Background: an optimization exercise with open tools, aiming at small area, a short achievable clock period and few clock cycles per item. Do not read the settings as production practice. RTL that was checked went through simulation tests only; none was proved equivalent to the original. The series may have gaps, and a smaller design here may also do less where the tests do not look. Function not checked in runs 5 to 8: the RTL went through the layout flow alone.

## flow/design.v

```verilog
module PC #(parameter bits=32) (input logic clk, rst,en,
									input logic [bits-1:0] d, 
									output logic [bits-1:0] q);
    always_ff @(posedge clk, posedge rst) 
        if (rst) 		q <= 0;
        else if (!en) q <= d;
endmodule
module sumador #(parameter N=32)(input logic [N-1:0] A,B,
										  output logic [N-1:0] C);
assign C = A + B;
endmodule
module mux_ #(parameter bits=4)(input logic  select, 
									input logic [bits-1:0] A, B,
									output logic [bits-1:0] out);
always_comb 
	begin
		case(select)
			1'b0 :out = A;
			1'b1 :out = B;
			default :out = A;
		endcase 
	end
endmodule
module mux3_1 #(parameter bits=32)(input logic [1:0] select, 
									input logic [bits-1:0] A, B, C,
									output logic [bits-1:0] out);
always_comb 
	begin
		case(select)
			2'b00 :out = A;
			2'b01 :out = B;
			2'b10 :out = C;
			default :out = A;
		endcase 
	end
endmodule
module pipeLine #(parameter bits = 32) 
	(input logic clk, rst, en, flush,
	input [bits-1:0] stateIn, 
	output logic [bits-1:0] stateOut);
logic [bits-1:0] state;
always_ff @ (posedge clk, posedge rst) begin
	if (rst)
		state <= 32'b0;
	else if(flush)
		state <= 32'b0;
	else if(!en)
		state <= stateIn;
end
assign stateOut = state;
endmodule
module Fetch (input logic clk,rst,en,
					input logic [31:0]imemData,
					input logic [31:0]pcNext,
					output logic [31:0]instr, pc, nextPcOut);
	PC #(32) pcflipflop(clk, rst, en, pcNext, pc);
	sumador #(32) add1(pc, 32'h1, nextPcOut);
	assign instr = imemData;
endmodule
module Extend(input logic [16:0] datain,
                output logic [31:0] dataout);
   assign dataout = {{15{datain[16]}}, datain};
endmodule
module ControlUnit(input logic Inmed,
						input logic [1:0] Op,
						input logic [3:0] func,
						output logic FlagW,RegWrite,MemtoReg,MemWrite,
						Branch,ALUSrc,NoWrite,RegSrcA1,RegSrcA2,txt,
						output logic [3:0] ALUControl);
logic [9:0]generalOut;
logic ALUOp;
 always_comb begin
		case(Op)
			2'b00:if(Inmed)begin
						if(func == 4'b1001)
							generalOut = 10'b0011010010; 
						else
							generalOut = 10'b0001010010; 
						end
					else begin
						if(func == 4'b1001)
							generalOut = 10'b0010010010; 
						else
							generalOut = 10'b0000010010; 
						end
			2'b01: if(Inmed)
						generalOut = 10'b0101110000; 
					 else
						generalOut = 10'b0000110000; 
			2'b10: if(func == 4'b1111)
						generalOut = 10'b0101000001; 
					 else
						generalOut = 10'b0101001000; 
			2'b11: generalOut = 10'b1101000100; 
        default:
          generalOut = 10'b0000000000;
		endcase
	end
assign{RegSrcA1,RegSrcA2,NoWrite,ALUSrc,MemtoReg,RegWrite,MemWrite,Branch,ALUOp,txt} = generalOut;
always_comb begin
	if(ALUOp) begin
			case(func)
				4'b0000: ALUControl = 4'b0000; 
				4'b0001: ALUControl = 4'b0001; 
				4'b0010: ALUControl = 4'b0010; 
				4'b0100: ALUControl = 4'b0100; 
				4'b0101: ALUControl = 4'b0101; 
				4'b0110: ALUControl = 4'b0110; 
				4'b0111: ALUControl = 4'b0111; 
				4'b1000: ALUControl = 4'b1000; 
				4'b1001: ALUControl = 4'b0001; 
				default: ALUControl = 4'b0000;
			endcase
		FlagW = (func == 4'b1001);
	end
	else begin
	ALUControl = 4'b0000;
	FlagW = 1'b0;
	end
end
endmodule
module RegFile (input logic clk, rst, WE3,
					input logic [3:0] A1, A2, A3,
					input logic [31:0] WD3,R15,
					output logic [31:0] RD1, RD2);
	logic [31:0] regF [14:0];
	logic [31:0] rf1, rf2;
	int n;
	always_ff @(posedge clk) begin
		if(rst)begin
			for (n = 0; n < 15; n = n + 1) begin
				regF[n] <= 32'b0;
			end
		end
		else begin
			if(WE3 && (A3 != 4'b1111))
				regF[A3] <= WD3;
		end
	end
	always_comb begin
		if (WE3 && (A1 == A3))
			rf1 = WD3;
		else
			rf1 = regF[A1];
		if (WE3 && (A2 == A3))
			rf2 = WD3;
		else
			rf2 = regF[A2];
	end
	always_comb begin
		if (A1 == 4'h0)begin 
            RD1 = 32'h0;
		end
      else begin
			if(A1==4'b1111)
            RD1 = R15;
			else
				RD1 = rf1;
		end
	end
	always_comb begin
		if (A2 == 4'h0)
            RD2 =32'h0;
        else if (A2 == 4'b1111)
            RD2 = 32'h0;
        else    
            RD2 = rf2;     
	end
endmodule
module Decode (input logic clk,rst,WE3,
					input logic [31:0]instr,pc,WD3,
					input logic [3:0] A3,
					output logic [3:0]ALUControl,RA1,RA2,
					output logic [31:0]immExt,RD1,RD2,
					output logic FlagW,RegWrite,MemtoReg,MemWrite,Branch,ALUSrc,NoWrite,txt);
	logic RegSrcA1,RegSrcA2;
	ControlUnit  CU(instr[4],instr[31:30],instr[3:0],
					FlagW,RegWrite,MemtoReg,MemWrite,Branch,
					ALUSrc,NoWrite,RegSrcA1,RegSrcA2,txt,ALUControl);
	mux_ #(4) muxA1(RegSrcA1,instr[25:22],4'b1111,RA1);
	mux_ #(4) muxA2(RegSrcA2,instr[21:18],instr[29:26],RA2);
	RegFile RF(clk,rst,WE3,RA1,RA2,A3,WD3,pc,RD1,RD2);
	Extend EI(instr[21:5],immExt);
endmodule
module pipeDecotoExe #(parameter bits = 32) 
	(input logic clk,rst,flush,
	input logic [bits-1:0] immExtD,RD2D,RD1D,
	input logic [3:0] WA3D,
	output logic [bits-1:0] immExtE, RD2E,RD1E,
	output logic [3:0] WA3E);
logic [bits-1:0] immExt;
logic [bits-1:0] RD2;
logic [bits-1:0] RD1;
logic [3:0] WA3;
always_ff @ (posedge clk, posedge rst) begin
	if (rst) begin
		immExt <= 32'b0;
		RD2 <= 32'b0;
		RD1 <= 32'b0;
		WA3 <= 4'b0;
	end
	else if (flush) begin
		immExt <= 32'b0;
		RD2 <= 32'b0;
		RD1 <= 32'b0;
		WA3 <= 4'b0;
	end
	else begin
		immExt <= immExtD;
		RD2 <= RD2D;
		RD1 <= RD1D;
		WA3 <= WA3D;
	end
end
assign immExtE = immExt;
assign RD2E = RD2;
assign RD1E = RD1;
assign WA3E = WA3;
endmodule
module pipeContUnitDtoE (input logic clk,rst,flush,FlagWD,RegWriteD,MemtoRegD,
										MemWriteD,BranchD,ALUSrcD,NoWriteD, 
								input logic [1:0] CondD,
								input logic [3:0] ALUControlD,
								output logic FlagWE,RegWriteE,MemtoRegE,MemWriteE,
												BranchE,ALUSrcE,NoWriteE,
								output logic [1:0] CondE,
								output logic [3:0] ALUControlE);
logic FlagW,RegWrite,MemtoReg,MemWrite,
		Branch,ALUSrc,NoWrite;
logic [1:0] Cond;
logic [3:0] ALUControl;
always_ff @ (posedge clk, posedge rst) begin
	if (rst) begin
		{FlagW,RegWrite,MemtoReg,MemWrite,
		Branch,ALUSrc,NoWrite,Cond} <= 9'b0;
		ALUControl <= 4'b0;
	end
	else if (flush) begin
		{FlagW,RegWrite,MemtoReg,MemWrite,
		Branch,ALUSrc,NoWrite,Cond} <= 9'b0;
		ALUControl <= 4'b0;
	end
	else begin
		FlagW <= FlagWD;
		RegWrite <= RegWriteD;
		MemtoReg <= MemtoRegD;
		MemWrite <= MemWriteD;
		Branch <= BranchD;
		ALUSrc <= ALUSrcD;
		NoWrite <= NoWriteD;
		Cond <= CondD;
		ALUControl <= ALUControlD;
	end
end
assign FlagWE = FlagW;
assign RegWriteE = RegWrite;
assign MemtoRegE = MemtoReg;
assign MemWriteE = MemWrite;
assign BranchE = Branch;
assign ALUSrcE = ALUSrc;
assign NoWriteE = NoWrite;
assign CondE = Cond;
assign ALUControlE = ALUControl;
endmodule
module sumALU #(parameter bits = 32)( input logic [bits-1:0] a, b,
												output logic [bits-1:0] out,
												output logic cout);
	assign {cout, out} = a + b;
endmodule
module resALU #(parameter bits = 32)( input logic [bits-1:0] a, b,
												output logic [bits-1:0] out);
	assign  out = a - b;
endmodule
module mulALU #(parameter bits = 32)( input logic [bits-1:0] a, b,
													output logic [bits-1:0] out);
	assign out = a * b;
endmodule
module andALU #(parameter bits = 32)
				(input logic [bits-1:0] a,b,
				output logic [bits-1:0] c);
	assign c = a & b;
endmodule
module orALU #(parameter bits = 32)
				(input logic [bits-1:0] a, b,
				output logic [bits-1:0] c);
	assign c = a | b;
endmodule
module flagN #(parameter bits = 32)
				(input logic [3:0] s,
				input logic [bits-1:0] result,
				output logic flag);
	assign flag = result[bits-1];
endmodule 
module flagZ #(parameter bits = 32)
					(input logic [3:0] s,
					input logic [bits-1:0] result,
					output logic flag);
	assign flag = (result == '0) & (s == 4'b0000
												| s == 4'b0001
												| s == 4'b0010
												| s == 4'b0011);
endmodule
module flagO# (parameter bits = 32)
					(input logic [bits-1:0] a, b, result,
					input logic [3:0]s,
					output logic flag);
logic aritmetic, signo, verif;
always_comb begin
		case(s)
			4'b0000 :aritmetic = 1;
			4'b0001 :aritmetic = 1;
			default :aritmetic = 0;
		endcase 
	end
assign signo = a[bits-1] ^ result[bits-1];
always_comb begin
		case(s)
			4'b0000 :verif = a[bits-1] == b[bits-1];
			4'b0001 :verif = a[bits-1] ^ b[bits-1];
			default :verif = 0;
		endcase 
	end
assign flag = aritmetic & signo & verif;	
endmodule 
module shiftL#	(parameter bits=32)(input logic [bits-1:0] num,
											input logic [bits-1:0] corrim,
											output logic [bits-1:0] out);
assign out = num << corrim;
endmodule
module shiftR#	(parameter bits=32)(input logic [bits-1:0] num,
											input logic [bits-1:0] corrim,
											output logic [bits-1:0] out);
assign out = num >> corrim;
endmodule 
module muxflag(input logic [3:0]s, 
					input logic	[3:0]flags,
					output logic [3:0] out);
	always_comb begin
		case(s)
			4'b0000 :out = flags;
			4'b0001 :out = flags;
			4'b0010 :out = {1'b0,flags[2:0]};
			4'b0011 :out = {1'b0,flags[2:0]};
			default :out = 4'b0000;
		endcase 
	end
endmodule
module muxALU #(parameter bits = 32)
				(input logic [3:0] s,
				input [bits-1:0] value0,value1,value2,value3,value4,value5,value6,value7,value8,
				output logic [bits-1:0] out);
	always_comb begin
		case(s)
			4'b0000: out = value0;
			4'b0001: out = value1;
			4'b0010: out = value2;
			4'b0011: out = value3;
			4'b0100: out = value4;
			4'b0101: out = value5;
			4'b0110: out = value6;
			4'b0111: out = value7;
			4'b1000: out = value8;
			default: out = value0;
		endcase
	end
endmodule
module Alu #(parameter bits=32)(input logic [3:0] s,
										input logic [bits-1:0] a,b,
										output logic [bits-1:0] outAlu,
										output logic [3:0] flag);
	logic [bits-1:0] andO, orO, shiftl, shiftr, sumO, resO, multO, divO;
	logic cout, flagN, flagZ, flagO, foaux;
	logic [3:0] flagAux;
	sumALU #(bits) sumAlu(a,b,sumO,cout);
	resALU #(bits) resAlu(a,b,resO);
	mulALU #(bits) mulAlu(a,b,multO);
	assign divO = '0;
	andALU #(bits) andAlu(a,b,andO);
	orALU #(bits) orAlu(a,b,orO);
	flagN #(bits) fN(s,outAlu,flagN);
	flagZ #(bits) fZ(s,outAlu,flagZ);
	flagO #(bits) fO(a,b,outAlu,s,flagO);
	shiftL #(bits) sl(a,b,shiftl);
	shiftR #(bits) sr(a,b,shiftr);
	assign flagAux = {cout, flagN, flagZ, flagO};
	muxflag mf(s,flagAux,flag);
	muxALU #(bits) muxalu(s,
							sumO,
							resO,
							multO,
							divO,
							andO,
							orO,
							shiftl,
							shiftr,
							b,
							outAlu);
endmodule
module flipflop #(parameter bits = 2) 
	(input logic clk,rst,en, 
	input [bits-1:0] stateIn, 
	output logic [bits-1:0] stateOut);
logic [bits-1:0] state;
always_ff @ (posedge clk, posedge rst) begin
	if (rst)
		state <= 2'b0;
	else begin
		if(en)
			state <= stateIn;
	end
end
assign stateOut = state;
endmodule
module CondCheck (input logic [1:0] Cond,
						input logic [3:0] Flags,
						output logic CondEx);
	logic neg, zero, carry_, overflow;
	assign {carry_, neg, zero, overflow} = Flags;
	always_comb case(Cond) 
		2'b00:     CondEx = 1'b1; 				 
		2'b01:     CondEx = zero; 				 
		2'b10:     CondEx = !neg && !zero; 	 
		2'b11:     CondEx = neg; 				 
		default:  CondEx = 1'bx;
	endcase
endmodule
module CondUnit(input logic clk,rst,FlagWE,NoWriteE,
						BranchE,MemWriteE,RegWriteE,
						input logic [1:0] CondE,
						input logic [3:0] AluFlags,
						output logic PCSrcE,RegWE,MemWE);
	logic [3:0] Flags;
	logic CondEx;
	flipflop #(2) ff1(clk,rst,FlagWE,AluFlags[3:2],Flags[3:2]);
	flipflop #(2) ff2(clk,rst,FlagWE,AluFlags[1:0],Flags[1:0]);
	CondCheck cc(CondE,Flags,CondEx);
	assign PCSrcE = CondEx & BranchE;
	assign RegWE = RegWriteE & !NoWriteE;
	assign MemWE = MemWriteE;
endmodule
module Execute (input logic clk,rst,FlagWE,RegWriteE,
						MemWriteE,BranchE,ALUSrcE,NoWriteE,
						input logic [1:0] CondE,
						input logic [3:0] ALUControlE,
						input logic [31:0]immExtE,RD2E,RD1E,
						output logic [31:0] ALUResultE,
						output logic PCSrcE,RegWE,MemWE);
	logic [31:0] SrcBE;
	logic [3:0] AluFlags;
	mux_ #(32) muxRegOrInmExt(ALUSrcE,RD2E,immExtE,SrcBE);
	Alu #(32) ALU(ALUControlE,RD1E,SrcBE,ALUResultE,AluFlags);
	CondUnit unidadCond(clk,rst,FlagWE,NoWriteE,BranchE,
								MemWriteE,RegWriteE,CondE,AluFlags,PCSrcE,
								RegWE,MemWE);
endmodule
module pipeExetoMem #(parameter bits = 32) 
							(input logic clk,rst,
							input logic [3:0] WA3E,
							input logic [bits-1:0]WriteDataE,ALUResultE,
							output logic [3:0] WA3M,
							output logic [bits-1:0] WriteDataM,ALUResultM);
logic [bits-1:0] WriteData;
logic [bits-1:0] ALUResult;
logic [3:0] WA3;
always_ff @ (posedge clk, posedge rst) begin
	if (rst) begin
		WA3 <= 4'b0;
		WriteData <= 32'b0;
		ALUResult <= 32'b0;
	end
	else begin
		WA3 <= WA3E;
		WriteData <= WriteDataE;
		ALUResult <= ALUResultE;
	end
end
assign WA3M = WA3;
assign WriteDataM = WriteData;
assign ALUResultM = ALUResult;
endmodule
module pipeCondUnitEtoM(input logic clk,rst,MemWriteE,MemtoRegE,RegWriteE,PCSrcE,
								output logic MemWriteM,MemtoRegM,RegWriteM,PCSrcM);
logic MemWrite,MemtoReg,RegWrite,PCSrc;
always_ff @ (posedge clk, posedge rst) begin
	if (rst) begin
		{MemWrite,MemtoReg,RegWrite,PCSrc} <= 4'b0;
	end
	else begin
		MemWrite <= MemWriteE;
		MemtoReg <= MemtoRegE;
		RegWrite <= RegWriteE;
		PCSrc <= PCSrcE;
	end
end
assign MemWriteM = MemWrite;
assign MemtoRegM = MemtoReg;
assign RegWriteM = RegWrite;
assign PCSrcM = PCSrc;
endmodule
module pipeMemtoWBack(input logic clk,rst,MemtoRegM,RegWriteM,PCSrcM,
							 input logic [3:0] WA3M,
							 input logic [31:0] ALUResultM,RDataM,
							 output logic MemtoRegW,RegWriteW,PCSrcW,
							 output logic [3:0] WA3W,
							 output logic [31:0] ALUResultW,RDataW);
logic MemtoReg,RegWrite,PCSrc;
logic [3:0] WA3;
logic [31:0] ALUResult;
logic [31:0] RData;
always_ff @ (posedge clk, posedge rst) begin
	if (rst) begin
		{MemtoReg,RegWrite,PCSrc} <= 3'b0;
		WA3 <= 4'b0;
		ALUResult <= 32'b0;
		RData <= 32'b0;
	end
	else begin
		MemtoReg <= MemtoRegM;
		RegWrite <= RegWriteM;
		PCSrc <= PCSrcM;
		WA3 <= WA3M;
		ALUResult <= ALUResultM;
		RData <= RDataM;
	end
end
assign MemtoRegW = MemtoReg;
assign RegWriteW = RegWrite;
assign PCSrcW = PCSrc;
assign WA3W = WA3;
assign ALUResultW = ALUResult;
assign RDataW = RData;
endmodule
module ForwardUnit (input logic RegWriteM,RegWriteW,
						 input logic [3:0] RA1E,RA2E,WA3M,WA3W,
						 output logic [1:0] RD1ESelect,RD2ESelect);
logic [1:0] ForwardRD1E, ForwardRD2E;						 
always_comb begin
	if((RA1E == WA3M) && RegWriteM)begin
		ForwardRD1E = 2'b10;
	end
	else if((RA1E == WA3W) && RegWriteW)begin
		ForwardRD1E = 2'b01;
	end
	else begin
		ForwardRD1E = 2'b00;
	end
end
always_comb begin
	if((RA2E == WA3M) && RegWriteM)begin
		ForwardRD2E = 2'b10;
	end
	else if((RA2E == WA3W) && RegWriteW)begin
		ForwardRD2E = 2'b01;
	end
	else begin
		ForwardRD2E = 2'b00;
	end
end
assign RD1ESelect = ForwardRD1E;
assign RD2ESelect = ForwardRD2E;
endmodule
 module StallUnit(input logic MemtoRegE,
						input logic [1:0] OpE,
						input logic [3:0] RA1D,RA2D,WA3E,
						output logic Stall);
logic LDRStall;
always_comb begin
	if((OpE == 2'b01)&&((RA1D == WA3E)|(RA2D == WA3E))&&MemtoRegE)
		LDRStall = 1'b1;
	else 
		LDRStall = 1'b0;
end
assign Stall = LDRStall;
endmodule
module Procesador(input logic clk,rst,
						input logic [31:0] imem_rdata,
						input logic [6:0] dmem_rdata,
						output logic [31:0] imem_addr,
						output logic [31:0] dmem_addr,
						output logic dmem_we,
						output logic [6:0] dmem_wdata,
						output logic txtE,
						output logic [31:0] SrcBE);
	logic FlagWD,MemtoRegD,ALUSrcD,RegWriteD,BranchD,MemWriteD,NoWriteD,txtD,
			FlagWE,RegWriteE,MemtoRegE,MemWriteE,BranchE,ALUSrcE,NoWriteE,
			PCSrcE,RegWE,MentoRE,MemWE,
			MemWriteM,MemtoRegM,RegWriteM,PCSrcM,
			MemtoRegW,RegWriteW,PCSrcW,
			Stall;
	logic [1:0] RD1ESelect,RD2ESelect,OpE,CondE;
	logic [3:0] ALUControlD,ALUControlE,WA3E,WA3M,WA3W,
					RA1D,RA2D,RA1E,RA2E;
	logic [31:0] pc,pcmas1,pcNext,pcD;  
	logic [31:0] instrF,instrD,RD1D,immExtD,RD2D,
					 immExtE,RD1E,ALUResultE,SrcAE,RD2E, 
					 WriteDataM,ALUResultM,RDataM,RDataM1,RDataM2,
					 ALUResultW,RDataW,ResultW;
	mux_ #(32) muxPC2(PCSrcE,pcmas1,ALUResultE,pcNext);
	Fetch fetch(clk,rst,Stall,imem_rdata,pcNext,instrF,pc,pcmas1);
	assign imem_addr = pc;
	pipeLine #(32) pipeInstrFtoD(clk,rst,Stall,PCSrcE,instrF,instrD);
	pipeLine #(32) pipePCFtoD(clk,rst,Stall,PCSrcE,pc,pcD);
	Decode decode(clk,rst,RegWriteW,instrD,pcD,ResultW,WA3W,ALUControlD,
					  RA1D,RA2D,immExtD,RD1D,RD2D,FlagWD,RegWriteD,MemtoRegD,
					  MemWriteD,BranchD,ALUSrcD,NoWriteD,txtD);
	pipeDecotoExe #(32) pipeDtoE(clk,rst,(Stall|PCSrcE),immExtD,RD2D,RD1D,instrD[29:26],
										  immExtE,RD2E,RD1E,WA3E);
	pipeContUnitDtoE pipeCUDtoE(clk,rst,(Stall|PCSrcE),FlagWD,RegWriteD,MemtoRegD,MemWriteD,
										 BranchD,ALUSrcD,NoWriteD,instrD[4:3],ALUControlD,
										 FlagWE,RegWriteE,MemtoRegE,MemWriteE,BranchE,
										 ALUSrcE,NoWriteE,CondE,ALUControlE); 
	pipeLine #(4) pipeRA1DtoE(clk,rst,1'b0,(Stall|PCSrcE),RA1D,RA1E);
	pipeLine #(4) pipeRA2DtoE(clk,rst,1'b0,(Stall|PCSrcE),RA2D,RA2E);
	pipeLine #(2) pipeOpDtoE(clk,rst,1'b0,(Stall|PCSrcE),instrD[31:30],OpE);
	pipeLine #(1) pipetxtDtoE(clk,rst,1'b0,(Stall|PCSrcE),txtD,txtE);
	mux3_1 #(32) muxRD1E(RD1ESelect,RD1E,ResultW,ALUResultM,SrcAE);
	mux3_1 #(32) muxRD2E(RD2ESelect,RD2E,ResultW,ALUResultM,SrcBE);
	Execute execute(clk,rst,FlagWE,RegWriteE,MemWriteE,BranchE,
						 ALUSrcE,NoWriteE,CondE,ALUControlE,immExtE,
						 SrcBE,SrcAE,ALUResultE,PCSrcE,RegWE,MemWE);
	pipeExetoMem pipeEtoM(clk,rst,WA3E,SrcBE,ALUResultE,
								 WA3M,WriteDataM,ALUResultM);
	pipeCondUnitEtoM pipeCondEtoM(clk,rst,MemWE,MemtoRegE,RegWE,PCSrcE,
											MemWriteM,MemtoRegM,RegWriteM,PCSrcM);
	assign dmem_addr  = ALUResultM;
	assign dmem_we    = MemWriteM;
	assign dmem_wdata = WriteDataM[6:0];
	assign RDataM = {{25{dmem_rdata[6]}}, dmem_rdata};
	pipeMemtoWBack pipeMtoW(clk,rst,MemtoRegM,RegWriteM,PCSrcM,WA3M,ALUResultM,RDataM,
									MemtoRegW,RegWriteW,PCSrcW,WA3W,ALUResultW,RDataW);
	mux_ #(32) muxMemoryOrAlu(MemtoRegW,ALUResultW,RDataW,ResultW);
	ForwardUnit forwardU(RegWriteM,RegWriteW,RA1E,RA2E,WA3M,WA3W,RD1ESelect,RD2ESelect);
	StallUnit ldrHazard(MemtoRegE,OpE,RA1D,RA2D,WA3E,Stall);
endmodule
```

## flow/run.sh

```bash
#!/bin/bash
# synth_recipe.tcl (not shown) runs the flow's synth.tcl, then flattens the netlist and writes it again
# the make line also repeats each setting of config.mk as NAME=value (left out here)
make -C /OpenROAD-flow-scripts/flow DESIGN_CONFIG=/design/flow/config.mk WORK_HOME=/design/flow/orfs CLKGATE_MAP_FILE= SYNTH_SCRIPT=/design/flow/synth_recipe.tcl finish
```

## flow/config.mk

```make
export PLATFORM = sky130hd
export DESIGN_NAME = Procesador
export DESIGN_NICKNAME = Procesador
export VERILOG_FILES = /design/flow/design.v
export SDC_FILE = /design/flow/constraint.sdc
export NUM_CORES = 4
export LEC_CHECK = 0
export CAP_MARGIN = 20
export CORE_MARGIN = 2
export CORE_UTILIZATION = 40
export SLEW_MARGIN = 20
```

## flow/constraint.sdc

```tcl
create_clock -name core_clock -period 12.0 [get_ports {clk}]
set_input_delay 2.4000 -clock core_clock [delete_from_list [all_inputs] [get_ports {clk}]]
set_output_delay 2.4000 -clock core_clock [all_outputs]
set_load 0.01 [all_outputs]
```

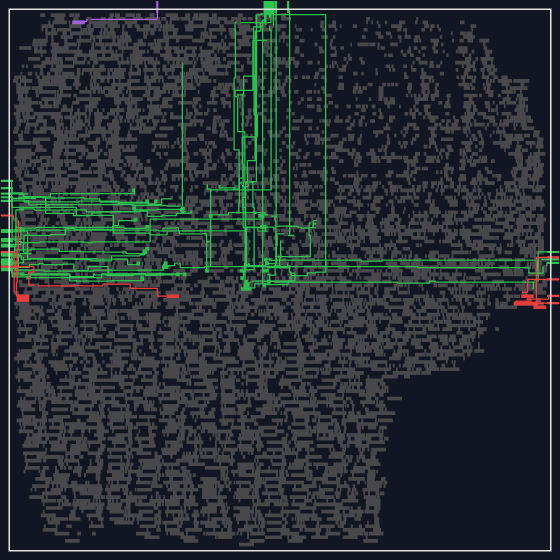
*Port wiring, run 1*
[`SrcBE`] green | direction: output | edge: 19 west, 10 north, 3 east | end cells: 32 | buffers: 41 | wire: 6,330 um
[`dmem_rdata`] red | direction: input | edge: 4 east, 3 west | end cells: 7 | buffers: 7 | wire: 385 um
[`dmem_we`] purple | direction: output | edge: north | end cells: 1 | buffers: 1 | wire: 59.6 um
top-level I/O count: 146
quantity of I/O buffers inserted on ports: 145

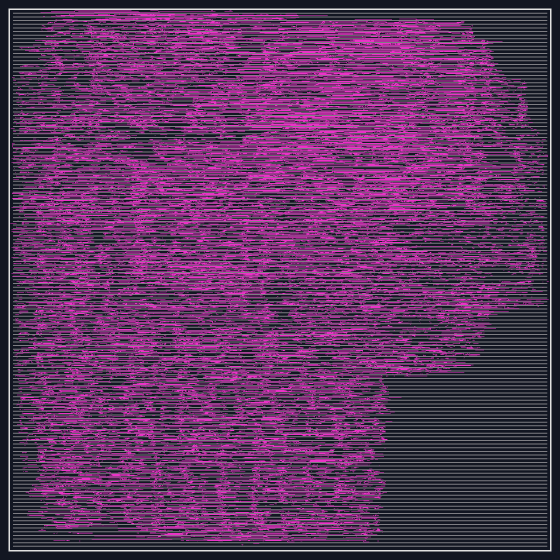
*Metal 1, run 1*
Supply wires on this layer in gray.
wire length on this layer: 118 mm
longest straight run: 162 um
nets with wire on the layer: 7,339
main direction: horizontal
detailed-route wire length: 314 mm
met1 Resource Use GR: 50.4%
vias after detailed routing: 61,700

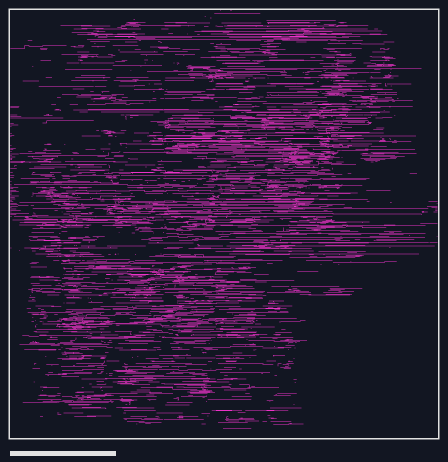
*Signal wires on met3, run 1*
Scale bar: 100 um.
nets with wire on the layer: 1,052
share of all routed wire: 13%
routing usage on met3: 11.0%

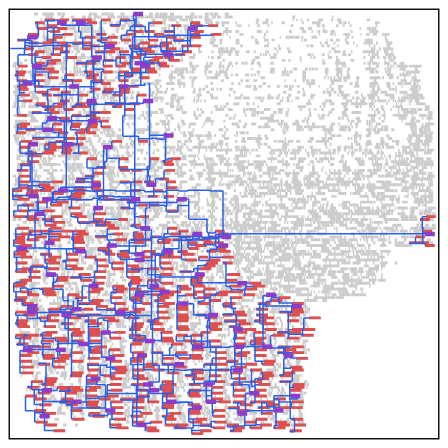
*Clock wires, drivers and flops, run 1*
[flip-flops] red | count: 809
[clock-net drivers] purple | count: 90
[clock wires] blue | length: 11,300 um
routed clock nets: 91

[run 1: worst max-delay path, delay by kind of cell, from the launching register on]
family | cells | cell delay [ns]
AO/OA/AOI/OAI | 6 | 1.87
XOR/XNOR | 2 | 0.39
flip-flops | 1 | 0.66
buffers and inverters | 7 | 0.76
AND/OR/NAND/NOR | 10 | 3.32
adder cells (fa/ha/maj) | 9 | 4.12
[run 1: cell families after synthesis]
logic type               Yosys count  share of synthesized area (%)
AO/OA/AOI/OAI                   1582                           17.4
XOR/XNOR                         157                           2.29
adder cells (fa/ha/maj)          570                           16.1
buffers and inverters           1086                           6.83
flip-flops                       809                           35.9
multiplexers                      43                          0.873
other                              1                        0.00591
AND/OR/NAND/NOR                 3067                           20.6
[run 1: cells in the final DEF (no fill, tap or decap), types with 35 or more instances in the layout]
master and instances:
sky130_fd_sc_hd__nor4_1 45, sky130_fd_sc_hd__nand2b_1 42, sky130_fd_sc_hd__clkbuf_16 90, sky130_fd_sc_hd__a21o_1 35
sky130_fd_sc_hd__nand3_1 263, sky130_fd_sc_hd__nand2_1 1248, sky130_fd_sc_hd__dfrtp_1 295, sky130_fd_sc_hd__inv_1 455
sky130_fd_sc_hd__and3_1 119, sky130_fd_sc_hd__o22ai_1 62, sky130_fd_sc_hd__clkdlybuf4s50_1 145, sky130_fd_sc_hd__edfxtp_1 512
sky130_fd_sc_hd__fa_1 409, sky130_fd_sc_hd__nand4_1 36, sky130_fd_sc_hd__buf_4 269, sky130_fd_sc_hd__xnor2_1 122
sky130_fd_sc_hd__a31oi_1 191, sky130_fd_sc_hd__a311oi_1 132, sky130_fd_sc_hd__o21ai_0 140, sky130_fd_sc_hd__nor2_1 1049
sky130_fd_sc_hd__a211oi_1 102, sky130_fd_sc_hd__a221oi_1 134, sky130_fd_sc_hd__o211ai_1 35, sky130_fd_sc_hd__ha_1 158
sky130_fd_sc_hd__nor3_1 121, sky130_fd_sc_hd__a21oi_1 395
[run 1: registers in the layout, summed over array words and instances (netlist names), 2 cells and up]
| name | flops |
|---|---|
| pipeRA1DtoE.state | 4 |
| pipeDtoE.RD2 | 32 |
| pipeMtoW.WA3 | 4 |
| pipeEtoM.WriteData | 7 |
| pipeEtoM.WA3 | 4 |
| pipeEtoM.ALUResult | 32 |
| pipeOpDtoE.state | 2 |
| fetch.pcflipflop.q | 32 |
| pipeInstrFtoD.state | 32 |
| pipeRA2DtoE.state | 4 |
| pipeDtoE.immExt | 17 |
| pipeDtoE.RD1 | 32 |
| pipeDtoE.WA3 | 4 |
| decode.RF.regF | 512 |
| pipeMtoW.RData | 7 |
| pipeCUDtoE.Cond | 2 |
| pipeCUDtoE.ALUControl | 4 |
| pipeMtoW.ALUResult | 32 |
| pipePCFtoD.state | 32 |
[run 1: final timing paths]
| kind | from | to | cells past startpoint |
|---|---|---|---|
| setup / recovery | pipeMtoW.WA3[0]$_DFF_PP0_ | execute.unidadCond.ff2.state[1]$_DFFE_PP0P_ | 34 |
| hold / removal | pipeCUDtoE.MemWrite$_DFF_PP0_ | pipeCondEtoM.MemWrite$_DFF_PP0_ | 0 |
| setup reg to reg | pipeMtoW.WA3[0]$_DFF_PP0_ | execute.unidadCond.ff2.state[1]$_DFFE_PP0P_ | 34 |
| hold reg to reg | pipeCUDtoE.MemWrite$_DFF_PP0_ | pipeCondEtoM.MemWrite$_DFF_PP0_ | 0 |
| max in group asynchronous | rst | pipeEtoM.ALUResult[3]$_DFF_PP0_ | 4 |
| min in group asynchronous | rst | pipeDtoE.RD2[1]$_DFF_PP0_ | 2 |
[run 1: through the flow]
stage                     hold WS (ns)  setup WS [ns]  instances  instance area (um^2)
after global routing             0.362          0.238       9403                 70700
final                            0.359          0.731       9411                 70700
after detailed placement         0.346           1.14       9236                 67700
after floorplan                  0.331           1.92       7346                 63600
after CTS                        0.362           1.07       9403                 70600
after global placement           0.340           1.18       9236                 67700
[run 1: per-layer routing]
metal	up-vias	share of wire, %	wire length (um)
li1	25300	-	-
met4	6	7.4	23400
met5	-	0.015	47
met1	30600	38	118000
met3	1039	13	41000
met2	4710	42	132000
==> metrics.md, run 1 <==
| Metric | Value |
|---|---|
| Non-clock buffer count | 424 |
| Critical-path maximum fanout | 14 |
| Worst Setup End Kind | flip-flop |
| Count of flip-flops and latches | between 800 and 900 |
| Y dimension of the die | between 400 and 500 um |
| Die Footprint | ~160,000 um^2 |
| Horizontal die dimension | 402 um |
| Result of the run | no timing/DRC/antenna violations |
| Number of rows in the core area | 146 |
| Vias in the first global route | 59,100 |
| Post-synthesis average cell area | slightly below 9 um^2 |
| Total global routing track utilization | 38.1% |
| Root buffer cell | sky130_fd_sc_hd__clkbuf_16 |
| TritonCTS clock tree | yes |
| Initial Util | 40.2% |
| Hold-fix buffers at CTS | 0 |
| Clock tree buffer depth | 3 |
| Final Util | 44.7% |
| Arrival time worst endpoint | 11.87 ns |
| Highest attainable clock frequency | 88.7 MHz |
| Count of different cell masters after synthesis | 117 |
| Worst path slowest cell | sky130_fd_sc_hd__nor4_1 |
| Number of enable flip-flop cells after synthesis | between 500 and 600 |
| Clock Network Area Fraction | 4.17% |
Testbench counts for the RTL of run 1, summed over its fixed seeds: cycles 418,263, samples 12,800.
### Placement view, run 1

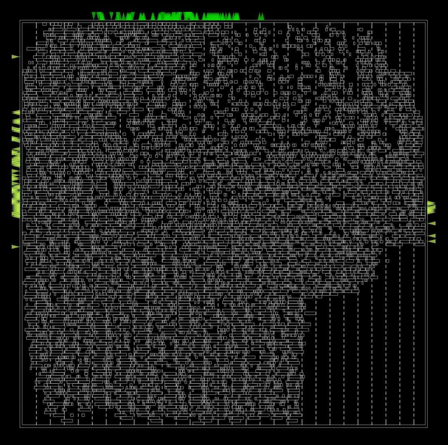

## Run 2: files that changed since run 1, shown whole
removed: flow/run.sh
==> flow/design.v <==
module Procesador(input  logic        clk, rst,
                  input  logic [31:0] imem_rdata,
                  input  logic [6:0]  dmem_rdata,
                  output logic [31:0] imem_addr,
                  output logic [31:0] dmem_addr,
                  output logic        dmem_we,
                  output logic [6:0]  dmem_wdata,
                  output logic        txtE,
                  output logic [31:0] SrcBE);
  logic [31:0] pc;
  logic        vD;
  logic [31:0] ir, pcD;
  logic [31:0] opA, opB;
  logic [6:0]  sdE;
  logic [3:0]  rdE;
  logic        wbE, ldE, stE, txE, cmpE, brE, mulE;    
  logic        fSub, fAnd, fOr, fSh, fLeft, fMov;
  logic [1:0]  condE;
  logic        fwdAE, fwdBE, fwdSE;
  logic        mIter;
  logic [31:0] resM;
  logic [6:0]  sdM;
  logic [3:0]  rdM;
  logic        wbM, ldM, stM, txM;
  logic        flagN, flagZ;
  logic [31:0] rf [1:14];
  assign imem_addr  = pc;
  assign dmem_addr  = resM;
  assign dmem_we    = stM;
  assign dmem_wdata = sdM;
  assign txtE       = txM;
  assign SrcBE      = resM;
  wire [31:0] ldata = {{25{dmem_rdata[6]}}, dmem_rdata};
  wire [31:0] wdata = ldM ? ldata : resM;
  always_ff @(posedge clk) begin
    for (int i = 1; i <= 14; i++)
      if (rst) rf[i] <= 32'b0;
      else if (wbM && rdM == 4'(i)) rf[i] <= wdata;
  end
  logic [31:0] rfx [0:15];
  always_comb begin
    rfx[0]  = 32'b0;
    rfx[15] = 32'b0;
    for (int i = 1; i <= 14; i++) rfx[i] = rf[i];
  end
  function automatic logic [31:0] rdreg(input logic [3:0] a);
    rdreg = rfx[a];
    if (wbM && rdM == a) rdreg = wdata;
    if (a == 4'd0) rdreg = 32'b0;
  endfunction
  wire [1:0]  op    = ir[31:30];
  wire [3:0]  rd    = ir[29:26];
  wire [3:0]  rn    = ir[25:22];
  wire [3:0]  rm    = ir[21:18];
  wire [16:0] imm   = ir[21:5];
  wire        iflg  = ir[4];
  wire [3:0]  fn    = ir[3:0];
  wire [1:0]  cond  = ir[4:3];
  wire [31:0] immx  = {{15{imm[16]}}, imm};
  wire isAlu = (op == 2'b00);
  wire isLdr = (op == 2'b01);
  wire isStx = (op == 2'b10) && (fn == 4'hF);
  wire isStr = (op == 2'b10) && (fn != 4'hF);
  wire isBr  = (op == 2'b11);
  wire aMov  = isAlu && fn == 4'h8;
  wire aCmp  = isAlu && fn == 4'h9;
  wire aSub  = isAlu && (fn == 4'h1 || fn == 4'h9);
  wire aMul  = isAlu && fn == 4'h2;
  wire aAnd  = isAlu && fn == 4'h4;
  wire aOr   = isAlu && fn == 4'h5;
  wire aLsl  = isAlu && fn == 4'h6;
  wire aLsr  = isAlu && fn == 4'h7;
  wire [3:0] ra2   = (op == 2'b10) ? rd : rm;
  wire usesA = ((isAlu && !aMov) || isLdr || isStr) && rn != 4'hF;
  wire usesB = ((isAlu || isLdr) && !iflg) || isStx;
  wire usesS = isStr;
  wire useImm = ((isAlu || isLdr) && iflg) || isStr;
  wire [31:0] rv1 = rdreg(rn);
  wire [31:0] rv2 = rdreg(ra2);
  wire [31:0] tgtD = pcD + immx;
  function automatic logic condok(input logic [1:0] c, input logic n, input logic z);
    case (c)
      2'b00: condok = 1'b1;
      2'b01: condok = z;
      2'b10: condok = !n && !z;
      default: condok = n;
    endcase
  endfunction
  logic mulDone, busyE, takenE;
  wire loaduse = ldE && ((usesA && rn == rdE) || (usesB && ra2 == rdE) || (usesS && rd == rdE));
  wire stallD  = busyE || loaduse;
  wire advD    = vD && !stallD && !takenE;
  wire brKnown = (cond == 2'b00) || !cmpE;
  wire takenD  = advD && isBr && brKnown && condok(cond, flagN, flagZ);
  always_ff @(posedge clk, posedge rst) begin
    if (rst) begin
      pc <= 32'b0;
      vD <= 1'b0;
    end else begin
      if (takenE)      pc <= opA;
      else if (takenD) pc <= tgtD;
      else if (!stallD) pc <= pc + 32'd1;
      if (takenE || takenD) vD <= 1'b0;
      else if (!stallD)     vD <= 1'b1;
    end
  end
  always_ff @(posedge clk) begin
    if (!stallD) begin
      ir  <= imem_rdata;
      pcD <= pc;
    end
  end
  wire [31:0] fa = fwdAE ? resM : opA;
  wire [31:0] fb = fwdBE ? resM : opB;
  wire mFirst = mulE && !mIter;
  wire [31:0] pa0 = opA & {32{opB[0]}};
  wire [31:0] pa1 = {opA[30:0], 1'b0} & {32{opB[1]}};
  wire [31:0] cs_s = resM ^ pa0 ^ pa1;
  wire [31:0] cs_c = {((resM & pa0) | (resM & pa1) | (pa0 & pa1)), 1'b0} ;
  wire [31:0] cs_c32 = cs_c[31:0];
  wire [31:0] addX = mIter ? cs_s : (mFirst ? (fa & {32{fb[0]}}) : fa);
  wire [31:0] addY = mIter ? cs_c32 : (mFirst ? ({fa[30:0], 1'b0} & {32{fb[1]}}) : (fb ^ {32{fSub}}));
  wire [31:0] sum  = addX + addY + {31'b0, fSub & !mulE};
  function automatic logic [31:0] rev32(input logic [31:0] x);
    for (int i = 0; i < 32; i++) rev32[i] = x[31-i];
  endfunction
  wire [31:0] shin = fLeft ? rev32(fa) : fa;
  wire [31:0] shr  = shin >> fb[4:0];
  wire [31:0] sho  = (|fb[31:5]) ? 32'b0 : (fLeft ? rev32(shr) : shr);
  wire [31:0] resE = fMov ? fb :
                     fAnd ? (fa & fb) :
                     fOr  ? (fa | fb) :
                     fSh  ? sho : sum;
  assign mulDone = mIter ? (opB[31:2] == 30'b0) : (fb[31:2] == 30'b0);
  assign busyE   = mulE && !mulDone;
  assign takenE  = brE && condok(condE, flagN, flagZ);
  always_ff @(posedge clk, posedge rst) begin
    if (rst) begin
      {wbE, ldE, stE, txE, cmpE, brE, mulE, mIter} <= '0;
      flagN <= 1'b0;
      flagZ <= 1'b0;
    end else begin
      if (cmpE) begin
        flagN <= sum[31];
        flagZ <= (fa == fb);
      end
      mIter <= busyE;
      if (!busyE) begin
        if (advD) begin
          wbE  <= (isAlu && !aCmp) || isLdr;
          ldE  <= isLdr;
          stE  <= isStr;
          txE  <= isStx;
          cmpE <= aCmp;
          brE  <= isBr && !brKnown;
          mulE <= aMul;
        end else begin
          {wbE, ldE, stE, txE, cmpE, brE, mulE} <= '0;
        end
      end
    end
  end
  always_ff @(posedge clk) begin
    if (busyE) begin
      opA <= (mFirst ? fa : opA) << 2;
      opB <= (mFirst ? fb : opB) >> 2;
    end else begin
      opA <= isBr ? tgtD : (rn == 4'hF) ? pcD : rv1;
      opB <= useImm ? immx : rv2;
      sdE <= rv2[6:0];
      rdE <= rd;
      condE <= cond;
      fSub  <= aSub;
      fAnd  <= aAnd;
      fOr   <= aOr;
      fSh   <= aLsl || aLsr;
      fLeft <= aLsl;
      fMov  <= aMov || isStx;
      fwdAE <= wbE && usesA && rn == rdE;
      fwdBE <= wbE && usesB && ra2 == rdE;
      fwdSE <= wbE && usesS && rd == rdE;
    end
  end
  always_ff @(posedge clk, posedge rst) begin
    if (rst) begin
      {wbM, ldM, stM, txM} <= '0;
    end else if (busyE) begin
      {wbM, ldM, stM, txM} <= '0;
    end else begin
      wbM <= wbE;
      ldM <= ldE;
      stM <= stE;
      txM <= txE;
    end
  end
  always_ff @(posedge clk) begin
    resM <= resE;
    sdM  <= fwdSE ? resM[6:0] : sdE;
    rdM  <= rdE;
  end
endmodule
==> flow/flow/run.sh <==
#!/bin/bash
bash standard.sh SETUP_SLACK_MARGIN=8 finish > standard.log 2>&1
==> flow/standard.sh <==
#!/bin/bash
# synth_recipe.tcl (not shown) runs the flow's synth.tcl, then flattens the netlist and writes it again
# the make line also repeats each setting of config.mk as NAME=value (left out here)
make -C /OpenROAD-flow-scripts/flow DESIGN_CONFIG=/design/flow/config.mk WORK_HOME=/design/flow/orfs CLKGATE_MAP_FILE= SYNTH_SCRIPT=/design/flow/synth_recipe.tcl "${@:-finish}"
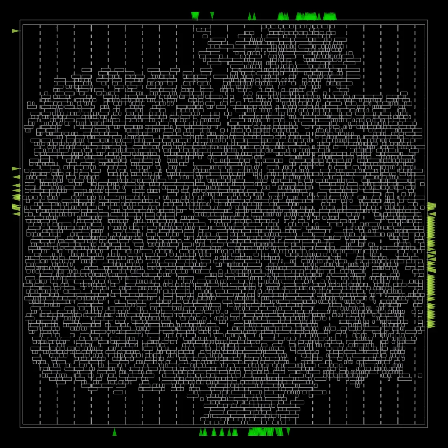
*Placement view, run 2*
Final Util: 48.4%
flip-flop and latch share of the layout cell area: 29.4%
n_taps: 1,391
number of rows in the core area: 119

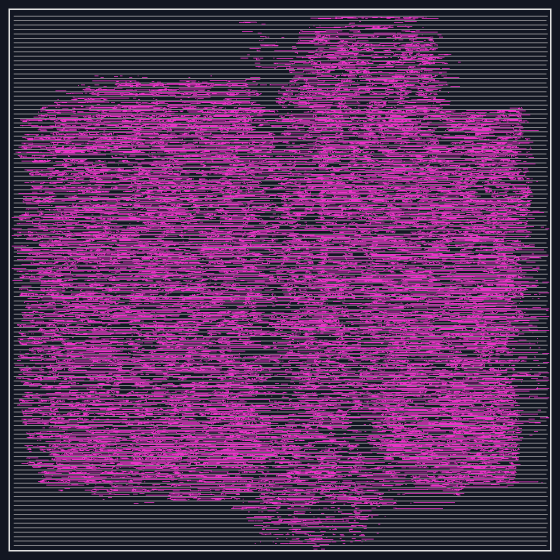
*Metal 1, run 2*
Supply wires on this layer in gray.
share of all routed wire: 37%
nets with wire on the layer: 4,972
met1 Resource Use GR: 45.3%
vias after detailed routing: 44,600
detailed-route wire length: 209 mm

==> metrics.md, run 2 <==
| Metric | Value |
|---|---|
| Buf/Inv on CP | 2 (-5) |
| Y dimension of the die | 330 um (-18%) |
| Worst path slowest cell | sky130_fd_sc_hd__mux2i_1 |
| CP Class | flip-flop to flip-flop |
| Highest-count cells in the layout ignoring fill and taps | 721 x sky130_fd_sc_hd__nor2_1, 532 x sky130_fd_sc_hd__a211oi_1, 530 x sky130_fd_sc_hd__dfxtp_1, 283 x sky130_fd_sc_hd__nand2_1, 283 x sky130_fd_sc_hd__a21oi_1 |
| Hold-fix buffers at CTS | 0 (unchanged) |
| Count of different cell masters after synthesis | 106 (-9.4%) |
| R2R Path End | resM[28]$_DFF_P_ |
| Minimum clock period after layout | around 4.3 ns |
| Via-per-instance ratio | between 6 and 7 |
| Cell count after synthesis | 5,045 |
| Number of nets with antenna violations after detailed routing | 0 |
| Root buffer cell | sky130_fd_sc_hd__clkbuf_16 |
| Number of flip-flops under the largest register name | 448 (-13%) |
| Critical R2R Launch | fwdAE$_DFFE_PP_ |
| Post-placement setup slack | 6.24 ns (+5.10 ns) |
| Vias in the first global route | 41,000 (-31%) |
| End point of the worst hold path | stE$_DFFE_PP0P_ |
| Arrival time worst endpoint | 4.87 ns (-7.00 ns) |
| Detailed-routing iteration count for the pre-antenna-repair pass | 26 |
| Number of clock sinks | 688 |
| Min-delay src | stE$_DFFE_PP0P_ |
| RSZ-0062 raised after global routing | true |
| Highest attainable clock frequency | 231 MHz (+160%) |
| Number of slew-limit violations in the final report | 0 |
| TritonCTS clock tree | yes |
| Die Footprint | 109,000 um^2 (-33%) |
| Residual overflow from global routing | 0 |
| Horizontal die dimension | 330 um (-18%) |
| Headroom to the max-slew limit | 16.3% |
| Family with the most delay on the worst path | compound AO/OA/AOI/OAI gates |
| Largest Register | rf |
| Top-level I/O count | 146 (unchanged) |
| Register bit total from synthesis | ~700 |
| Classification of the worst-slack hold path | flip-flop to flip-flop |
| Worst Setup End Kind | flip-flop |
| Quantity of I/O buffers inserted on ports | 145 (unchanged) |
| Leading cell type in the layout, fill and taps excluded | sky130_fd_sc_hd__nor2_1 |
| Clock transition at path regs | 0.06 ns |
| Leading area contributor after synthesis | sky130_fd_sc_hd__dfxtp_1 |
| Total global routing track utilization | 36.9% (-1.2 points) |
| Count of synthesis-stage warnings from yosys | 3 |
| Number of cells on the worst hold path | 2 (+2) |
| Post-synthesis average cell area | 8.43 um^2 (-2.8%) |
| Number of enable flip-flop cells after synthesis | 86 (-83%) |
| Transition time at the pin with the least slew margin | 1.25 ns |
| Most used standard cells in the synthesized netlist | 738 x sky130_fd_sc_hd__nor2_1, 555 x sky130_fd_sc_hd__dfxtp_1, 536 x sky130_fd_sc_hd__a211oi_1 |
| Result of the run | no timing/DRC/antenna violations |
| Critical-path maximum fanout | 28 (+14) |
| Final worst slack | 7.67 ns (+6.94 ns) |
| Clock buffer count from CTS | 82 |
| Initial Util | 40.4% (+0.21 points) |
| R2r worst-path depth | 15 (-56%) |
| Maximum number of pins on one net before global-route repair | roughly 200 |
| Clock tree buffer depth | 3 (unchanged) |
| Final clock skew | 0.0295 ns |
Testbench counts for the RTL of run 2, summed over its fixed seeds: cycles 442,993, samples 12,800.
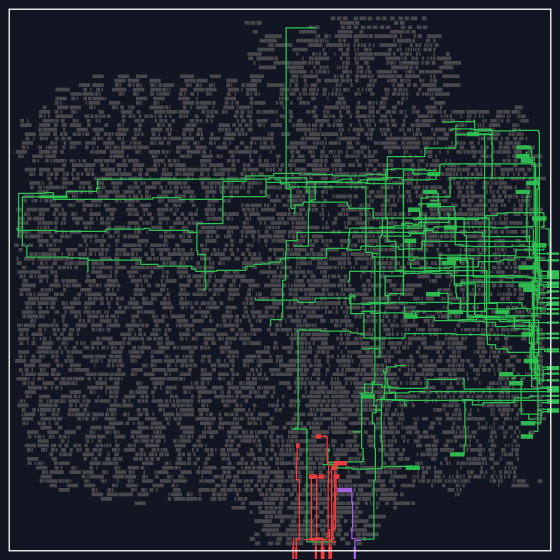
*Port wiring, run 2*

-- run 2: how the worst max path moves through the flow --
stage / start / to / slack (ns) / cells past startpoint
after floorplan: fwdBE$_DFFE_PP_ / resM[28]$_DFF_P_ / 7.91 / 19
after global placement: fwdBE$_DFFE_PP_ / flagN$_DFFE_PP0P_ / 6.24 / 16
after detailed placement: fwdBE$_DFFE_PP_ / flagN$_DFFE_PP0P_ / 6.24 / 16
after CTS: fwdBE$_DFFE_PP_ / resM[17]$_DFF_P_ / 7.77 / 17
after global routing: fwdBE$_DFFE_PP_ / resM[19]$_DFF_P_ / 7.55 / 21
final: fwdAE$_DFFE_PP_ / resM[28]$_DFF_P_ / 7.67 / 15
-- run 2: timing repair --
| item | CTS | global route |
|---|---|---|
| pin swaps | 42 | 41 |
| gates cloned | 10 | 3 |
| setup buffers | 114 | 38 |
| endpoints found under the setup margin | 521 | 301 |
| resized for setup | 366 | 83 |
-- run 2: cell families after synthesis --
family / count (synthesis) / share of synthesized area, %
adders and majority gates: 160 / 5.29
DFF: 688 / 34.9
and+or+nand+nor: 1465 / 15.2
AOI/OAI and AO/OA: 1798 / 30.3
muxes: 194 / 5.83
buffers and inverters: 634 / 6.24
xor gates and xnor gates: 106 / 2.18
-- run 2: layout make-up --
| type | count | area (um^2) | area share, % |
|---|---|---|---|
| clock inverter | 38 | 497 | 0.974 |
| inverter | 127 | 578 | 1.13 |
| timing repair inverter | 2 | 17.5 | 0.0343 |
| clock buffer | 114 | 2410 | 4.72 |
| sequential | 688 | 15000 | 29.4 |
| multi-input combinational | 3724 | 26300 | 51.5 |
| antenna | 6 | 15.0 | 0.0294 |
| tap | 1391 | 1740 | 3.41 |
| timing repair buffer | 470 | 4480 | 8.78 |
-- run 2: metal layers --
layer | global-route usage [%] | routed length (um)
met5 | 0.391 | 281
met4 | 27.1 | 18700
met3 | 10.9 | 25500
met2 | 55.0 | 88000
met1 | 45.3 | 76700
-- run 2: worst reg2reg max path: cells and delay by family (launching register included) --
kind / cells / cell delay [ns]
AO/OA/AOI/OAI: 9 / 2.10
multiplexers: 1 / 0.64
buffers and inverters: 2 / 0.50
flip-flops: 1 / 0.44
adder cells (fa/ha/maj): 1 / 0.31
AND/OR/NAND/NOR: 1 / 0.11
XOR/XNOR: 1 / 0.09
-- run 2: through the flow --
stage	hold WS [ns]	std cells	instance area, um^2
global route	0.505	6556	51000
CTS	0.476	6513	50300
global placement	0.458	6236	45200
finish	0.480	6560	51000
floorplan	0.424	5045	42700
detailed placement	0.462	6237	45200
### Signal wires on met3, run 2

Scale bar: 100 um.
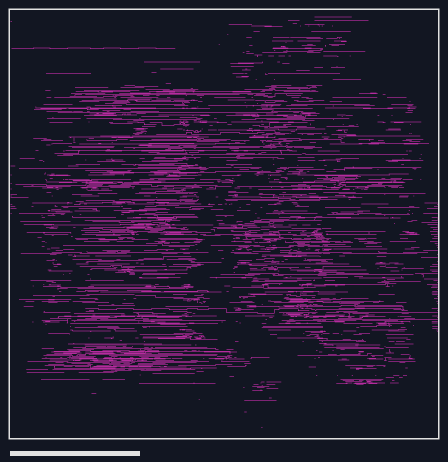

==> inputs of run 3 (changes only) <==
==> flow/run.sh (new file) <==
#!/bin/bash
# synth_recipe.tcl (not shown) runs the flow's synth.tcl, then flattens the netlist and writes it again
# the make line also repeats each setting of config.mk as NAME=value (left out here)
make -C /OpenROAD-flow-scripts/flow DESIGN_CONFIG=/design/flow/config.mk WORK_HOME=/design/flow/orfs CLKGATE_MAP_FILE= SYNTH_SCRIPT=/design/flow/synth_recipe.tcl finish
removed: flow/flow/run.sh
removed: flow/standard.sh
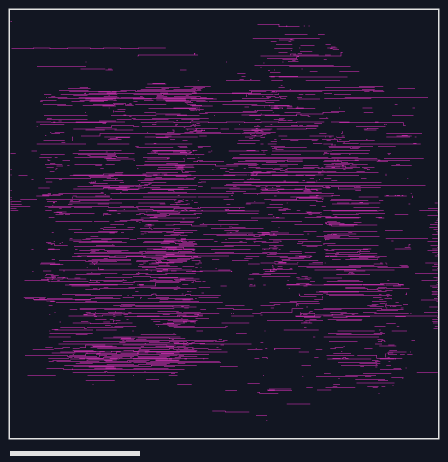
*Signal wires on met3, run 3*
Scale bar: 100 um.
nets with wire on the layer: 747
main direction: horizontal
longest straight run: 155 um
share of all routed wire: 11%
wire length on this layer: 22.8 mm

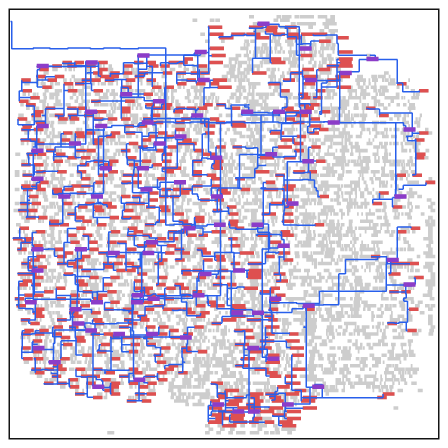
*Clock wires, drivers and flops, run 3*
final clock skew: 0.0578 ns
worst-skew pair later-pin latency: 0.68 ns

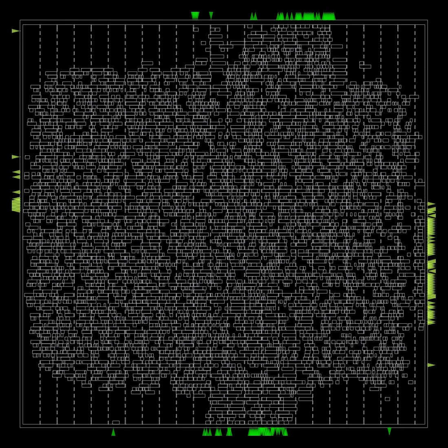
*Placement view, run 3*
number of inserted filler cells in the final layout: 10,400
flip-flop and latch share of the layout cell area: 31.0%
count of flip-flops and latches: 688
Final Util: 45.5%
Core Region: 105,000 um^2

==> metrics.md, run 3 <==
| Metric | Value |
|---|---|
| Highest attainable clock frequency | 156 MHz (-33%) |
| Number of slew-limit violations in the final report | 0 (unchanged) |
| Highest-count cells in the layout ignoring fill and taps | 725 x sky130_fd_sc_hd__nor2_1, 555 x sky130_fd_sc_hd__dfxtp_1, 536 x sky130_fd_sc_hd__a211oi_1, 309 x sky130_fd_sc_hd__a21oi_1, 286 x sky130_fd_sc_hd__nand2_1 |
| Quantity of I/O buffers inserted on ports | 145 (unchanged) |
| Largest Register | rf |
| Headroom to the max-slew limit | 19.4% (+3.2 points) |
| Via-per-instance ratio | 6.73 (-1.1%) |
| Critical-path maximum fanout | 35 (+25%) |
| Die Footprint | 109,000 um^2 (unchanged) |
| Count of different cell masters after synthesis | 106 (unchanged) |
| Most used standard cells in the synthesized netlist | 738 x sky130_fd_sc_hd__nor2_1, 555 x sky130_fd_sc_hd__dfxtp_1, 536 x sky130_fd_sc_hd__a211oi_1 |
| Synth Area in Compound Gates | 30.3% (unchanged) |
| Top-level I/O count | 146 (unchanged) |
| Transition time at the pin with the least slew margin | 1.21 ns (-0.0441 ns) |
| Routed length per placed instance | 31.0 um |
| Number of flip-flops under the largest register name | 448 (unchanged) |
| RSZ-0062 raised after global routing | false |
| Initial Util | 40.4% (unchanged) |
| Cell count after synthesis | 5,045 (unchanged) |
| TritonCTS clock tree | yes |
| Clock buffer count from CTS | 80 (-2.4%) |
| Minimum clock period after layout | 6.42 ns (+2.09 ns) |
| Vias after detailed routing | 43,000 (-3.6%) |
| Vias in the first global route | 39,500 (-3.8%) |
| Detailed-route wire length | 198 mm (-5.2%) |
| Worst hold margin | 0.478 ns (-0.00201 ns) |
| CP Class | flip-flop to flip-flop |
| Number of clock sinks | 688 (unchanged) |
| Sum of met2 wire segment lengths after detailed routing | 84.6 mm (-3.9%) |
| Number of rows in the core area | 119 (unchanged) |
| Arrival time worst endpoint | 6.94 ns (+2.07 ns) |
| Hold-fix buffers at CTS | 0 (unchanged) |
| Multiplexer share of the synthesized area | 5.83% (unchanged) |
| Post-CTS Setup Repair Bufs | 0 (-100%) |
| Clock tree buffer depth | 3 (unchanged) |
| Horizontal die dimension | 330 um (unchanged) |
| Met1 routed wirelength after detailed routing | 75.5 mm (-1.6%) |
| Dominant combinational cell family by area after synthesis | compound AO/OA/AOI/OAI gates |
| Cells resized by post-CTS repair | 0 (-100%) |
| DR WL met3 | 22.8 mm (-11%) |
| Leading area contributor after synthesis | sky130_fd_sc_hd__dfxtp_1 |
| Area share of xor/xnor cells in the synthesized design | 2.18% (unchanged) |
| Y dimension of the die | 330 um (unchanged) |
| Result of the run | no timing/DRC/antenna violations |
| Residual overflow from global routing | 0 (unchanged) |
| Worst path slowest cell | sky130_fd_sc_hd__o41ai_1 |
| Leading cell type in the layout, fill and taps excluded | sky130_fd_sc_hd__nor2_1 |
[run 3: path summary, 6_finish.rpt]
| path | start | endpoint | slack (ns) | cells past startpoint |
|---|---|---|---|---|
| setup / recovery | fwdBE$_DFFE_PP_ | resM[21]$_DFF_P_ | 5.58 | 18 |
| hold / removal | stE$_DFFE_PP0P_ | stE$_DFFE_PP0P_ | 0.48 | 2 |
| setup reg to reg | fwdBE$_DFFE_PP_ | resM[21]$_DFF_P_ | 5.58 | 18 |
| hold reg to reg | stE$_DFFE_PP0P_ | stE$_DFFE_PP0P_ | 0.48 | 2 |
| max in group asynchronous | rst | mIter$_DFF_PP0_ | 9.02 | 3 |
| min in group asynchronous | rst | wbM$_DFF_PP0_ | 2.33 | 3 |
[run 3: area by class of cell]
cell class	instances	area, um^2	area share (%)
clock inverter	39	497	1.03
timing repair buffer	310	2700	5.62
multi-input combinational	3723	25300	52.8
tap	1391	1740	3.63
sequential	688	14900	31.0
inverter	127	485	1.01
antenna	2	5.00	0.0104
clock buffer	111	2350	4.90
[run 3: kinds of logic (layout without fill, tap and decap cells)]
| family | count (synthesis) | count (layout) |
|---|---|---|
| flops | 688 | 688 |
| fa+ha+maj | 160 | 160 |
| buf+inv | 634 | 587 |
| compound gates | 1798 | 1798 |
| other cells | 0 | 2 |
| simple gates | 1465 | 1465 |
| xor+xnor | 106 | 106 |
| mux | 194 | 194 |
[run 3: layer usage]
metal	vias up	track usage, %
met5	-	0
met4	12	22.9
met2	2889	52.9
met3	727	8.74
li1	18800	-
met1	20500	44.9
[run 3: metrics by stage]
step / cells / cell area [um^2] / utilization (%) / worst slack (ns)
final: 6391 / 48000 / 45.5 / 5.58
after global routing: 6389 / 48000 / 45.5 / 5.30
after CTS: 6389 / 48000 / 45.5 / 5.64
after detailed placement: 6239 / 45100 / 42.8 / 5.70
after global placement: 6238 / 45100 / 42.8 / 5.68
after floorplan: 5045 / 42600 / - / 7.35
[run 3: critical path, delay by kind of cell, from the launching register on]
kind                       cells  cell delay (ns)
AOI/OAI and AO/OA              7             1.86
buffers and inverters          3             1.67
muxes                          2             1.02
and+or+nand+nor                4             0.76
adders and majority gates      2             0.61
DFF                            1             0.32
### Metal 1, run 3

Supply wires on this layer in gray.
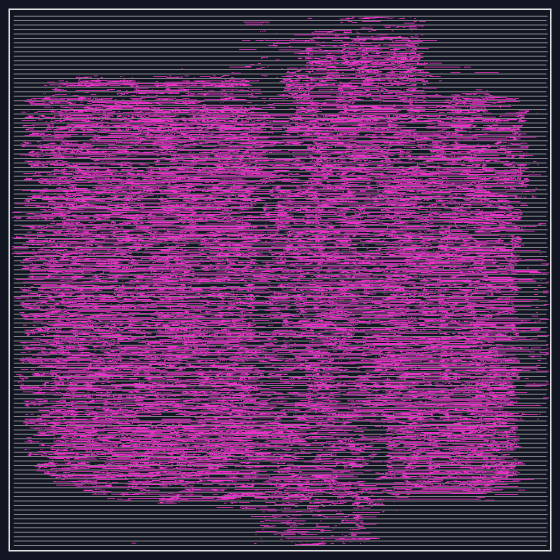

==> inputs of run 4 (changes only) <==
--- a/flow/design.v
+++ b/flow/design.v
@@ -11,3 +11,3 @@
   logic        vD;
-  logic [31:0] ir, pcD;
+  logic [31:0] ir;
   logic [31:0] opA, opB;
@@ -15,4 +15,4 @@
   logic [3:0]  rdE;
-  logic        wbE, ldE, stE, txE, cmpE, brE, mulE;    
-  logic        fSub, fAnd, fOr, fSh, fLeft, fMov;
+  logic        wbE, ldE, stE, txE, cmpE, brE, mulE, lslE;    
+  logic        fSub, fAnd, fOr, fSh, fMov;
   logic [1:0]  condE;
@@ -79,3 +79,4 @@
   wire [31:0] rv2 = rdreg(ra2);
-  wire [31:0] tgtD = pcD + immx;
+  wire [17:0] immm1 = {imm[16], imm} - 18'd1;
+  wire [31:0] tgtD = pc + (isBr ? {{14{immm1[17]}}, immm1} : 32'hFFFFFFFF);
   function automatic logic condok(input logic [1:0] c, input logic n, input logic z);
@@ -93,3 +94,3 @@
   wire brKnown = (cond == 2'b00) || !cmpE;
-  wire takenD  = advD && isBr && brKnown && condok(cond, flagN, flagZ);
+  wire takenD  = advD && isBr && brKnown && condok(cond, flagN, flagZ) && imm != 17'd1;
   always_ff @(posedge clk, posedge rst) begin
@@ -109,3 +110,2 @@
       ir  <= imem_rdata;
-      pcD <= pc;
     end
@@ -120,11 +120,7 @@
   wire [31:0] cs_c32 = cs_c[31:0];
-  wire [31:0] addX = mIter ? cs_s : (mFirst ? (fa & {32{fb[0]}}) : fa);
-  wire [31:0] addY = mIter ? cs_c32 : (mFirst ? ({fa[30:0], 1'b0} & {32{fb[1]}}) : (fb ^ {32{fSub}}));
+  wire [31:0] addX = mIter ? cs_s : (mFirst ? (fa & {32{fb[0] & !lslE}}) : fa);
+  wire [31:0] addY = mIter ? cs_c32 : (mFirst ? ({fa[30:0], 1'b0} & {32{fb[1] & !lslE}}) : (fb ^ {32{fSub}}));
   wire [31:0] sum  = addX + addY + {31'b0, fSub & !mulE};
-  function automatic logic [31:0] rev32(input logic [31:0] x);
-    for (int i = 0; i < 32; i++) rev32[i] = x[31-i];
-  endfunction
-  wire [31:0] shin = fLeft ? rev32(fa) : fa;
-  wire [31:0] shr  = shin >> fb[4:0];
-  wire [31:0] sho  = (|fb[31:5]) ? 32'b0 : (fLeft ? rev32(shr) : shr);
+  wire [31:0] sho  = (|fb[31:5]) ? 32'b0 : (fa >> fb[4:0]);
+  wire [31:0] pow2 = (|fb[31:5]) ? 32'b0 : (32'b1 << fb[4:0]);
   wire [31:0] resE = fMov ? fb :
@@ -133,3 +129,3 @@
                      fSh  ? sho : sum;
-  assign mulDone = mIter ? (opB[31:2] == 30'b0) : (fb[31:2] == 30'b0);
+  assign mulDone = mIter ? (opB[31:2] == 30'b0) : (!lslE && fb[31:2] == 30'b0);
   assign busyE   = mulE && !mulDone;
@@ -138,3 +134,3 @@
     if (rst) begin
-      {wbE, ldE, stE, txE, cmpE, brE, mulE, mIter} <= '0;
+      {wbE, ldE, stE, txE, cmpE, brE, mulE, lslE, mIter} <= '0;
       flagN <= 1'b0;
@@ -155,5 +151,6 @@
           brE  <= isBr && !brKnown;
-          mulE <= aMul;
+          mulE <= aMul || aLsl;
+          lslE <= aLsl;
         end else begin
-          {wbE, ldE, stE, txE, cmpE, brE, mulE} <= '0;
+          {wbE, ldE, stE, txE, cmpE, brE, mulE, lslE} <= '0;
         end
@@ -164,6 +161,11 @@
     if (busyE) begin
-      opA <= (mFirst ? fa : opA) << 2;
-      opB <= (mFirst ? fb : opB) >> 2;
-    end else begin
-      opA <= isBr ? tgtD : (rn == 4'hF) ? pcD : rv1;
+      if (mFirst && lslE) begin
+        opA <= fa;
+        opB <= pow2;
+      end else begin
+        opA <= (mFirst ? fa : opA) << 2;
+        opB <= (mFirst ? fb : opB) >> 2;
+      end
+    end else begin
+      opA <= (isBr || rn == 4'hF) ? tgtD : rv1;
       opB <= useImm ? immx : rv2;
@@ -175,4 +177,3 @@
       fOr   <= aOr;
-      fSh   <= aLsl || aLsr;
-      fLeft <= aLsl;
+      fSh   <= aLsr;
       fMov  <= aMov || isStx;
==> flow/flow/run.sh (new file) <==
#!/bin/bash
bash standard.sh SETUP_SLACK_MARGIN=8 finish > standard.log 2>&1
==> flow/standard.sh (new file) <==
#!/bin/bash
# synth_recipe.tcl (not shown) runs the flow's synth.tcl, then flattens the netlist and writes it again
# the make line also repeats each setting of config.mk as NAME=value (left out here)
make -C /OpenROAD-flow-scripts/flow DESIGN_CONFIG=/design/flow/config.mk WORK_HOME=/design/flow/orfs CLKGATE_MAP_FILE= SYNTH_SCRIPT=/design/flow/synth_recipe.tcl "${@:-finish}"
removed: flow/run.sh
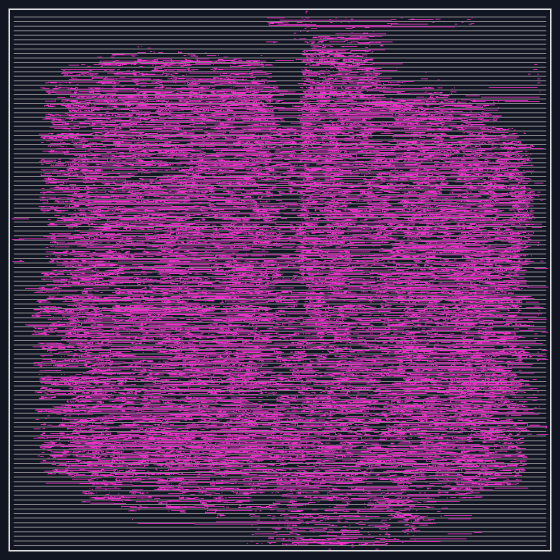
*Metal 1, run 4*
Supply wires on this layer in gray.
main direction: horizontal
nets with wire on the layer: 4,949

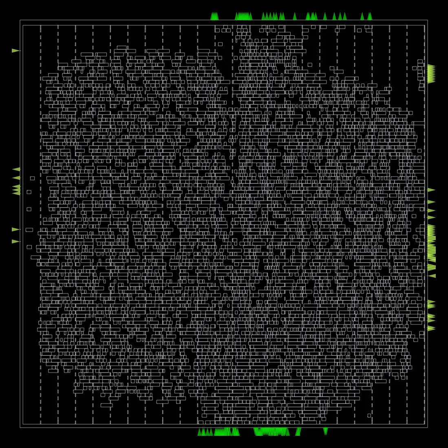
*Placement view, run 4*
number of inserted filler cells in the final layout: 9,577
n_taps: 1,357
number of rows in the core area: 116
flip-flop and latch share of the layout cell area: 28.5%
count of flip-flops and latches: 656

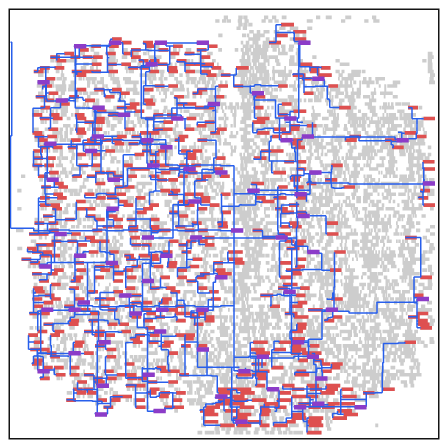
*Clock wires, drivers and flops, run 4*
[clock wires] blue | length: 9,270 um
[flip-flops] red | count: 656
[clock-net drivers] purple | count: 77
flops lie: all over the die
routed clock nets: 78

==> metrics.md, run 4 <==
| Metric | Value |
|---|---|
| Result of the run | no timing/DRC/antenna violations |
| Critical-path maximum fanout | 12 (-66%) |
| Top-level I/O count | 146 (unchanged) |
| Highest attainable clock frequency | 233 MHz (+50%) |
| Most used standard cells in the synthesized netlist | 696 x sky130_fd_sc_hd__nor2_1, 555 x sky130_fd_sc_hd__dfxtp_1, 520 x sky130_fd_sc_hd__a211oi_1 |
| Layout Cells excl Fill | 6,482 (+1.4%) |
| Vias in the first global route | 39,900 (+1.1%) |
| Number of placed cells counting well taps | 6,146 (-1.5%) |
| Leading area contributor after synthesis | sky130_fd_sc_hd__dfxtp_1 |
| Leading cell type in the layout, fill and taps excluded | sky130_fd_sc_hd__nor2_1 |
| Met2 routing resource usage after global routing | 54.8% (+1.8 points) |
| Worst hold margin | 0.458 ns (-0.0199 ns) |
| Post-placement setup slack | 6.61 ns (+0.905 ns) |
| Number of slew-limit violations in the final report | 0 (unchanged) |
| Residual overflow from global routing | 0 (unchanged) |
| Die Footprint | 104,000 um^2 (-4.6%) |
| CP Class | flip-flop to flip-flop |
| Clock buffer count from CTS | 77 (-3.8%) |
| Final clock skew | 0.0434 ns (-0.0144 ns) |
| Number of clock sinks | 656 (-4.7%) |
| Met1 Resource Use GR | 45.4% (+0.44 points) |
| Final worst slack | 7.71 ns (+2.13 ns) |
| Cell count after synthesis | 4,992 (-1.1%) |
| Arrival time worst endpoint | 4.83 ns (-2.11 ns) |
| Routing usage on met3 | 9.03% (+0.28 points) |
Testbench counts for the RTL of run 4, summed over its fixed seeds: cycles 441,429, samples 12,800.
## run 4: cell families after synthesis
| logic type | Yosys count | synth area share (%) |
|---|---|---|
| flops | 656 | 34.3 |
| fa+ha+maj | 164 | 5.67 |
| simple gates | 1431 | 15.6 |
| compound gates | 1852 | 31.6 |
| buf+inv | 613 | 6.19 |
| xor+xnor | 126 | 2.72 |
| mux | 150 | 3.90 |
## run 4: final cells by class
class                   instances  area [um^2]
inverters                     133          564
multi-input cells            3726        26000
well taps                    1357         1700
clock buffers                 107         2270
clock inverters                32          429
flip-flops and latches        656        14100
fillers                      9577        51000
repair buffers                463         4250
diodes                          8         20.0
## run 4: routing by layer
metal	vias up	part of all wire (%)
li1	18800	-
met1	20400	38
met2	3165	43
met3	831	12
met4	10	7.6
met5	-	0.037
## run 4: path summary, 6_finish.rpt
path | startpoint | end | slack [ns] | cells past startpoint
max | fwdBE$_DFFE_PP_ | resM[28]$_DFF_P_ | 7.71 | 20
min in group asynchronous | rst | pc[31]$_DFFE_PP0P_ | 2.80 | 4
max reg2reg | fwdBE$_DFFE_PP_ | resM[28]$_DFF_P_ | 7.71 | 20
min reg2reg | sdE[5]$_DFFE_PP_ | sdM[5]$_DFF_P_ | 0.46 | 1
max in group asynchronous | rst | lslE$_DFFE_PP0P_ | 8.59 | 4
min | sdE[5]$_DFFE_PP_ | sdM[5]$_DFF_P_ | 0.46 | 1
## run 4: critical path, delay by kind of cell (launching register included)
kind	cells	cell delay, ns
multiplexers	1	0.19
adder cells (fa/ha/maj)	1	0.35
AO/OA/AOI/OAI	9	1.70
AND/OR/NAND/NOR	5	0.67
buffers and inverters	3	0.54
XOR/XNOR	1	0.21
flip-flops	1	0.45
## run 4: repair_timing
action	in CTS	in global routing
gates resized for setup	338	176
hold buffers	0	0
cloned	6	6
setup endpoints to repair	275	124
pin swaps	72	90
buffers inserted	130	46
## run 4: through the flow
stage	util (%)
2_1_floorplan	-
3_3_place_gp	43.0
3_5_place_dp	43.0
4_1_cts	47.8
5_1_grt	49.1
6_report	49.1
### Port wiring, run 4

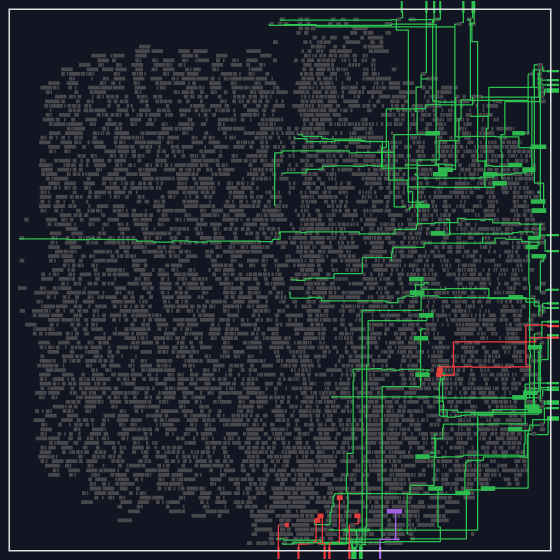

==> inputs of run 5 (changes only) <==
--- a/flow/design.v
+++ b/flow/design.v
@@ -15,7 +15,8 @@
   logic [3:0]  rdE;
-  logic        wbE, ldE, stE, txE, cmpE, brE, mulE, lslE;    
+  logic        wbE, ldE, stE, txE, cmpE, brE, mulE, lslE;
+  logic [1:0]  condE;    
   logic        fSub, fAnd, fOr, fSh, fMov;
-  logic [1:0]  condE;
-  logic        fwdAE, fwdBE, fwdSE;
+  logic        fwdLA, fwdLB, fwdLS;    
   logic        mIter;
+  logic        mg0, mg1;               
   logic [31:0] resM;
@@ -90,3 +91,8 @@
   logic mulDone, busyE, takenE;
-  wire loaduse = ldE && ((usesA && rn == rdE) || (usesB && ra2 == rdE) || (usesS && rd == rdE));
+  logic nE, zE;
+  wire logicOp = aAnd || aOr || aMov || isStx;
+  wire ldDepA  = ldE && usesA && rn == rdE;
+  wire ldDepB  = ldE && usesB && ra2 == rdE;
+  wire ldDepS  = ldE && usesS && rd == rdE;
+  wire loaduse = (ldDepA || ldDepB) && !logicOp;
   wire stallD  = busyE || loaduse;
@@ -112,22 +118,25 @@
   end
-  wire [31:0] fa = fwdAE ? resM : opA;
-  wire [31:0] fb = fwdBE ? resM : opB;
   wire mFirst = mulE && !mIter;
-  wire [31:0] pa0 = opA & {32{opB[0]}};
-  wire [31:0] pa1 = {opA[30:0], 1'b0} & {32{opB[1]}};
-  wire [31:0] cs_s = resM ^ pa0 ^ pa1;
-  wire [31:0] cs_c = {((resM & pa0) | (resM & pa1) | (pa0 & pa1)), 1'b0} ;
-  wire [31:0] cs_c32 = cs_c[31:0];
-  wire [31:0] addX = mIter ? cs_s : (mFirst ? (fa & {32{fb[0] & !lslE}}) : fa);
-  wire [31:0] addY = mIter ? cs_c32 : (mFirst ? ({fa[30:0], 1'b0} & {32{fb[1] & !lslE}}) : (fb ^ {32{fSub}}));
-  wire [31:0] sum  = addX + addY + {31'b0, fSub & !mulE};
-  wire [31:0] sho  = (|fb[31:5]) ? 32'b0 : (fa >> fb[4:0]);
-  wire [31:0] pow2 = (|fb[31:5]) ? 32'b0 : (32'b1 << fb[4:0]);
-  wire [31:0] resE = fMov ? fb :
-                     fAnd ? (fa & fb) :
-                     fOr  ? (fa | fb) :
+  wire lslSet = mFirst && lslE;           
+  wire [31:0] acc = mIter ? resM : 32'b0;
+  wire [31:0] pa0 = opA & {32{mg0}};
+  wire [31:0] pa1 = {opA[30:0], 1'b0} & {32{mg1}};
+  wire [31:0] cs_s = acc ^ pa0 ^ pa1;
+  wire [31:0] cs_c = {((acc & pa0) | (acc & pa1) | (pa0 & pa1)), 1'b0};
+  wire [31:0] addX = mulE ? cs_s : opA;
+  wire [31:0] addY = mulE ? cs_c[31:0] : (opB ^ {32{fSub}});
+  wire [31:0] sum  = addX + addY + {31'b0, fSub};
+  wire [31:0] sho  = (|opB[31:5]) ? 32'b0 : (opA >> opB[4:0]);
+  wire [31:0] pow2 = (|opB[31:5]) ? 32'b0 : (32'b1 << opB[4:0]);
+  wire [31:0] la = fwdLA ? ldata : opA;
+  wire [31:0] lb = fwdLB ? ldata : opB;
+  wire [31:0] resE = fMov ? lb :
+                     fAnd ? (la & lb) :
+                     fOr  ? (la | lb) :
                      fSh  ? sho : sum;
-  assign mulDone = mIter ? (opB[31:2] == 30'b0) : (!lslE && fb[31:2] == 30'b0);
+  assign mulDone = !lslSet && (opB[31:2] == 30'b0);
   assign busyE   = mulE && !mulDone;
   assign takenE  = brE && condok(condE, flagN, flagZ);
+  assign nE = sum[31];
+  assign zE = (opA == opB);
   always_ff @(posedge clk, posedge rst) begin
@@ -139,4 +148,4 @@
       if (cmpE) begin
-        flagN <= sum[31];
-        flagZ <= (fa == fb);
+        flagN <= nE;
+        flagZ <= zE;
       end
@@ -159,15 +168,24 @@
   end
+  wire fwdA = wbE && !ldE && usesA && rn == rdE;
+  wire fwdB = wbE && !ldE && usesB && ra2 == rdE;
+  wire fwdS = wbE && !ldE && usesS && rd == rdE;
+  wire [31:0] opBD = useImm ? immx : fwdB ? resE : rv2;
   always_ff @(posedge clk) begin
     if (busyE) begin
-      if (mFirst && lslE) begin
-        opA <= fa;
+      if (lslSet) begin
         opB <= pow2;
+        mg0 <= pow2[0];
+        mg1 <= pow2[1];
       end else begin
-        opA <= (mFirst ? fa : opA) << 2;
-        opB <= (mFirst ? fb : opB) >> 2;
+        opA <= opA << 2;
+        opB <= opB >> 2;
+        mg0 <= opB[2];
+        mg1 <= opB[3];
       end
     end else begin
-      opA <= (isBr || rn == 4'hF) ? tgtD : rv1;
-      opB <= useImm ? immx : rv2;
-      sdE <= rv2[6:0];
+      mg0 <= aMul && opBD[0];
+      mg1 <= aMul && opBD[1];
+      opA <= fwdA ? resE : (isBr || rn == 4'hF) ? tgtD : rv1;
+      opB <= opBD;
+      sdE <= fwdS ? resE[6:0] : rv2[6:0];
       rdE <= rd;
@@ -179,5 +197,5 @@
       fMov  <= aMov || isStx;
-      fwdAE <= wbE && usesA && rn == rdE;
-      fwdBE <= wbE && usesB && ra2 == rdE;
-      fwdSE <= wbE && usesS && rd == rdE;
+      fwdLA <= ldDepA;
+      fwdLB <= ldDepB;
+      fwdLS <= ldDepS;
     end
@@ -198,3 +216,3 @@
     resM <= resE;
-    sdM  <= fwdSE ? resM[6:0] : sdE;
+    sdM  <= fwdLS ? dmem_rdata : sdE;
     rdM  <= rdE;
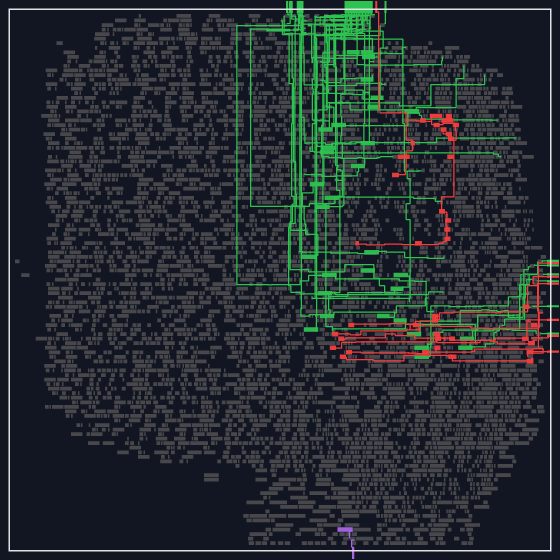
*Port wiring, run 5*
[`dmem_rdata`] red | direction: input | edge: 6 east, 1 north | end cells: 45 | buffers: 7 | wire: 1,290 um
[`SrcBE`] green | direction: output | edge: 26 north, 6 east | end cells: 32 | buffers: 36 | wire: 6,380 um
[`dmem_we`] purple | direction: output | edge: south | end cells: 1 | buffers: 1 | wire: 14.6 um

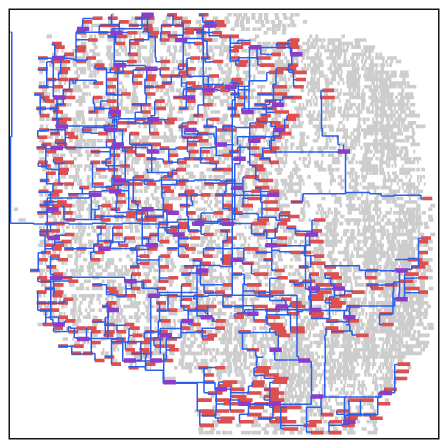
*Clock wires, drivers and flops, run 5*
[clock-net drivers] purple | count: 75
[flip-flops] red | count: 658
[clock wires] blue | length: 9,370 um
routed clock nets: 76
worst-skew pair later-pin latency: 0.69 ns

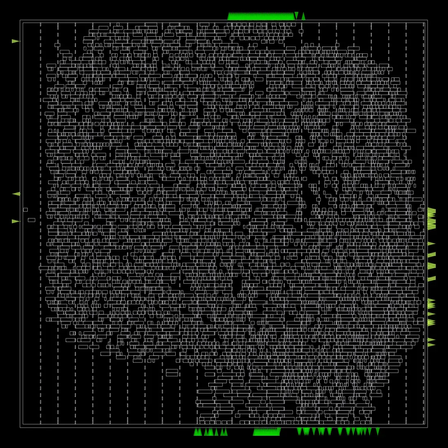
*Placement view, run 5*
Final Util: 49.3%
flip-flop and latch share of the layout cell area: 28.8%

==> metrics.md, run 5 <==
| Metric | Value |
|---|---|
| Result of the run | no timing/DRC/antenna violations |
| Core Region | a little over 100,000 um^2 |
| Vias in the first global route | 39,800 (-0.32%) |
| Detailed-route wire length | 200 mm |
| Detailed router's first-iteration violation count | 7,192 |
| Y dimension of the die | 323 um |
| Most used standard cells in the synthesized netlist | 663 x sky130_fd_sc_hd__nor2_1, 525 x sky130_fd_sc_hd__dfxtp_1, 487 x sky130_fd_sc_hd__a211oi_1 |
| Critical path data required time | ~13 ns |
| Number of inserted filler cells in the final layout | 9,558 (-0.20%) |
| Post-route DRC violation count | 0 |
| Layout overhead on the synthesized area | 22.7% |
| Number of slew-limit violations in the final report | 0 (unchanged) |
| Number of rows in the core area | 117 (+0.86%) |
| Final clock skew | 0.0594 ns (+0.0160 ns) |
| Area fraction of the dominant cell type after synthesis | 25.8% |
| Layout Cells excl Fill | 6,421 (-0.94%) |
| Detailed placement HPWL | 128 mm |
| Initial Util | around two fifths |
| Clock buffer count from CTS | 75 (-2.6%) |
| Most instantiated library cell after synthesis | sky130_fd_sc_hd__nor2_1 |
| Quantity of I/O buffers inserted on ports | 145 |
| Transition time at the pin with the least slew margin | between 1 and 1.5 ns |
| Minimum clock period after layout | 4.54 ns |
| Leading cell type in the layout, fill and taps excluded | sky130_fd_sc_hd__nor2_1 |
| Top-level I/O count | 146 (unchanged) |
| Worst Setup End Kind | flip-flop |
| Leading area contributor after synthesis | sky130_fd_sc_hd__dfxtp_1 |
| Number of placed cells counting well taps | 6,052 (-1.5%) |
| Maximum level of the CTS H-tree | 3 |
| Combined area of all synthesized cells | 40,700 um^2 |
| Largest Register | rf |
| Multi-input gate area in the final layout | 26,500 um^2 (+2.1%) |
| Horizontal die dimension | 323 um |
| Arrival time worst endpoint | 5.07 ns (+0.24 ns) |
| Wire length of the first global-routing pass | 284 mm |
| Post-route clock period utilization | 37.9% |
| Sequential-to-total area share from yosys stat | a little over a third |
| Worst hold margin | 0.472 ns (+0.0140 ns) |
| Predominant post-synthesis flop cell | sky130_fd_sc_hd__dfxtp_1 |
| Vias after detailed routing | around 43,000 |
| Final setup violation count | 0 |
| Highest attainable clock frequency | 220 MHz (-5.5%) |
| CP Class | flip-flop to flip-flop |
| Count of synthesis-stage warnings from yosys | 3 |
| Cell count after synthesis | 4,911 (-1.6%) |
| Startpoint kind of the worst setup timing path | flip-flop |
| Critical-path maximum fanout | 4 (-8) |
| Die Footprint | 104,000 um^2 (+0.45%) |
| Maximum number of pins on one net before global-route repair | about 100 |
| Fraction of synthesis flops using an asynchronous set or reset pin | 7.29% |
| Register area | 14,400 um^2 (+2.5%) |
| Residual overflow from global routing | 0 (unchanged) |
| Initial antenna violation count | 15 |
| Number of clock sinks | 658 (+0.30%) |
| Number of nets with antenna violations after detailed routing | 0 |
run 5: cell count changes in the layout (fill, tap and decap cells not counted), moves of 31 or more:
cell	before	now
sky130_fd_sc_hd__a211oi_1	513	477
sky130_fd_sc_hd__a21oi_1	355	214
sky130_fd_sc_hd__a22o_1	37	80
sky130_fd_sc_hd__a22oi_1	376	250
sky130_fd_sc_hd__and2_1	22	102
sky130_fd_sc_hd__buf_4	269	308
sky130_fd_sc_hd__dfxtp_1	526	490
sky130_fd_sc_hd__edfxtp_1	53	85
sky130_fd_sc_hd__ha_1	115	26
sky130_fd_sc_hd__inv_1	122	39
sky130_fd_sc_hd__mux4_2	0	31
sky130_fd_sc_hd__nand2b_1	15	54
sky130_fd_sc_hd__nor2_1	665	625
sky130_fd_sc_hd__o21ai_0	83	181
run 5: cell families (layout without fill, tap and decap cells):
family	count (synthesis)	count (layout)	synth area share (%)
buffers and inverters	566	700	5.74
xor gates and xnor gates	150	150	3.26
and+or+nand+nor	1533	1533	17.0
adders and majority gates	100	100	3.68
muxes	147	147	4.71
other	0	8	0
AOI/OAI and AO/OA	1757	1757	30.6
DFF	658	658	35.0
run 5: repair_timing:
action	CTS	global route
setup buffers	150	68
pin swaps	83	131
hold buffers	0	0
gates cloned	3	2
setup endpoints to repair	556	298
gates resized for setup	422	207
run 5: final cells by class:
type	count	share of cell area, %
multi-input cells	3687	53.0
repair buffers	512	9.09
clock inverters	33	0.798
clock buffers	105	4.39
flip-flops and latches	658	28.8
diodes	8	0.0400
inverters	50	0.388
well taps	1368	3.42
run 5: path summary, 6_finish.rpt:
kind                       cells past startpoint            startpoint  slack, ns                  to
max                                           16  opA[0]$_SDFFCE_PP0P_       7.46     opB[30]$_DFF_P_
min                                            2       txE$_DFFE_PP0N_       0.47     txE$_DFFE_PP0N_
max reg2reg                                   16  opA[0]$_SDFFCE_PP0P_       7.46     opB[30]$_DFF_P_
min reg2reg                                    2       txE$_DFFE_PP0N_       0.47     txE$_DFFE_PP0N_
max in group asynchronous                      3                   rst       9.16  pc[11]$_DFFE_PP0P_
min in group asynchronous                      3                   rst       2.28       ldM$_DFF_PP0_
run 5: metal layers:
metal / global-route usage, % / share of wire (%)
met1: 45.3 / 37
met2: 54.0 / 42
met3: 10.9 / 12
met4: 28.4 / 8.9
met5: 0 / 0.089
run 5: metrics by stage:
| step | instance area, um^2 | setup WS, ns |
|---|---|---|
| global route | 50000 | 7.44 |
| global placement | 43300 | 6.28 |
| floorplan | 40900 | 7.50 |
| CTS | 48400 | 7.57 |
| finish | 50000 | 7.46 |
| detailed placement | 43300 | 6.32 |
run 5: critical path, stage by stage, from the launching register on:
cell and delay (ns):
sky130_fd_sc_hd__edfxtp_1 0.53, sky130_fd_sc_hd__and2_4 0.23, sky130_fd_sc_hd__fa_1 0.44, sky130_fd_sc_hd__mux2_4 0.29
sky130_fd_sc_hd__fa_2 0.35, sky130_fd_sc_hd__a21o_1 0.22, sky130_fd_sc_hd__a2111oi_4 0.34, sky130_fd_sc_hd__buf_4 0.20
sky130_fd_sc_hd__or3_4 0.14, sky130_fd_sc_hd__nand3b_1 0.17, sky130_fd_sc_hd__a41o_1 0.27, sky130_fd_sc_hd__o311a_1 0.34
sky130_fd_sc_hd__o211a_1 0.21, sky130_fd_sc_hd__nand3b_1 0.27, sky130_fd_sc_hd__buf_4 0.22, sky130_fd_sc_hd__a21oi_2 0.11
sky130_fd_sc_hd__o2bb2ai_1 0.07
### Metal 1, run 5

Supply wires on this layer in gray.
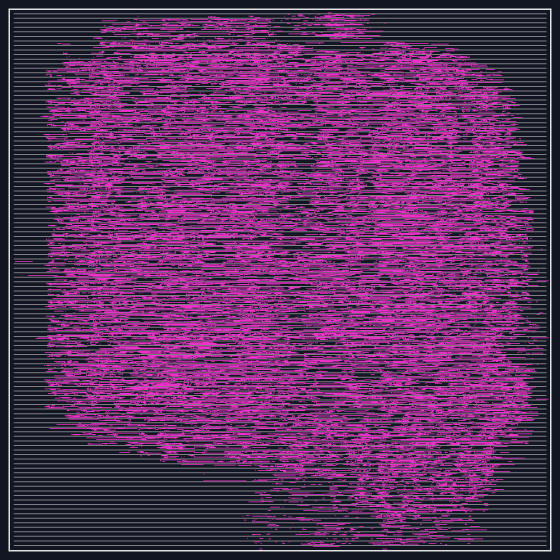

==> inputs of run 6 (changes only) <==
--- a/flow/config.mk
+++ b/flow/config.mk
@@ -9,3 +9,3 @@
 export CORE_MARGIN = 2
-export CORE_UTILIZATION = 40
+export CORE_UTILIZATION = 60
 export SLEW_MARGIN = 20
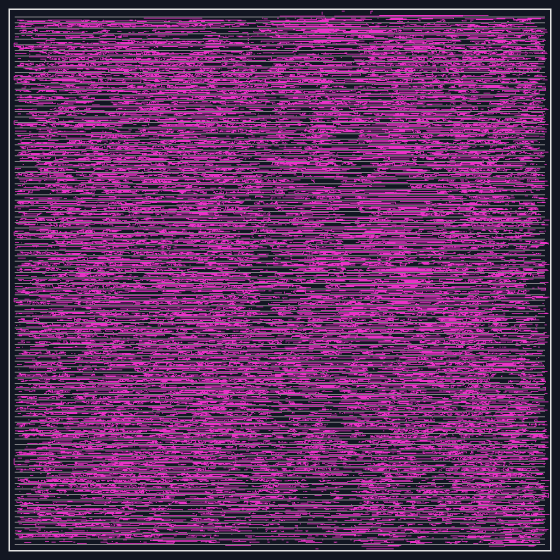
*Metal 1, run 6*
Supply wires on this layer in gray.
longest straight run: 98.9 um
wire length on this layer: 67.0 mm
main direction: horizontal
detailed-route wire length: 203 mm
vias after detailed routing: 45,600
met1 Resource Use GR: 63.9%

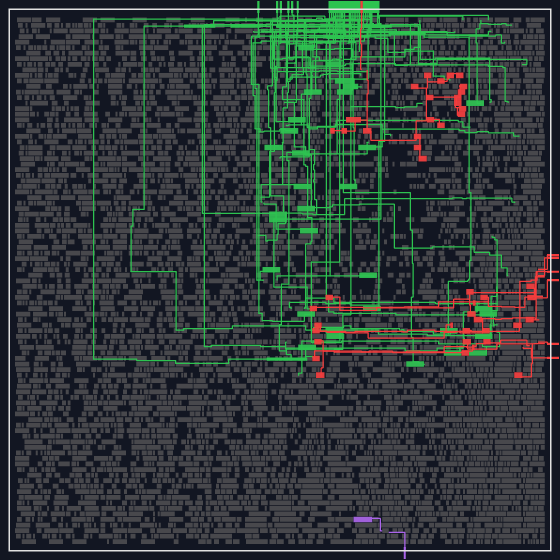
*Port wiring, run 6*
[`dmem_rdata`] red | direction: input | edge: 6 east, 1 north | end cells: 45 | buffers: 7 | wire: 1,190 um
[`SrcBE`] green | direction: output | edge: north | end cells: 32 | buffers: 36 | wire: 8,110 um
[`dmem_we`] purple | direction: output | edge: south | end cells: 1 | buffers: 1 | wire: 27.3 um

==> metrics.md, run 6 <==
| Metric | Value |
|---|---|
| Largest Register | rf |
| Final clock skew | 0.0417 ns (-0.0177 ns) |
| Die Footprint | 70,000 um^2 (-33%) |
| Post-route DRC violation count | 0 (unchanged) |
| Buf/Inv on CP | 0 (-2) |
| Worst path slowest cell | sky130_fd_sc_hd__edfxtp_1 |
| Worst setup slack for register-to-register paths | 7.29 ns (-0.17 ns) |
| Wire length of the first global-routing pass | 281 mm (-0.87%) |
| Most used standard cells in the synthesized netlist | 663 x sky130_fd_sc_hd__nor2_1, 525 x sky130_fd_sc_hd__dfxtp_1, 487 x sky130_fd_sc_hd__a211oi_1 |
| Critical-path maximum fanout | 4 (unchanged) |
| Fraction of synthesis flops using an asynchronous set or reset pin | 7.29% (unchanged) |
| Number of inserted filler cells in the final layout | 5,042 (-47%) |
| Top-level I/O count | 146 (unchanged) |
| R2R Path End | opA[30]$_DFFE_PP_ |
| Count of synthesis-stage warnings from yosys | 3 (unchanged) |
| Leading cell type in the layout, fill and taps excluded | sky130_fd_sc_hd__nor2_1 |
| Multi-input gate area in the final layout | 26,700 um^2 (+0.53%) |
| Startpoint kind of the worst setup timing path | flip-flop |
| Combined area of all synthesized cells | 40,700 um^2 (unchanged) |
| Initial antenna violation count | 26 (+11) |
| Y dimension of the die | 265 um (-18%) |
| Core Region | 67,200 um^2 (-34%) |
| Result of the run | no timing/DRC/antenna violations |
| Predominant post-synthesis flop cell | sky130_fd_sc_hd__dfxtp_1 |
| Minimum clock period after layout | 4.71 ns (+0.170 ns) |
| Highest attainable clock frequency | 212 MHz (-3.6%) |
| Critical path data required time | 12.38 ns (-0.15 ns) |
| Number of nets with antenna violations after detailed routing | 0 (unchanged) |
| Initial Util | 60.7% (+21 points) |
| Clock buffer count from CTS | 72 (-4.0%) |
| Post-placement setup slack | 6.32 ns (-0.00320 ns) |
| Capture point of the worst path | opA[30]$_DFFE_PP_ |
| Logic depth of the worst setup path including buffers | 14 (-2) |
| Vias in the first global route | 40,700 (+2.4%) |
| Most repeated library cell on the critical path | sky130_fd_sc_hd__nand3b_1 |
| Critical path, cell by cell | and2_4 > fa_1 > mux2_4 > fa_2 > a21o_1 > a2111oi_4 > or3_4 > nand3b_1 > a41o_1 > o311a_1 > o211a_1 > nand3b_1 > o22ai_1 > a21oi_1 |
| Worst Setup End Kind | flip-flop |
| Critical Path Max Stage Delay | 0.56 ns (+0.03 ns) |
| Family with the most delay on the worst path | compound AO/OA/AOI/OAI gates |
| Leading area contributor after synthesis | sky130_fd_sc_hd__dfxtp_1 |
| R2r worst-path depth | 14 (-2) |
| Cell count after synthesis | 4,911 (unchanged) |
| Residual overflow from global routing | 0 (unchanged) |
| Register area | 14,400 um^2 (about the same) |
| Number of slew-limit violations in the final report | 0 (unchanged) |
| Final setup violation count | 0 (unchanged) |
| Hold-fix buffers at CTS | 0 (unchanged) |
| Maximum number of pins on one net before global-route repair | 250 (+140%) |
| Horizontal die dimension | 265 um (-18%) |
| Number of clock sinks | 658 (unchanged) |
| Detailed router's first-iteration violation count | 8,907 (+24%) |
| Layout overhead on the synthesized area | 20.6% |
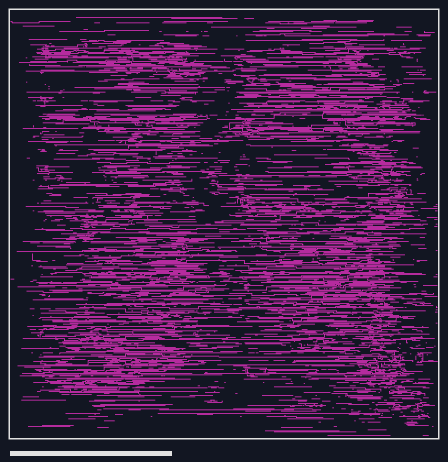
*Signal wires on met3, run 6*
Scale bar: 100 um.
share of all routed wire: 16%
nets with wire on the layer: 1,059
longest straight run: 137 um

## run 6: cell counts after synthesis
Identical to the previous run, type by type.
## run 6: layer usage
layer	vias up	track usage, %	part of all wire [%]	wire [um]
li1	18500	-	-	-
met1	20800	63.9	33	67000
met2	4593	76.0	39	79800
met3	1599	23.5	16	33000
met4	36	45.7	11	23100
met5	-	0	0.14	287
## run 6: timing repair
| item | CTS | global route |
|---|---|---|
| buffers inserted | 119 | 66 |
| resized for setup | 402 | 217 |
| setup endpoints to repair | 483 | 109 |
| pin swaps | 74 | 122 |
| cloned | 1 | 1 |
## run 6: cells by family (layout without fill, tap and decap cells)
kind of cell    after synthesis  in the layout  share of synthesized area [%]
simple gates               1533           1533                           17.0
compound gates             1757           1757                           30.6
fa+ha+maj                   100            100                           3.68
xor+xnor                    150            150                           3.26
flops                       658            658                           35.0
other cells                   0             14                              0
mux                         147            147                           4.71
buf+inv                     566            648                           5.74
## run 6: layout make-up
| class | count | share of cell area, % |
|---|---|---|
| timing repair buffer | 470 | 8.64 |
| inverter | 50 | 0.390 |
| multi-input combinational | 3687 | 54.3 |
| clock inverter | 25 | 0.777 |
| sequential | 658 | 29.4 |
| clock buffer | 103 | 4.28 |
| antenna | 14 | 0.0713 |
| tap | 873 | 2.22 |
## run 6: worst min path at each step
stage / startpoint / slack (ns) / depth (start not counted) / to
2_1_floorplan: stE$_DFFE_PP0N_ / 0.44 / 2 / stE$_DFFE_PP0N_
3_3_place_gp: sdE[2]$_DFFE_PN_ / 0.45 / 1 / sdM[2]$_DFF_P_
3_5_place_dp: txE$_DFFE_PP0N_ / 0.46 / 2 / txE$_DFFE_PP0N_
4_1_cts: txE$_DFFE_PP0N_ / 0.47 / 2 / txE$_DFFE_PP0N_
5_1_grt: txE$_DFFE_PP0N_ / 0.49 / 2 / txE$_DFFE_PP0N_
6_report: txE$_DFFE_PP0N_ / 0.48 / 2 / txE$_DFFE_PP0N_
## run 6: stage by stage
stage	area, um^2	hold slack (ns)	utilization [%]	cells
after floorplan	40900	0.440	-	4911
after global placement	42600	0.454	63.4	5548
after detailed placement	42600	0.463	63.4	5549
after CTS	47400	0.474	70.5	5797
after global routing	49100	0.491	73.1	5872
final	49100	0.479	73.2	5880
## run 6: worst min-delay path, stage by stage (launching register included)
cell and delay, ns:
sky130_fd_sc_hd__dfrtp_1 0.34, sky130_fd_sc_hd__nand2_1 0.05, sky130_fd_sc_hd__o31ai_1 0.06
### Placement view, run 6

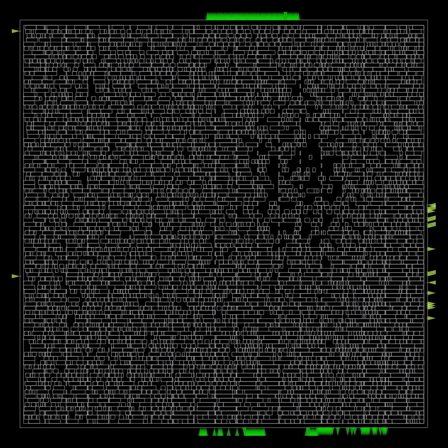

==> inputs of run 7 (changes only) <==
--- a/flow/design.v
+++ b/flow/design.v
@@ -48,4 +48,23 @@
     rdreg = rfx[a];
-    if (wbM && rdM == a) rdreg = wdata;
+    if (wbM && !ldM && rdM == a) rdreg = resM;
     if (a == 4'd0) rdreg = 32'b0;
+  endfunction
+  function automatic logic [31:0] add_ks(input logic [31:0] a, input logic [31:0] b, input logic ci);
+    logic [31:0] g, p, gg, pp, gn, pn;
+    g = a & b;
+    p = a ^ b;
+    gg = g;
+    pp = p;
+    gg[0] = g[0] | (p[0] & ci);
+    for (int l = 0; l < 5; l++) begin
+      gn = gg;
+      pn = pp;
+      for (int i = (1 << l); i < 32; i++) begin
+        gn[i] = gg[i] | (pp[i] & gg[i - (1 << l)]);
+        pn[i] = pp[i] & pp[i - (1 << l)];
+      end
+      gg = gn;
+      pp = pn;
+    end
+    add_ks = p ^ {gg[30:0], ci};
   endfunction
@@ -80,4 +99,6 @@
   wire [31:0] rv2 = rdreg(ra2);
+  wire ldb1 = wbM && ldM && rdM == rn && rn != 4'd0;
+  wire ldb2 = wbM && ldM && rdM == ra2 && ra2 != 4'd0;
   wire [17:0] immm1 = {imm[16], imm} - 18'd1;
-  wire [31:0] tgtD = pc + (isBr ? {{14{immm1[17]}}, immm1} : 32'hFFFFFFFF);
+  wire [31:0] tgtD = add_ks(pc, isBr ? {{14{immm1[17]}}, immm1} : 32'hFFFFFFFF, 1'b0);
   function automatic logic condok(input logic [1:0] c, input logic n, input logic z);
@@ -127,3 +148,3 @@
   wire [31:0] addY = mulE ? cs_c[31:0] : (opB ^ {32{fSub}});
-  wire [31:0] sum  = addX + addY + {31'b0, fSub};
+  wire [31:0] sum  = add_ks(addX, addY, fSub);
   wire [31:0] sho  = (|opB[31:5]) ? 32'b0 : (opA >> opB[4:0]);
@@ -171,3 +192,16 @@
   wire fwdS = wbE && !ldE && usesS && rd == rdE;
-  wire [31:0] opBD = useImm ? immx : fwdB ? resE : rv2;
+  wire aE = fwdA;
+  wire aT = !fwdA && (isBr || rn == 4'hF);
+  wire aL = !fwdA && !(isBr || rn == 4'hF) && ldb1;
+  wire aR = !fwdA && !(isBr || rn == 4'hF) && !ldb1;
+  wire bI = useImm;
+  wire bE = !useImm && fwdB;
+  wire bL = !useImm && !fwdB && ldb2;
+  wire bR = !useImm && !fwdB && !ldb2;
+  wire sE = fwdS;
+  wire sL = !fwdS && ldb2;
+  wire sR = !fwdS && !ldb2;
+  wire [31:0] opAD = ({32{aE}} & resE) | ({32{aT}} & tgtD) | ({32{aL}} & ldata) | ({32{aR}} & rv1);
+  wire [31:0] opBD = ({32{bE}} & resE) | ({32{bI}} & immx) | ({32{bL}} & ldata) | ({32{bR}} & rv2);
+  wire [6:0]  sdD  = ({7{sE}} & resE[6:0]) | ({7{sL}} & dmem_rdata) | ({7{sR}} & rv2[6:0]);
   always_ff @(posedge clk) begin
@@ -187,5 +221,5 @@
       mg1 <= aMul && opBD[1];
-      opA <= fwdA ? resE : (isBr || rn == 4'hF) ? tgtD : rv1;
+      opA <= opAD;
       opB <= opBD;
-      sdE <= fwdS ? resE[6:0] : rv2[6:0];
+      sdE <= sdD;
       rdE <= rd;
--- a/flow/config.mk
+++ b/flow/config.mk
@@ -9,3 +9,3 @@
 export CORE_MARGIN = 2
-export CORE_UTILIZATION = 60
+export CORE_UTILIZATION = 40
 export SLEW_MARGIN = 20
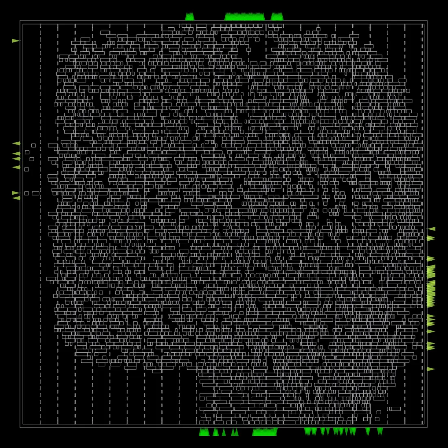
*Placement view, run 7*
Core Region: 102,000 um^2
Layout Cells excl Fill: 6,404

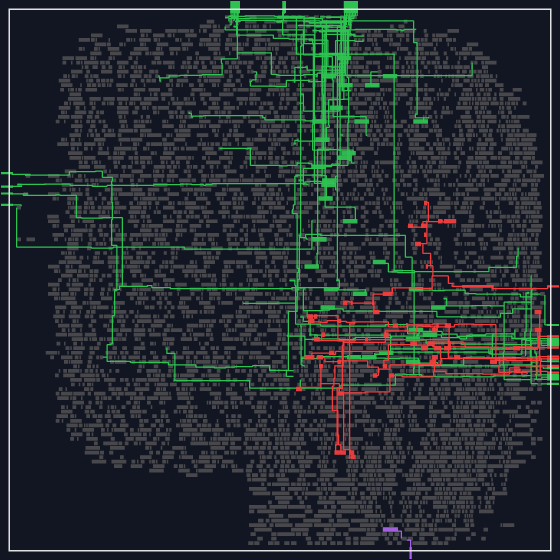
*Port wiring, run 7*
[`dmem_we`] purple | direction: output | edge: south | end cells: 1 | buffers: 1 | wire: 14.6 um
[`dmem_rdata`] red | direction: input | edge: east | end cells: 56 | buffers: 7 | wire: 1,710 um
[`SrcBE`] green | direction: output | edge: 17 north, 11 east, 4 west | end cells: 32 | buffers: 35 | wire: 6,870 um

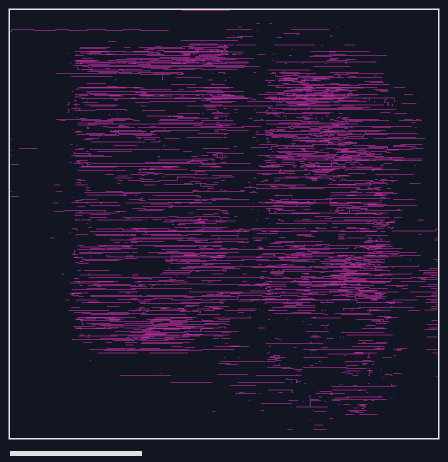
*Signal wires on met3, run 7*
Scale bar: 100 um.
main direction: horizontal
longest straight run: 154 um
share of all routed wire: 12%
detailed-route wire length: 206 mm
routing usage on met3: 11.7%
vias after detailed routing: 43,700

==> metrics.md, run 7 <==
| Metric | Value |
|---|---|
| Clock buffer count from CTS | 76 (+5.6%) |
| RSZ-0062 raised after global routing | true |
| Count of synthesis-stage warnings from yosys | 3 (unchanged) |
| Result of the run | no timing/DRC/antenna violations |
| Predominant post-synthesis flop cell | sky130_fd_sc_hd__dfxtp_1 |
| Minimum clock period after layout | 4.49 ns (-0.228 ns) |
| Fraction of synthesis flops using an asynchronous set or reset pin | 7.29% (unchanged) |
| Largest Register | rf |
| Startpoint kind of the worst setup timing path | flip-flop |
| Hold-fix buffers at CTS | 0 (unchanged) |
| Worst setup slack for register-to-register paths | 7.51 ns (+0.23 ns) |
| Residual overflow from global routing | 0 (unchanged) |
| Leading area contributor after synthesis | sky130_fd_sc_hd__dfxtp_1 |
| Final Util | 49.7% (-23 points) |
| Number of cells on the worst hold path | 2 (unchanged) |
| Initial Util | 40.3% (-20 points) |
| Hold violation total from the final report | 0 |
| Number of rows in the core area | 117 |
| Layout overhead on the synthesized area | 23.4% |
| Y dimension of the die | 324 um (+22%) |
| Leading cell type in the layout, fill and taps excluded | sky130_fd_sc_hd__nor2_1 |
| Cell count after synthesis | 4,894 (-0.35%) |
| Die Footprint | 105,000 um^2 (+50%) |
| Arrival time worst endpoint | 4.90 ns |
| Number of placed cells counting well taps | 5,999 (+8.1%) |
| Critical-path maximum fanout | 6 (+2) |
| Top-level I/O count | 146 (unchanged) |
| Detailed router's first-iteration violation count | 6,608 (-26%) |
| Final Cell Area | 50,500 um^2 (+2.8%) |
| Post-placement setup slack | 6.38 ns (+0.0601 ns) |
| Highest attainable clock frequency | 223 MHz (+5.1%) |
| Quantity of I/O buffers inserted on ports | 145 |
| Critical path data required time | 12.41 ns (+0.03 ns) |
| Wire length of the first global-routing pass | 291 mm (+3.6%) |
| Initial antenna violation count | 13 (-50%) |
| Placement Cell Area | 43,300 um^2 (+1.7%) |
| R2r worst-path depth | 16 (+2) |
| Worst Setup End Kind | flip-flop |
| Combined area of all synthesized cells | 40,900 um^2 (+0.48%) |
| Register bit total from synthesis | 658 |
| Min-delay src | stE$_DFFE_PP0N_ |
| Maximum number of pins on one net before global-route repair | 215 (-14%) |
| R2R Path End | opA[31]$_DFFE_PP_ |
| Number of nets with antenna violations after detailed routing | 0 (unchanged) |
| Number of clock sinks | 658 (unchanged) |
| Post-route DRC violation count | 0 (unchanged) |
| Number of slew-limit violations in the final report | 0 (unchanged) |
| Horizontal die dimension | 324 um (+22%) |
| Most used standard cells in the synthesized netlist | 663 x sky130_fd_sc_hd__nor2_1, 525 x sky130_fd_sc_hd__dfxtp_1, 474 x sky130_fd_sc_hd__a211oi_1 |
| Final clock skew | 0.0479 ns (+0.00621 ns) |
| Detailed placement HPWL | 123 mm |
| Final setup violation count | 0 (unchanged) |
[run 7: cell types whose count changed in the layout (fill, tap and decap cells not counted), moves of 20 or more]
cell and delta:
sky130_fd_sc_hd__nand4_1 +39, sky130_fd_sc_hd__nor3_1 -42, sky130_fd_sc_hd__a221oi_1 +42, sky130_fd_sc_hd__a21oi_1 -46, sky130_fd_sc_hd__a222oi_1 +23, sky130_fd_sc_hd__a21oi_2 +27
sky130_fd_sc_hd__a22oi_1 -48, sky130_fd_sc_hd__clkdlybuf4s50_1 -20, sky130_fd_sc_hd__buf_4 +42, sky130_fd_sc_hd__nand3_1 -24
[run 7: kinds of logic after synthesis]
logic type	share of synthesized area, %
buf+inv	5.67
compound gates	30.7
fa+ha+maj	3.66
simple gates	17.5
xor+xnor	3.27
mux	4.32
flops	34.8
[run 7: worst max path at each step]
stage / from / to / cells after the start
2_1_floorplan: dmem_rdata[6] / opA[26]$_DFFE_PP_ / 10
3_3_place_gp: dmem_rdata[6] / opA[26]$_DFFE_PP_ / 10
3_5_place_dp: dmem_rdata[6] / opA[26]$_DFFE_PP_ / 10
4_1_cts: ir[10]$_DFFE_PP_ / opA[31]$_DFFE_PP_ / 15
5_1_grt: ir[9]$_DFFE_PP_ / opA[31]$_DFFE_PP_ / 16
6_report: ir[9]$_DFFE_PP_ / opA[31]$_DFFE_PP_ / 16
[run 7: timing repair]
action	in CTS	in global routing
buffers inserted	190	53
gates cloned	4	0
endpoints found under the setup margin	625	133
pin swaps	81	135
resized for setup	484	204
[run 7: stage by stage]
stage | hold slack (ns)
5_1_grt | 0.499
3_5_place_dp | 0.462
4_1_cts | 0.476
2_1_floorplan | 0.421
3_3_place_gp | 0.455
6_report | 0.474
[run 7: cell type report]
type / instances / area, um^2
antenna: 12 / 30.0
clock buffer: 106 / 2170
clock inverter: 35 / 460
fill: 9655 / 51100
inverter: 47 / 180
multi-input combinational: 3660 / 26900
sequential: 658 / 14400
tap: 1368 / 1710
timing repair buffer: 518 / 4670
[run 7: critical path, cell delays in order, from the launching register on]
cell                       delay (ns)
sky130_fd_sc_hd__edfxtp_1        0.40
sky130_fd_sc_hd__or4_4           0.58
sky130_fd_sc_hd__nor3_4          0.26
sky130_fd_sc_hd__buf_4           0.19
sky130_fd_sc_hd__nand4_1         0.13
sky130_fd_sc_hd__xor2_1          0.18
sky130_fd_sc_hd__nand2_1         0.15
sky130_fd_sc_hd__ha_4            0.30
sky130_fd_sc_hd__a21oi_1         0.30
sky130_fd_sc_hd__o211ai_1        0.20
sky130_fd_sc_hd__a41o_1          0.30
sky130_fd_sc_hd__nand4_1         0.18
sky130_fd_sc_hd__a21oi_4         0.09
sky130_fd_sc_hd__o21a_4          0.23
sky130_fd_sc_hd__a221o_1         0.37
sky130_fd_sc_hd__o21ai_4         0.25
sky130_fd_sc_hd__a31oi_1         0.11
[run 7: per-layer routing]
| layer | vias to the layer above | GRT usage [%] | share of wire [%] |
|---|---|---|---|
| met2 | 3098 | 55.8 | 42 |
| met5 | - | 0 | 0.048 |
| met4 | 14 | 28.7 | 8.9 |
| li1 | 18600 | - | - |
| met3 | 963 | 11.7 | 12 |
| met1 | 21000 | 46.0 | 36 |
### Clock wires, drivers and flops, run 7

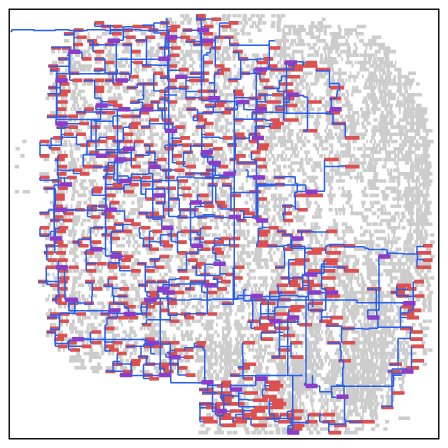

==> inputs of run 8 (changes only) <==
==> flow/flow/run.sh (replaced) <==
#!/bin/bash
bash standard.sh SETUP_SLACK_MARGIN=8 MATCH_CELL_FOOTPRINT=0 \
  "BUFFER_PORTS_ARGS=-buffer_cell sky130_fd_sc_hd__buf_4" finish > standard.log 2>&1
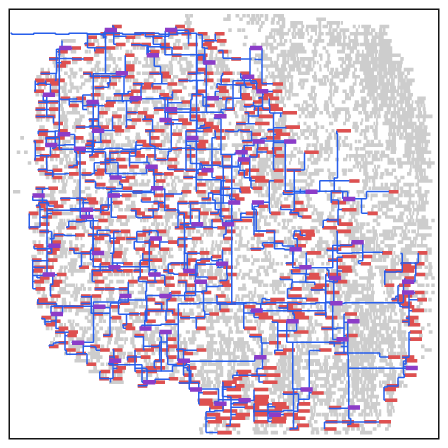
*Clock wires, drivers and flops, run 8*
[clock wires] blue | length: 9,440 um
[flip-flops] red | count: 658
[clock-net drivers] purple | count: 77
flops lie: all over the die
final clock skew: 0.0501 ns
worst-skew pair later-pin latency: 0.68 ns

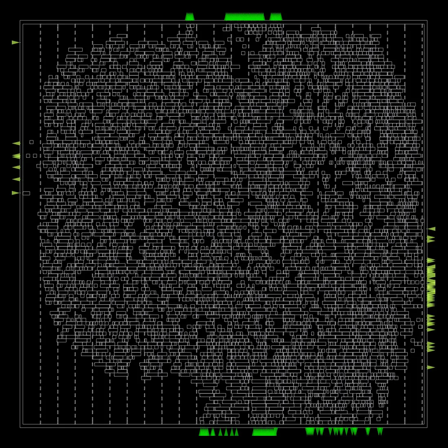
*Placement view, run 8*
number of rows in the core area: 117
Layout Cells excl Fill: 6,317

==> metrics.md, run 8 <==
| Metric | Value |
|---|---|
| Detailed-route wire length | 210 mm (+2.1%) |
| R2r worst-path depth | 15 (-1) |
| Placement Cell Area | 43,000 um^2 (-0.71%) |
| Highest attainable clock frequency | 228 MHz (+2.4%) |
| Y dimension of the die | 324 um (unchanged) |
| Worst Setup End Kind | flip-flop |
| Post-route DRC violation count | 0 (unchanged) |
| Worst path slowest cell | sky130_fd_sc_hd__nor4_2 |
| Minimum clock period after layout | 4.38 ns (-0.104 ns) |
| Worst setup slack for register-to-register paths | 7.62 ns (+0.10 ns) |
| Post-placement setup slack | 6.85 ns (+0.470 ns) |
| Number of cells on the worst hold path | 1 (-1) |
| Core Region | 102,000 um^2 (unchanged) |
| Detailed placement HPWL | 129 mm (+4.2%) |
| Initial antenna violation count | 19 (+6) |
| Result of the run | no timing/DRC/antenna violations |
| Critical path data required time | 12.42 ns (about the same) |
| Final Cell Area | 49,500 um^2 (-2.0%) |
| Horizontal die dimension | 324 um (unchanged) |
| Arrival time worst endpoint | 4.80 ns (-0.10 ns) |
| Die Footprint | 105,000 um^2 (unchanged) |
| Detailed router's first-iteration violation count | 7,313 (+11%) |
| Number of slew-limit violations in the final report | 0 (unchanged) |
| Leading area contributor after synthesis | sky130_fd_sc_hd__dfxtp_1 |
| Cell count after synthesis | 4,894 (unchanged) |
| Critical Path Max Stage Delay | 0.71 ns (+0.13 ns) |
| Register bit total from synthesis | 658 (unchanged) |
| Count of synthesis-stage warnings from yosys | 3 (unchanged) |
| RSZ-0062 raised after global routing | true |
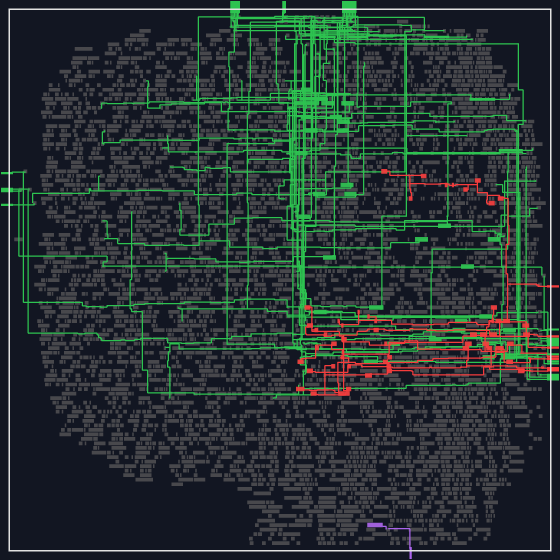
*Port wiring, run 8*
[`SrcBE`] green | direction: output | edge: 17 north, 11 east, 4 west | end cells: 32 | buffers: 36 | wire: 12,400 um
[`dmem_rdata`] red | direction: input | edge: east | end cells: 56 | buffers: 7 | wire: 1,580 um
[`dmem_we`] purple | direction: output | edge: south | end cells: 1 | buffers: 1 | wire: 29.8 um

[run 8: cell counts after synthesis]
No cell type changed its count.
[run 8: metrics by stage]
stage | instances | hold slack, ns
floorplan | 4894 | 0.421
global placement | 6011 | 0.456
detailed placement | 6011 | 0.458
CTS | 6245 | 0.476
global route | 6313 | 0.481
finish | 6317 | 0.472
[run 8: worst max-delay path by stage]
stage / from / to / slack, ns / cells after the start
global placement: mIter$_DFF_PP0_ / pc[14]$_DFFE_PP0P_ / 6.78 / 13
global route: ir[10]$_DFFE_PP_ / opA[31]$_DFFE_PP_ / 7.45 / 16
finish: ir[15]$_DFFE_PP_ / opA[26]$_DFFE_PP_ / 7.62 / 15
floorplan: dmem_rdata[6] / opA[26]$_DFFE_PP_ / 7.82 / 10
CTS: ir[9]$_DFFE_PP_ / opA[31]$_DFFE_PP_ / 7.74 / 15
detailed placement: ir[9]$_DFFE_PP_ / opA[26]$_DFFE_PP_ / 6.85 / 15
[run 8: layout make-up]
type	count	area [um^2]	area share, %
Multi-Input combinational cell	3660	26900	54.4
Sequential cell	658	14300	28.9
Timing Repair Buffer	447	3800	7.68
Clock buffer	106	2190	4.42
Tap cell	1368	1710	3.46
Clock inverter	27	357	0.720
Inverter	47	190	0.384
Antenna cell	4	10.0	0.0202
[run 8: what timing repair did]
action / CTS / global route
hold buffers: 0 / 0
setup buffers: 100 / 66
setup endpoints to repair: 197 / 105
gates cloned: 1 / 2
gates resized for setup: 285 / 233
pin swaps: 97 / 120
[run 8: kinds of logic after synthesis]
family | share of synthesized area, %
adders and majority gates | 3.66
and+or+nand+nor | 17.5
AOI/OAI and AO/OA | 30.7
xor gates and xnor gates | 3.27
buffers and inverters | 5.67
muxes | 4.32
DFF | 34.8
[run 8: layer usage]
layer  GRT usage (%)  part of all wire (%)  routed length, um
met1            47.5                    36              76200
met2            57.5                    42              88800
met3            11.5                    13              26400
met4            26.7                   8.7              18300
met5               0                 0.035                 74

## afterwards: timing with drivers on the ports
How much do the figures lean on ideal ports? The routed layouts below were timed once more, with nothing changed but the port constraints.
Step 1, drivers: a clkbuf_16 drives clk and a buf_2 each remaining input, both assumed.
Step 2 adds t to the input delays and takes it off the output delays; t is the mean of the earliest and latest rising clock arrival at the registers after step 1. Input paths then give back, and output paths get back, about the clock's delay inside the block.
Three values: ideal, step 1, step 2; two values: the first two.
run	t (ns)	setup slack, ns	hold WS [ns]	worst data-port slew with drivers (ns)
run 1	0.812	0.731 / 0.731 / 0.731	0.359 / 0.359 / 0.359	0.10
run 2	0.740	7.671 / 7.671 / 7.340	0.480 / 0.480 / 0.480	0.07
run 3	0.726	5.583 / 5.583 / 5.583	0.478 / 0.478 / 0.478	0.06
run 4	0.744	7.708 / 7.708 / 7.264	0.458 / 0.458 / 0.458	0.07
run 5	0.731	7.457 / 7.457 / 7.211	0.472 / 0.472 / 0.472	0.06
run 6	0.712	7.287 / 7.287 / 7.284	0.479 / 0.479 / 0.479	0.06
run 7	0.736	7.514 / 7.514 / 7.139	0.474 / 0.474 / 0.474	0.07
run 8	0.727	7.619 / 7.619 / 7.301	0.472 / 0.472 / 0.472	0.05
After both steps setup and hold are still met in every run listed. The setup slack of run 4, which loses most, moves by 0.000 ns with the drivers and by -0.444 ns with both steps.
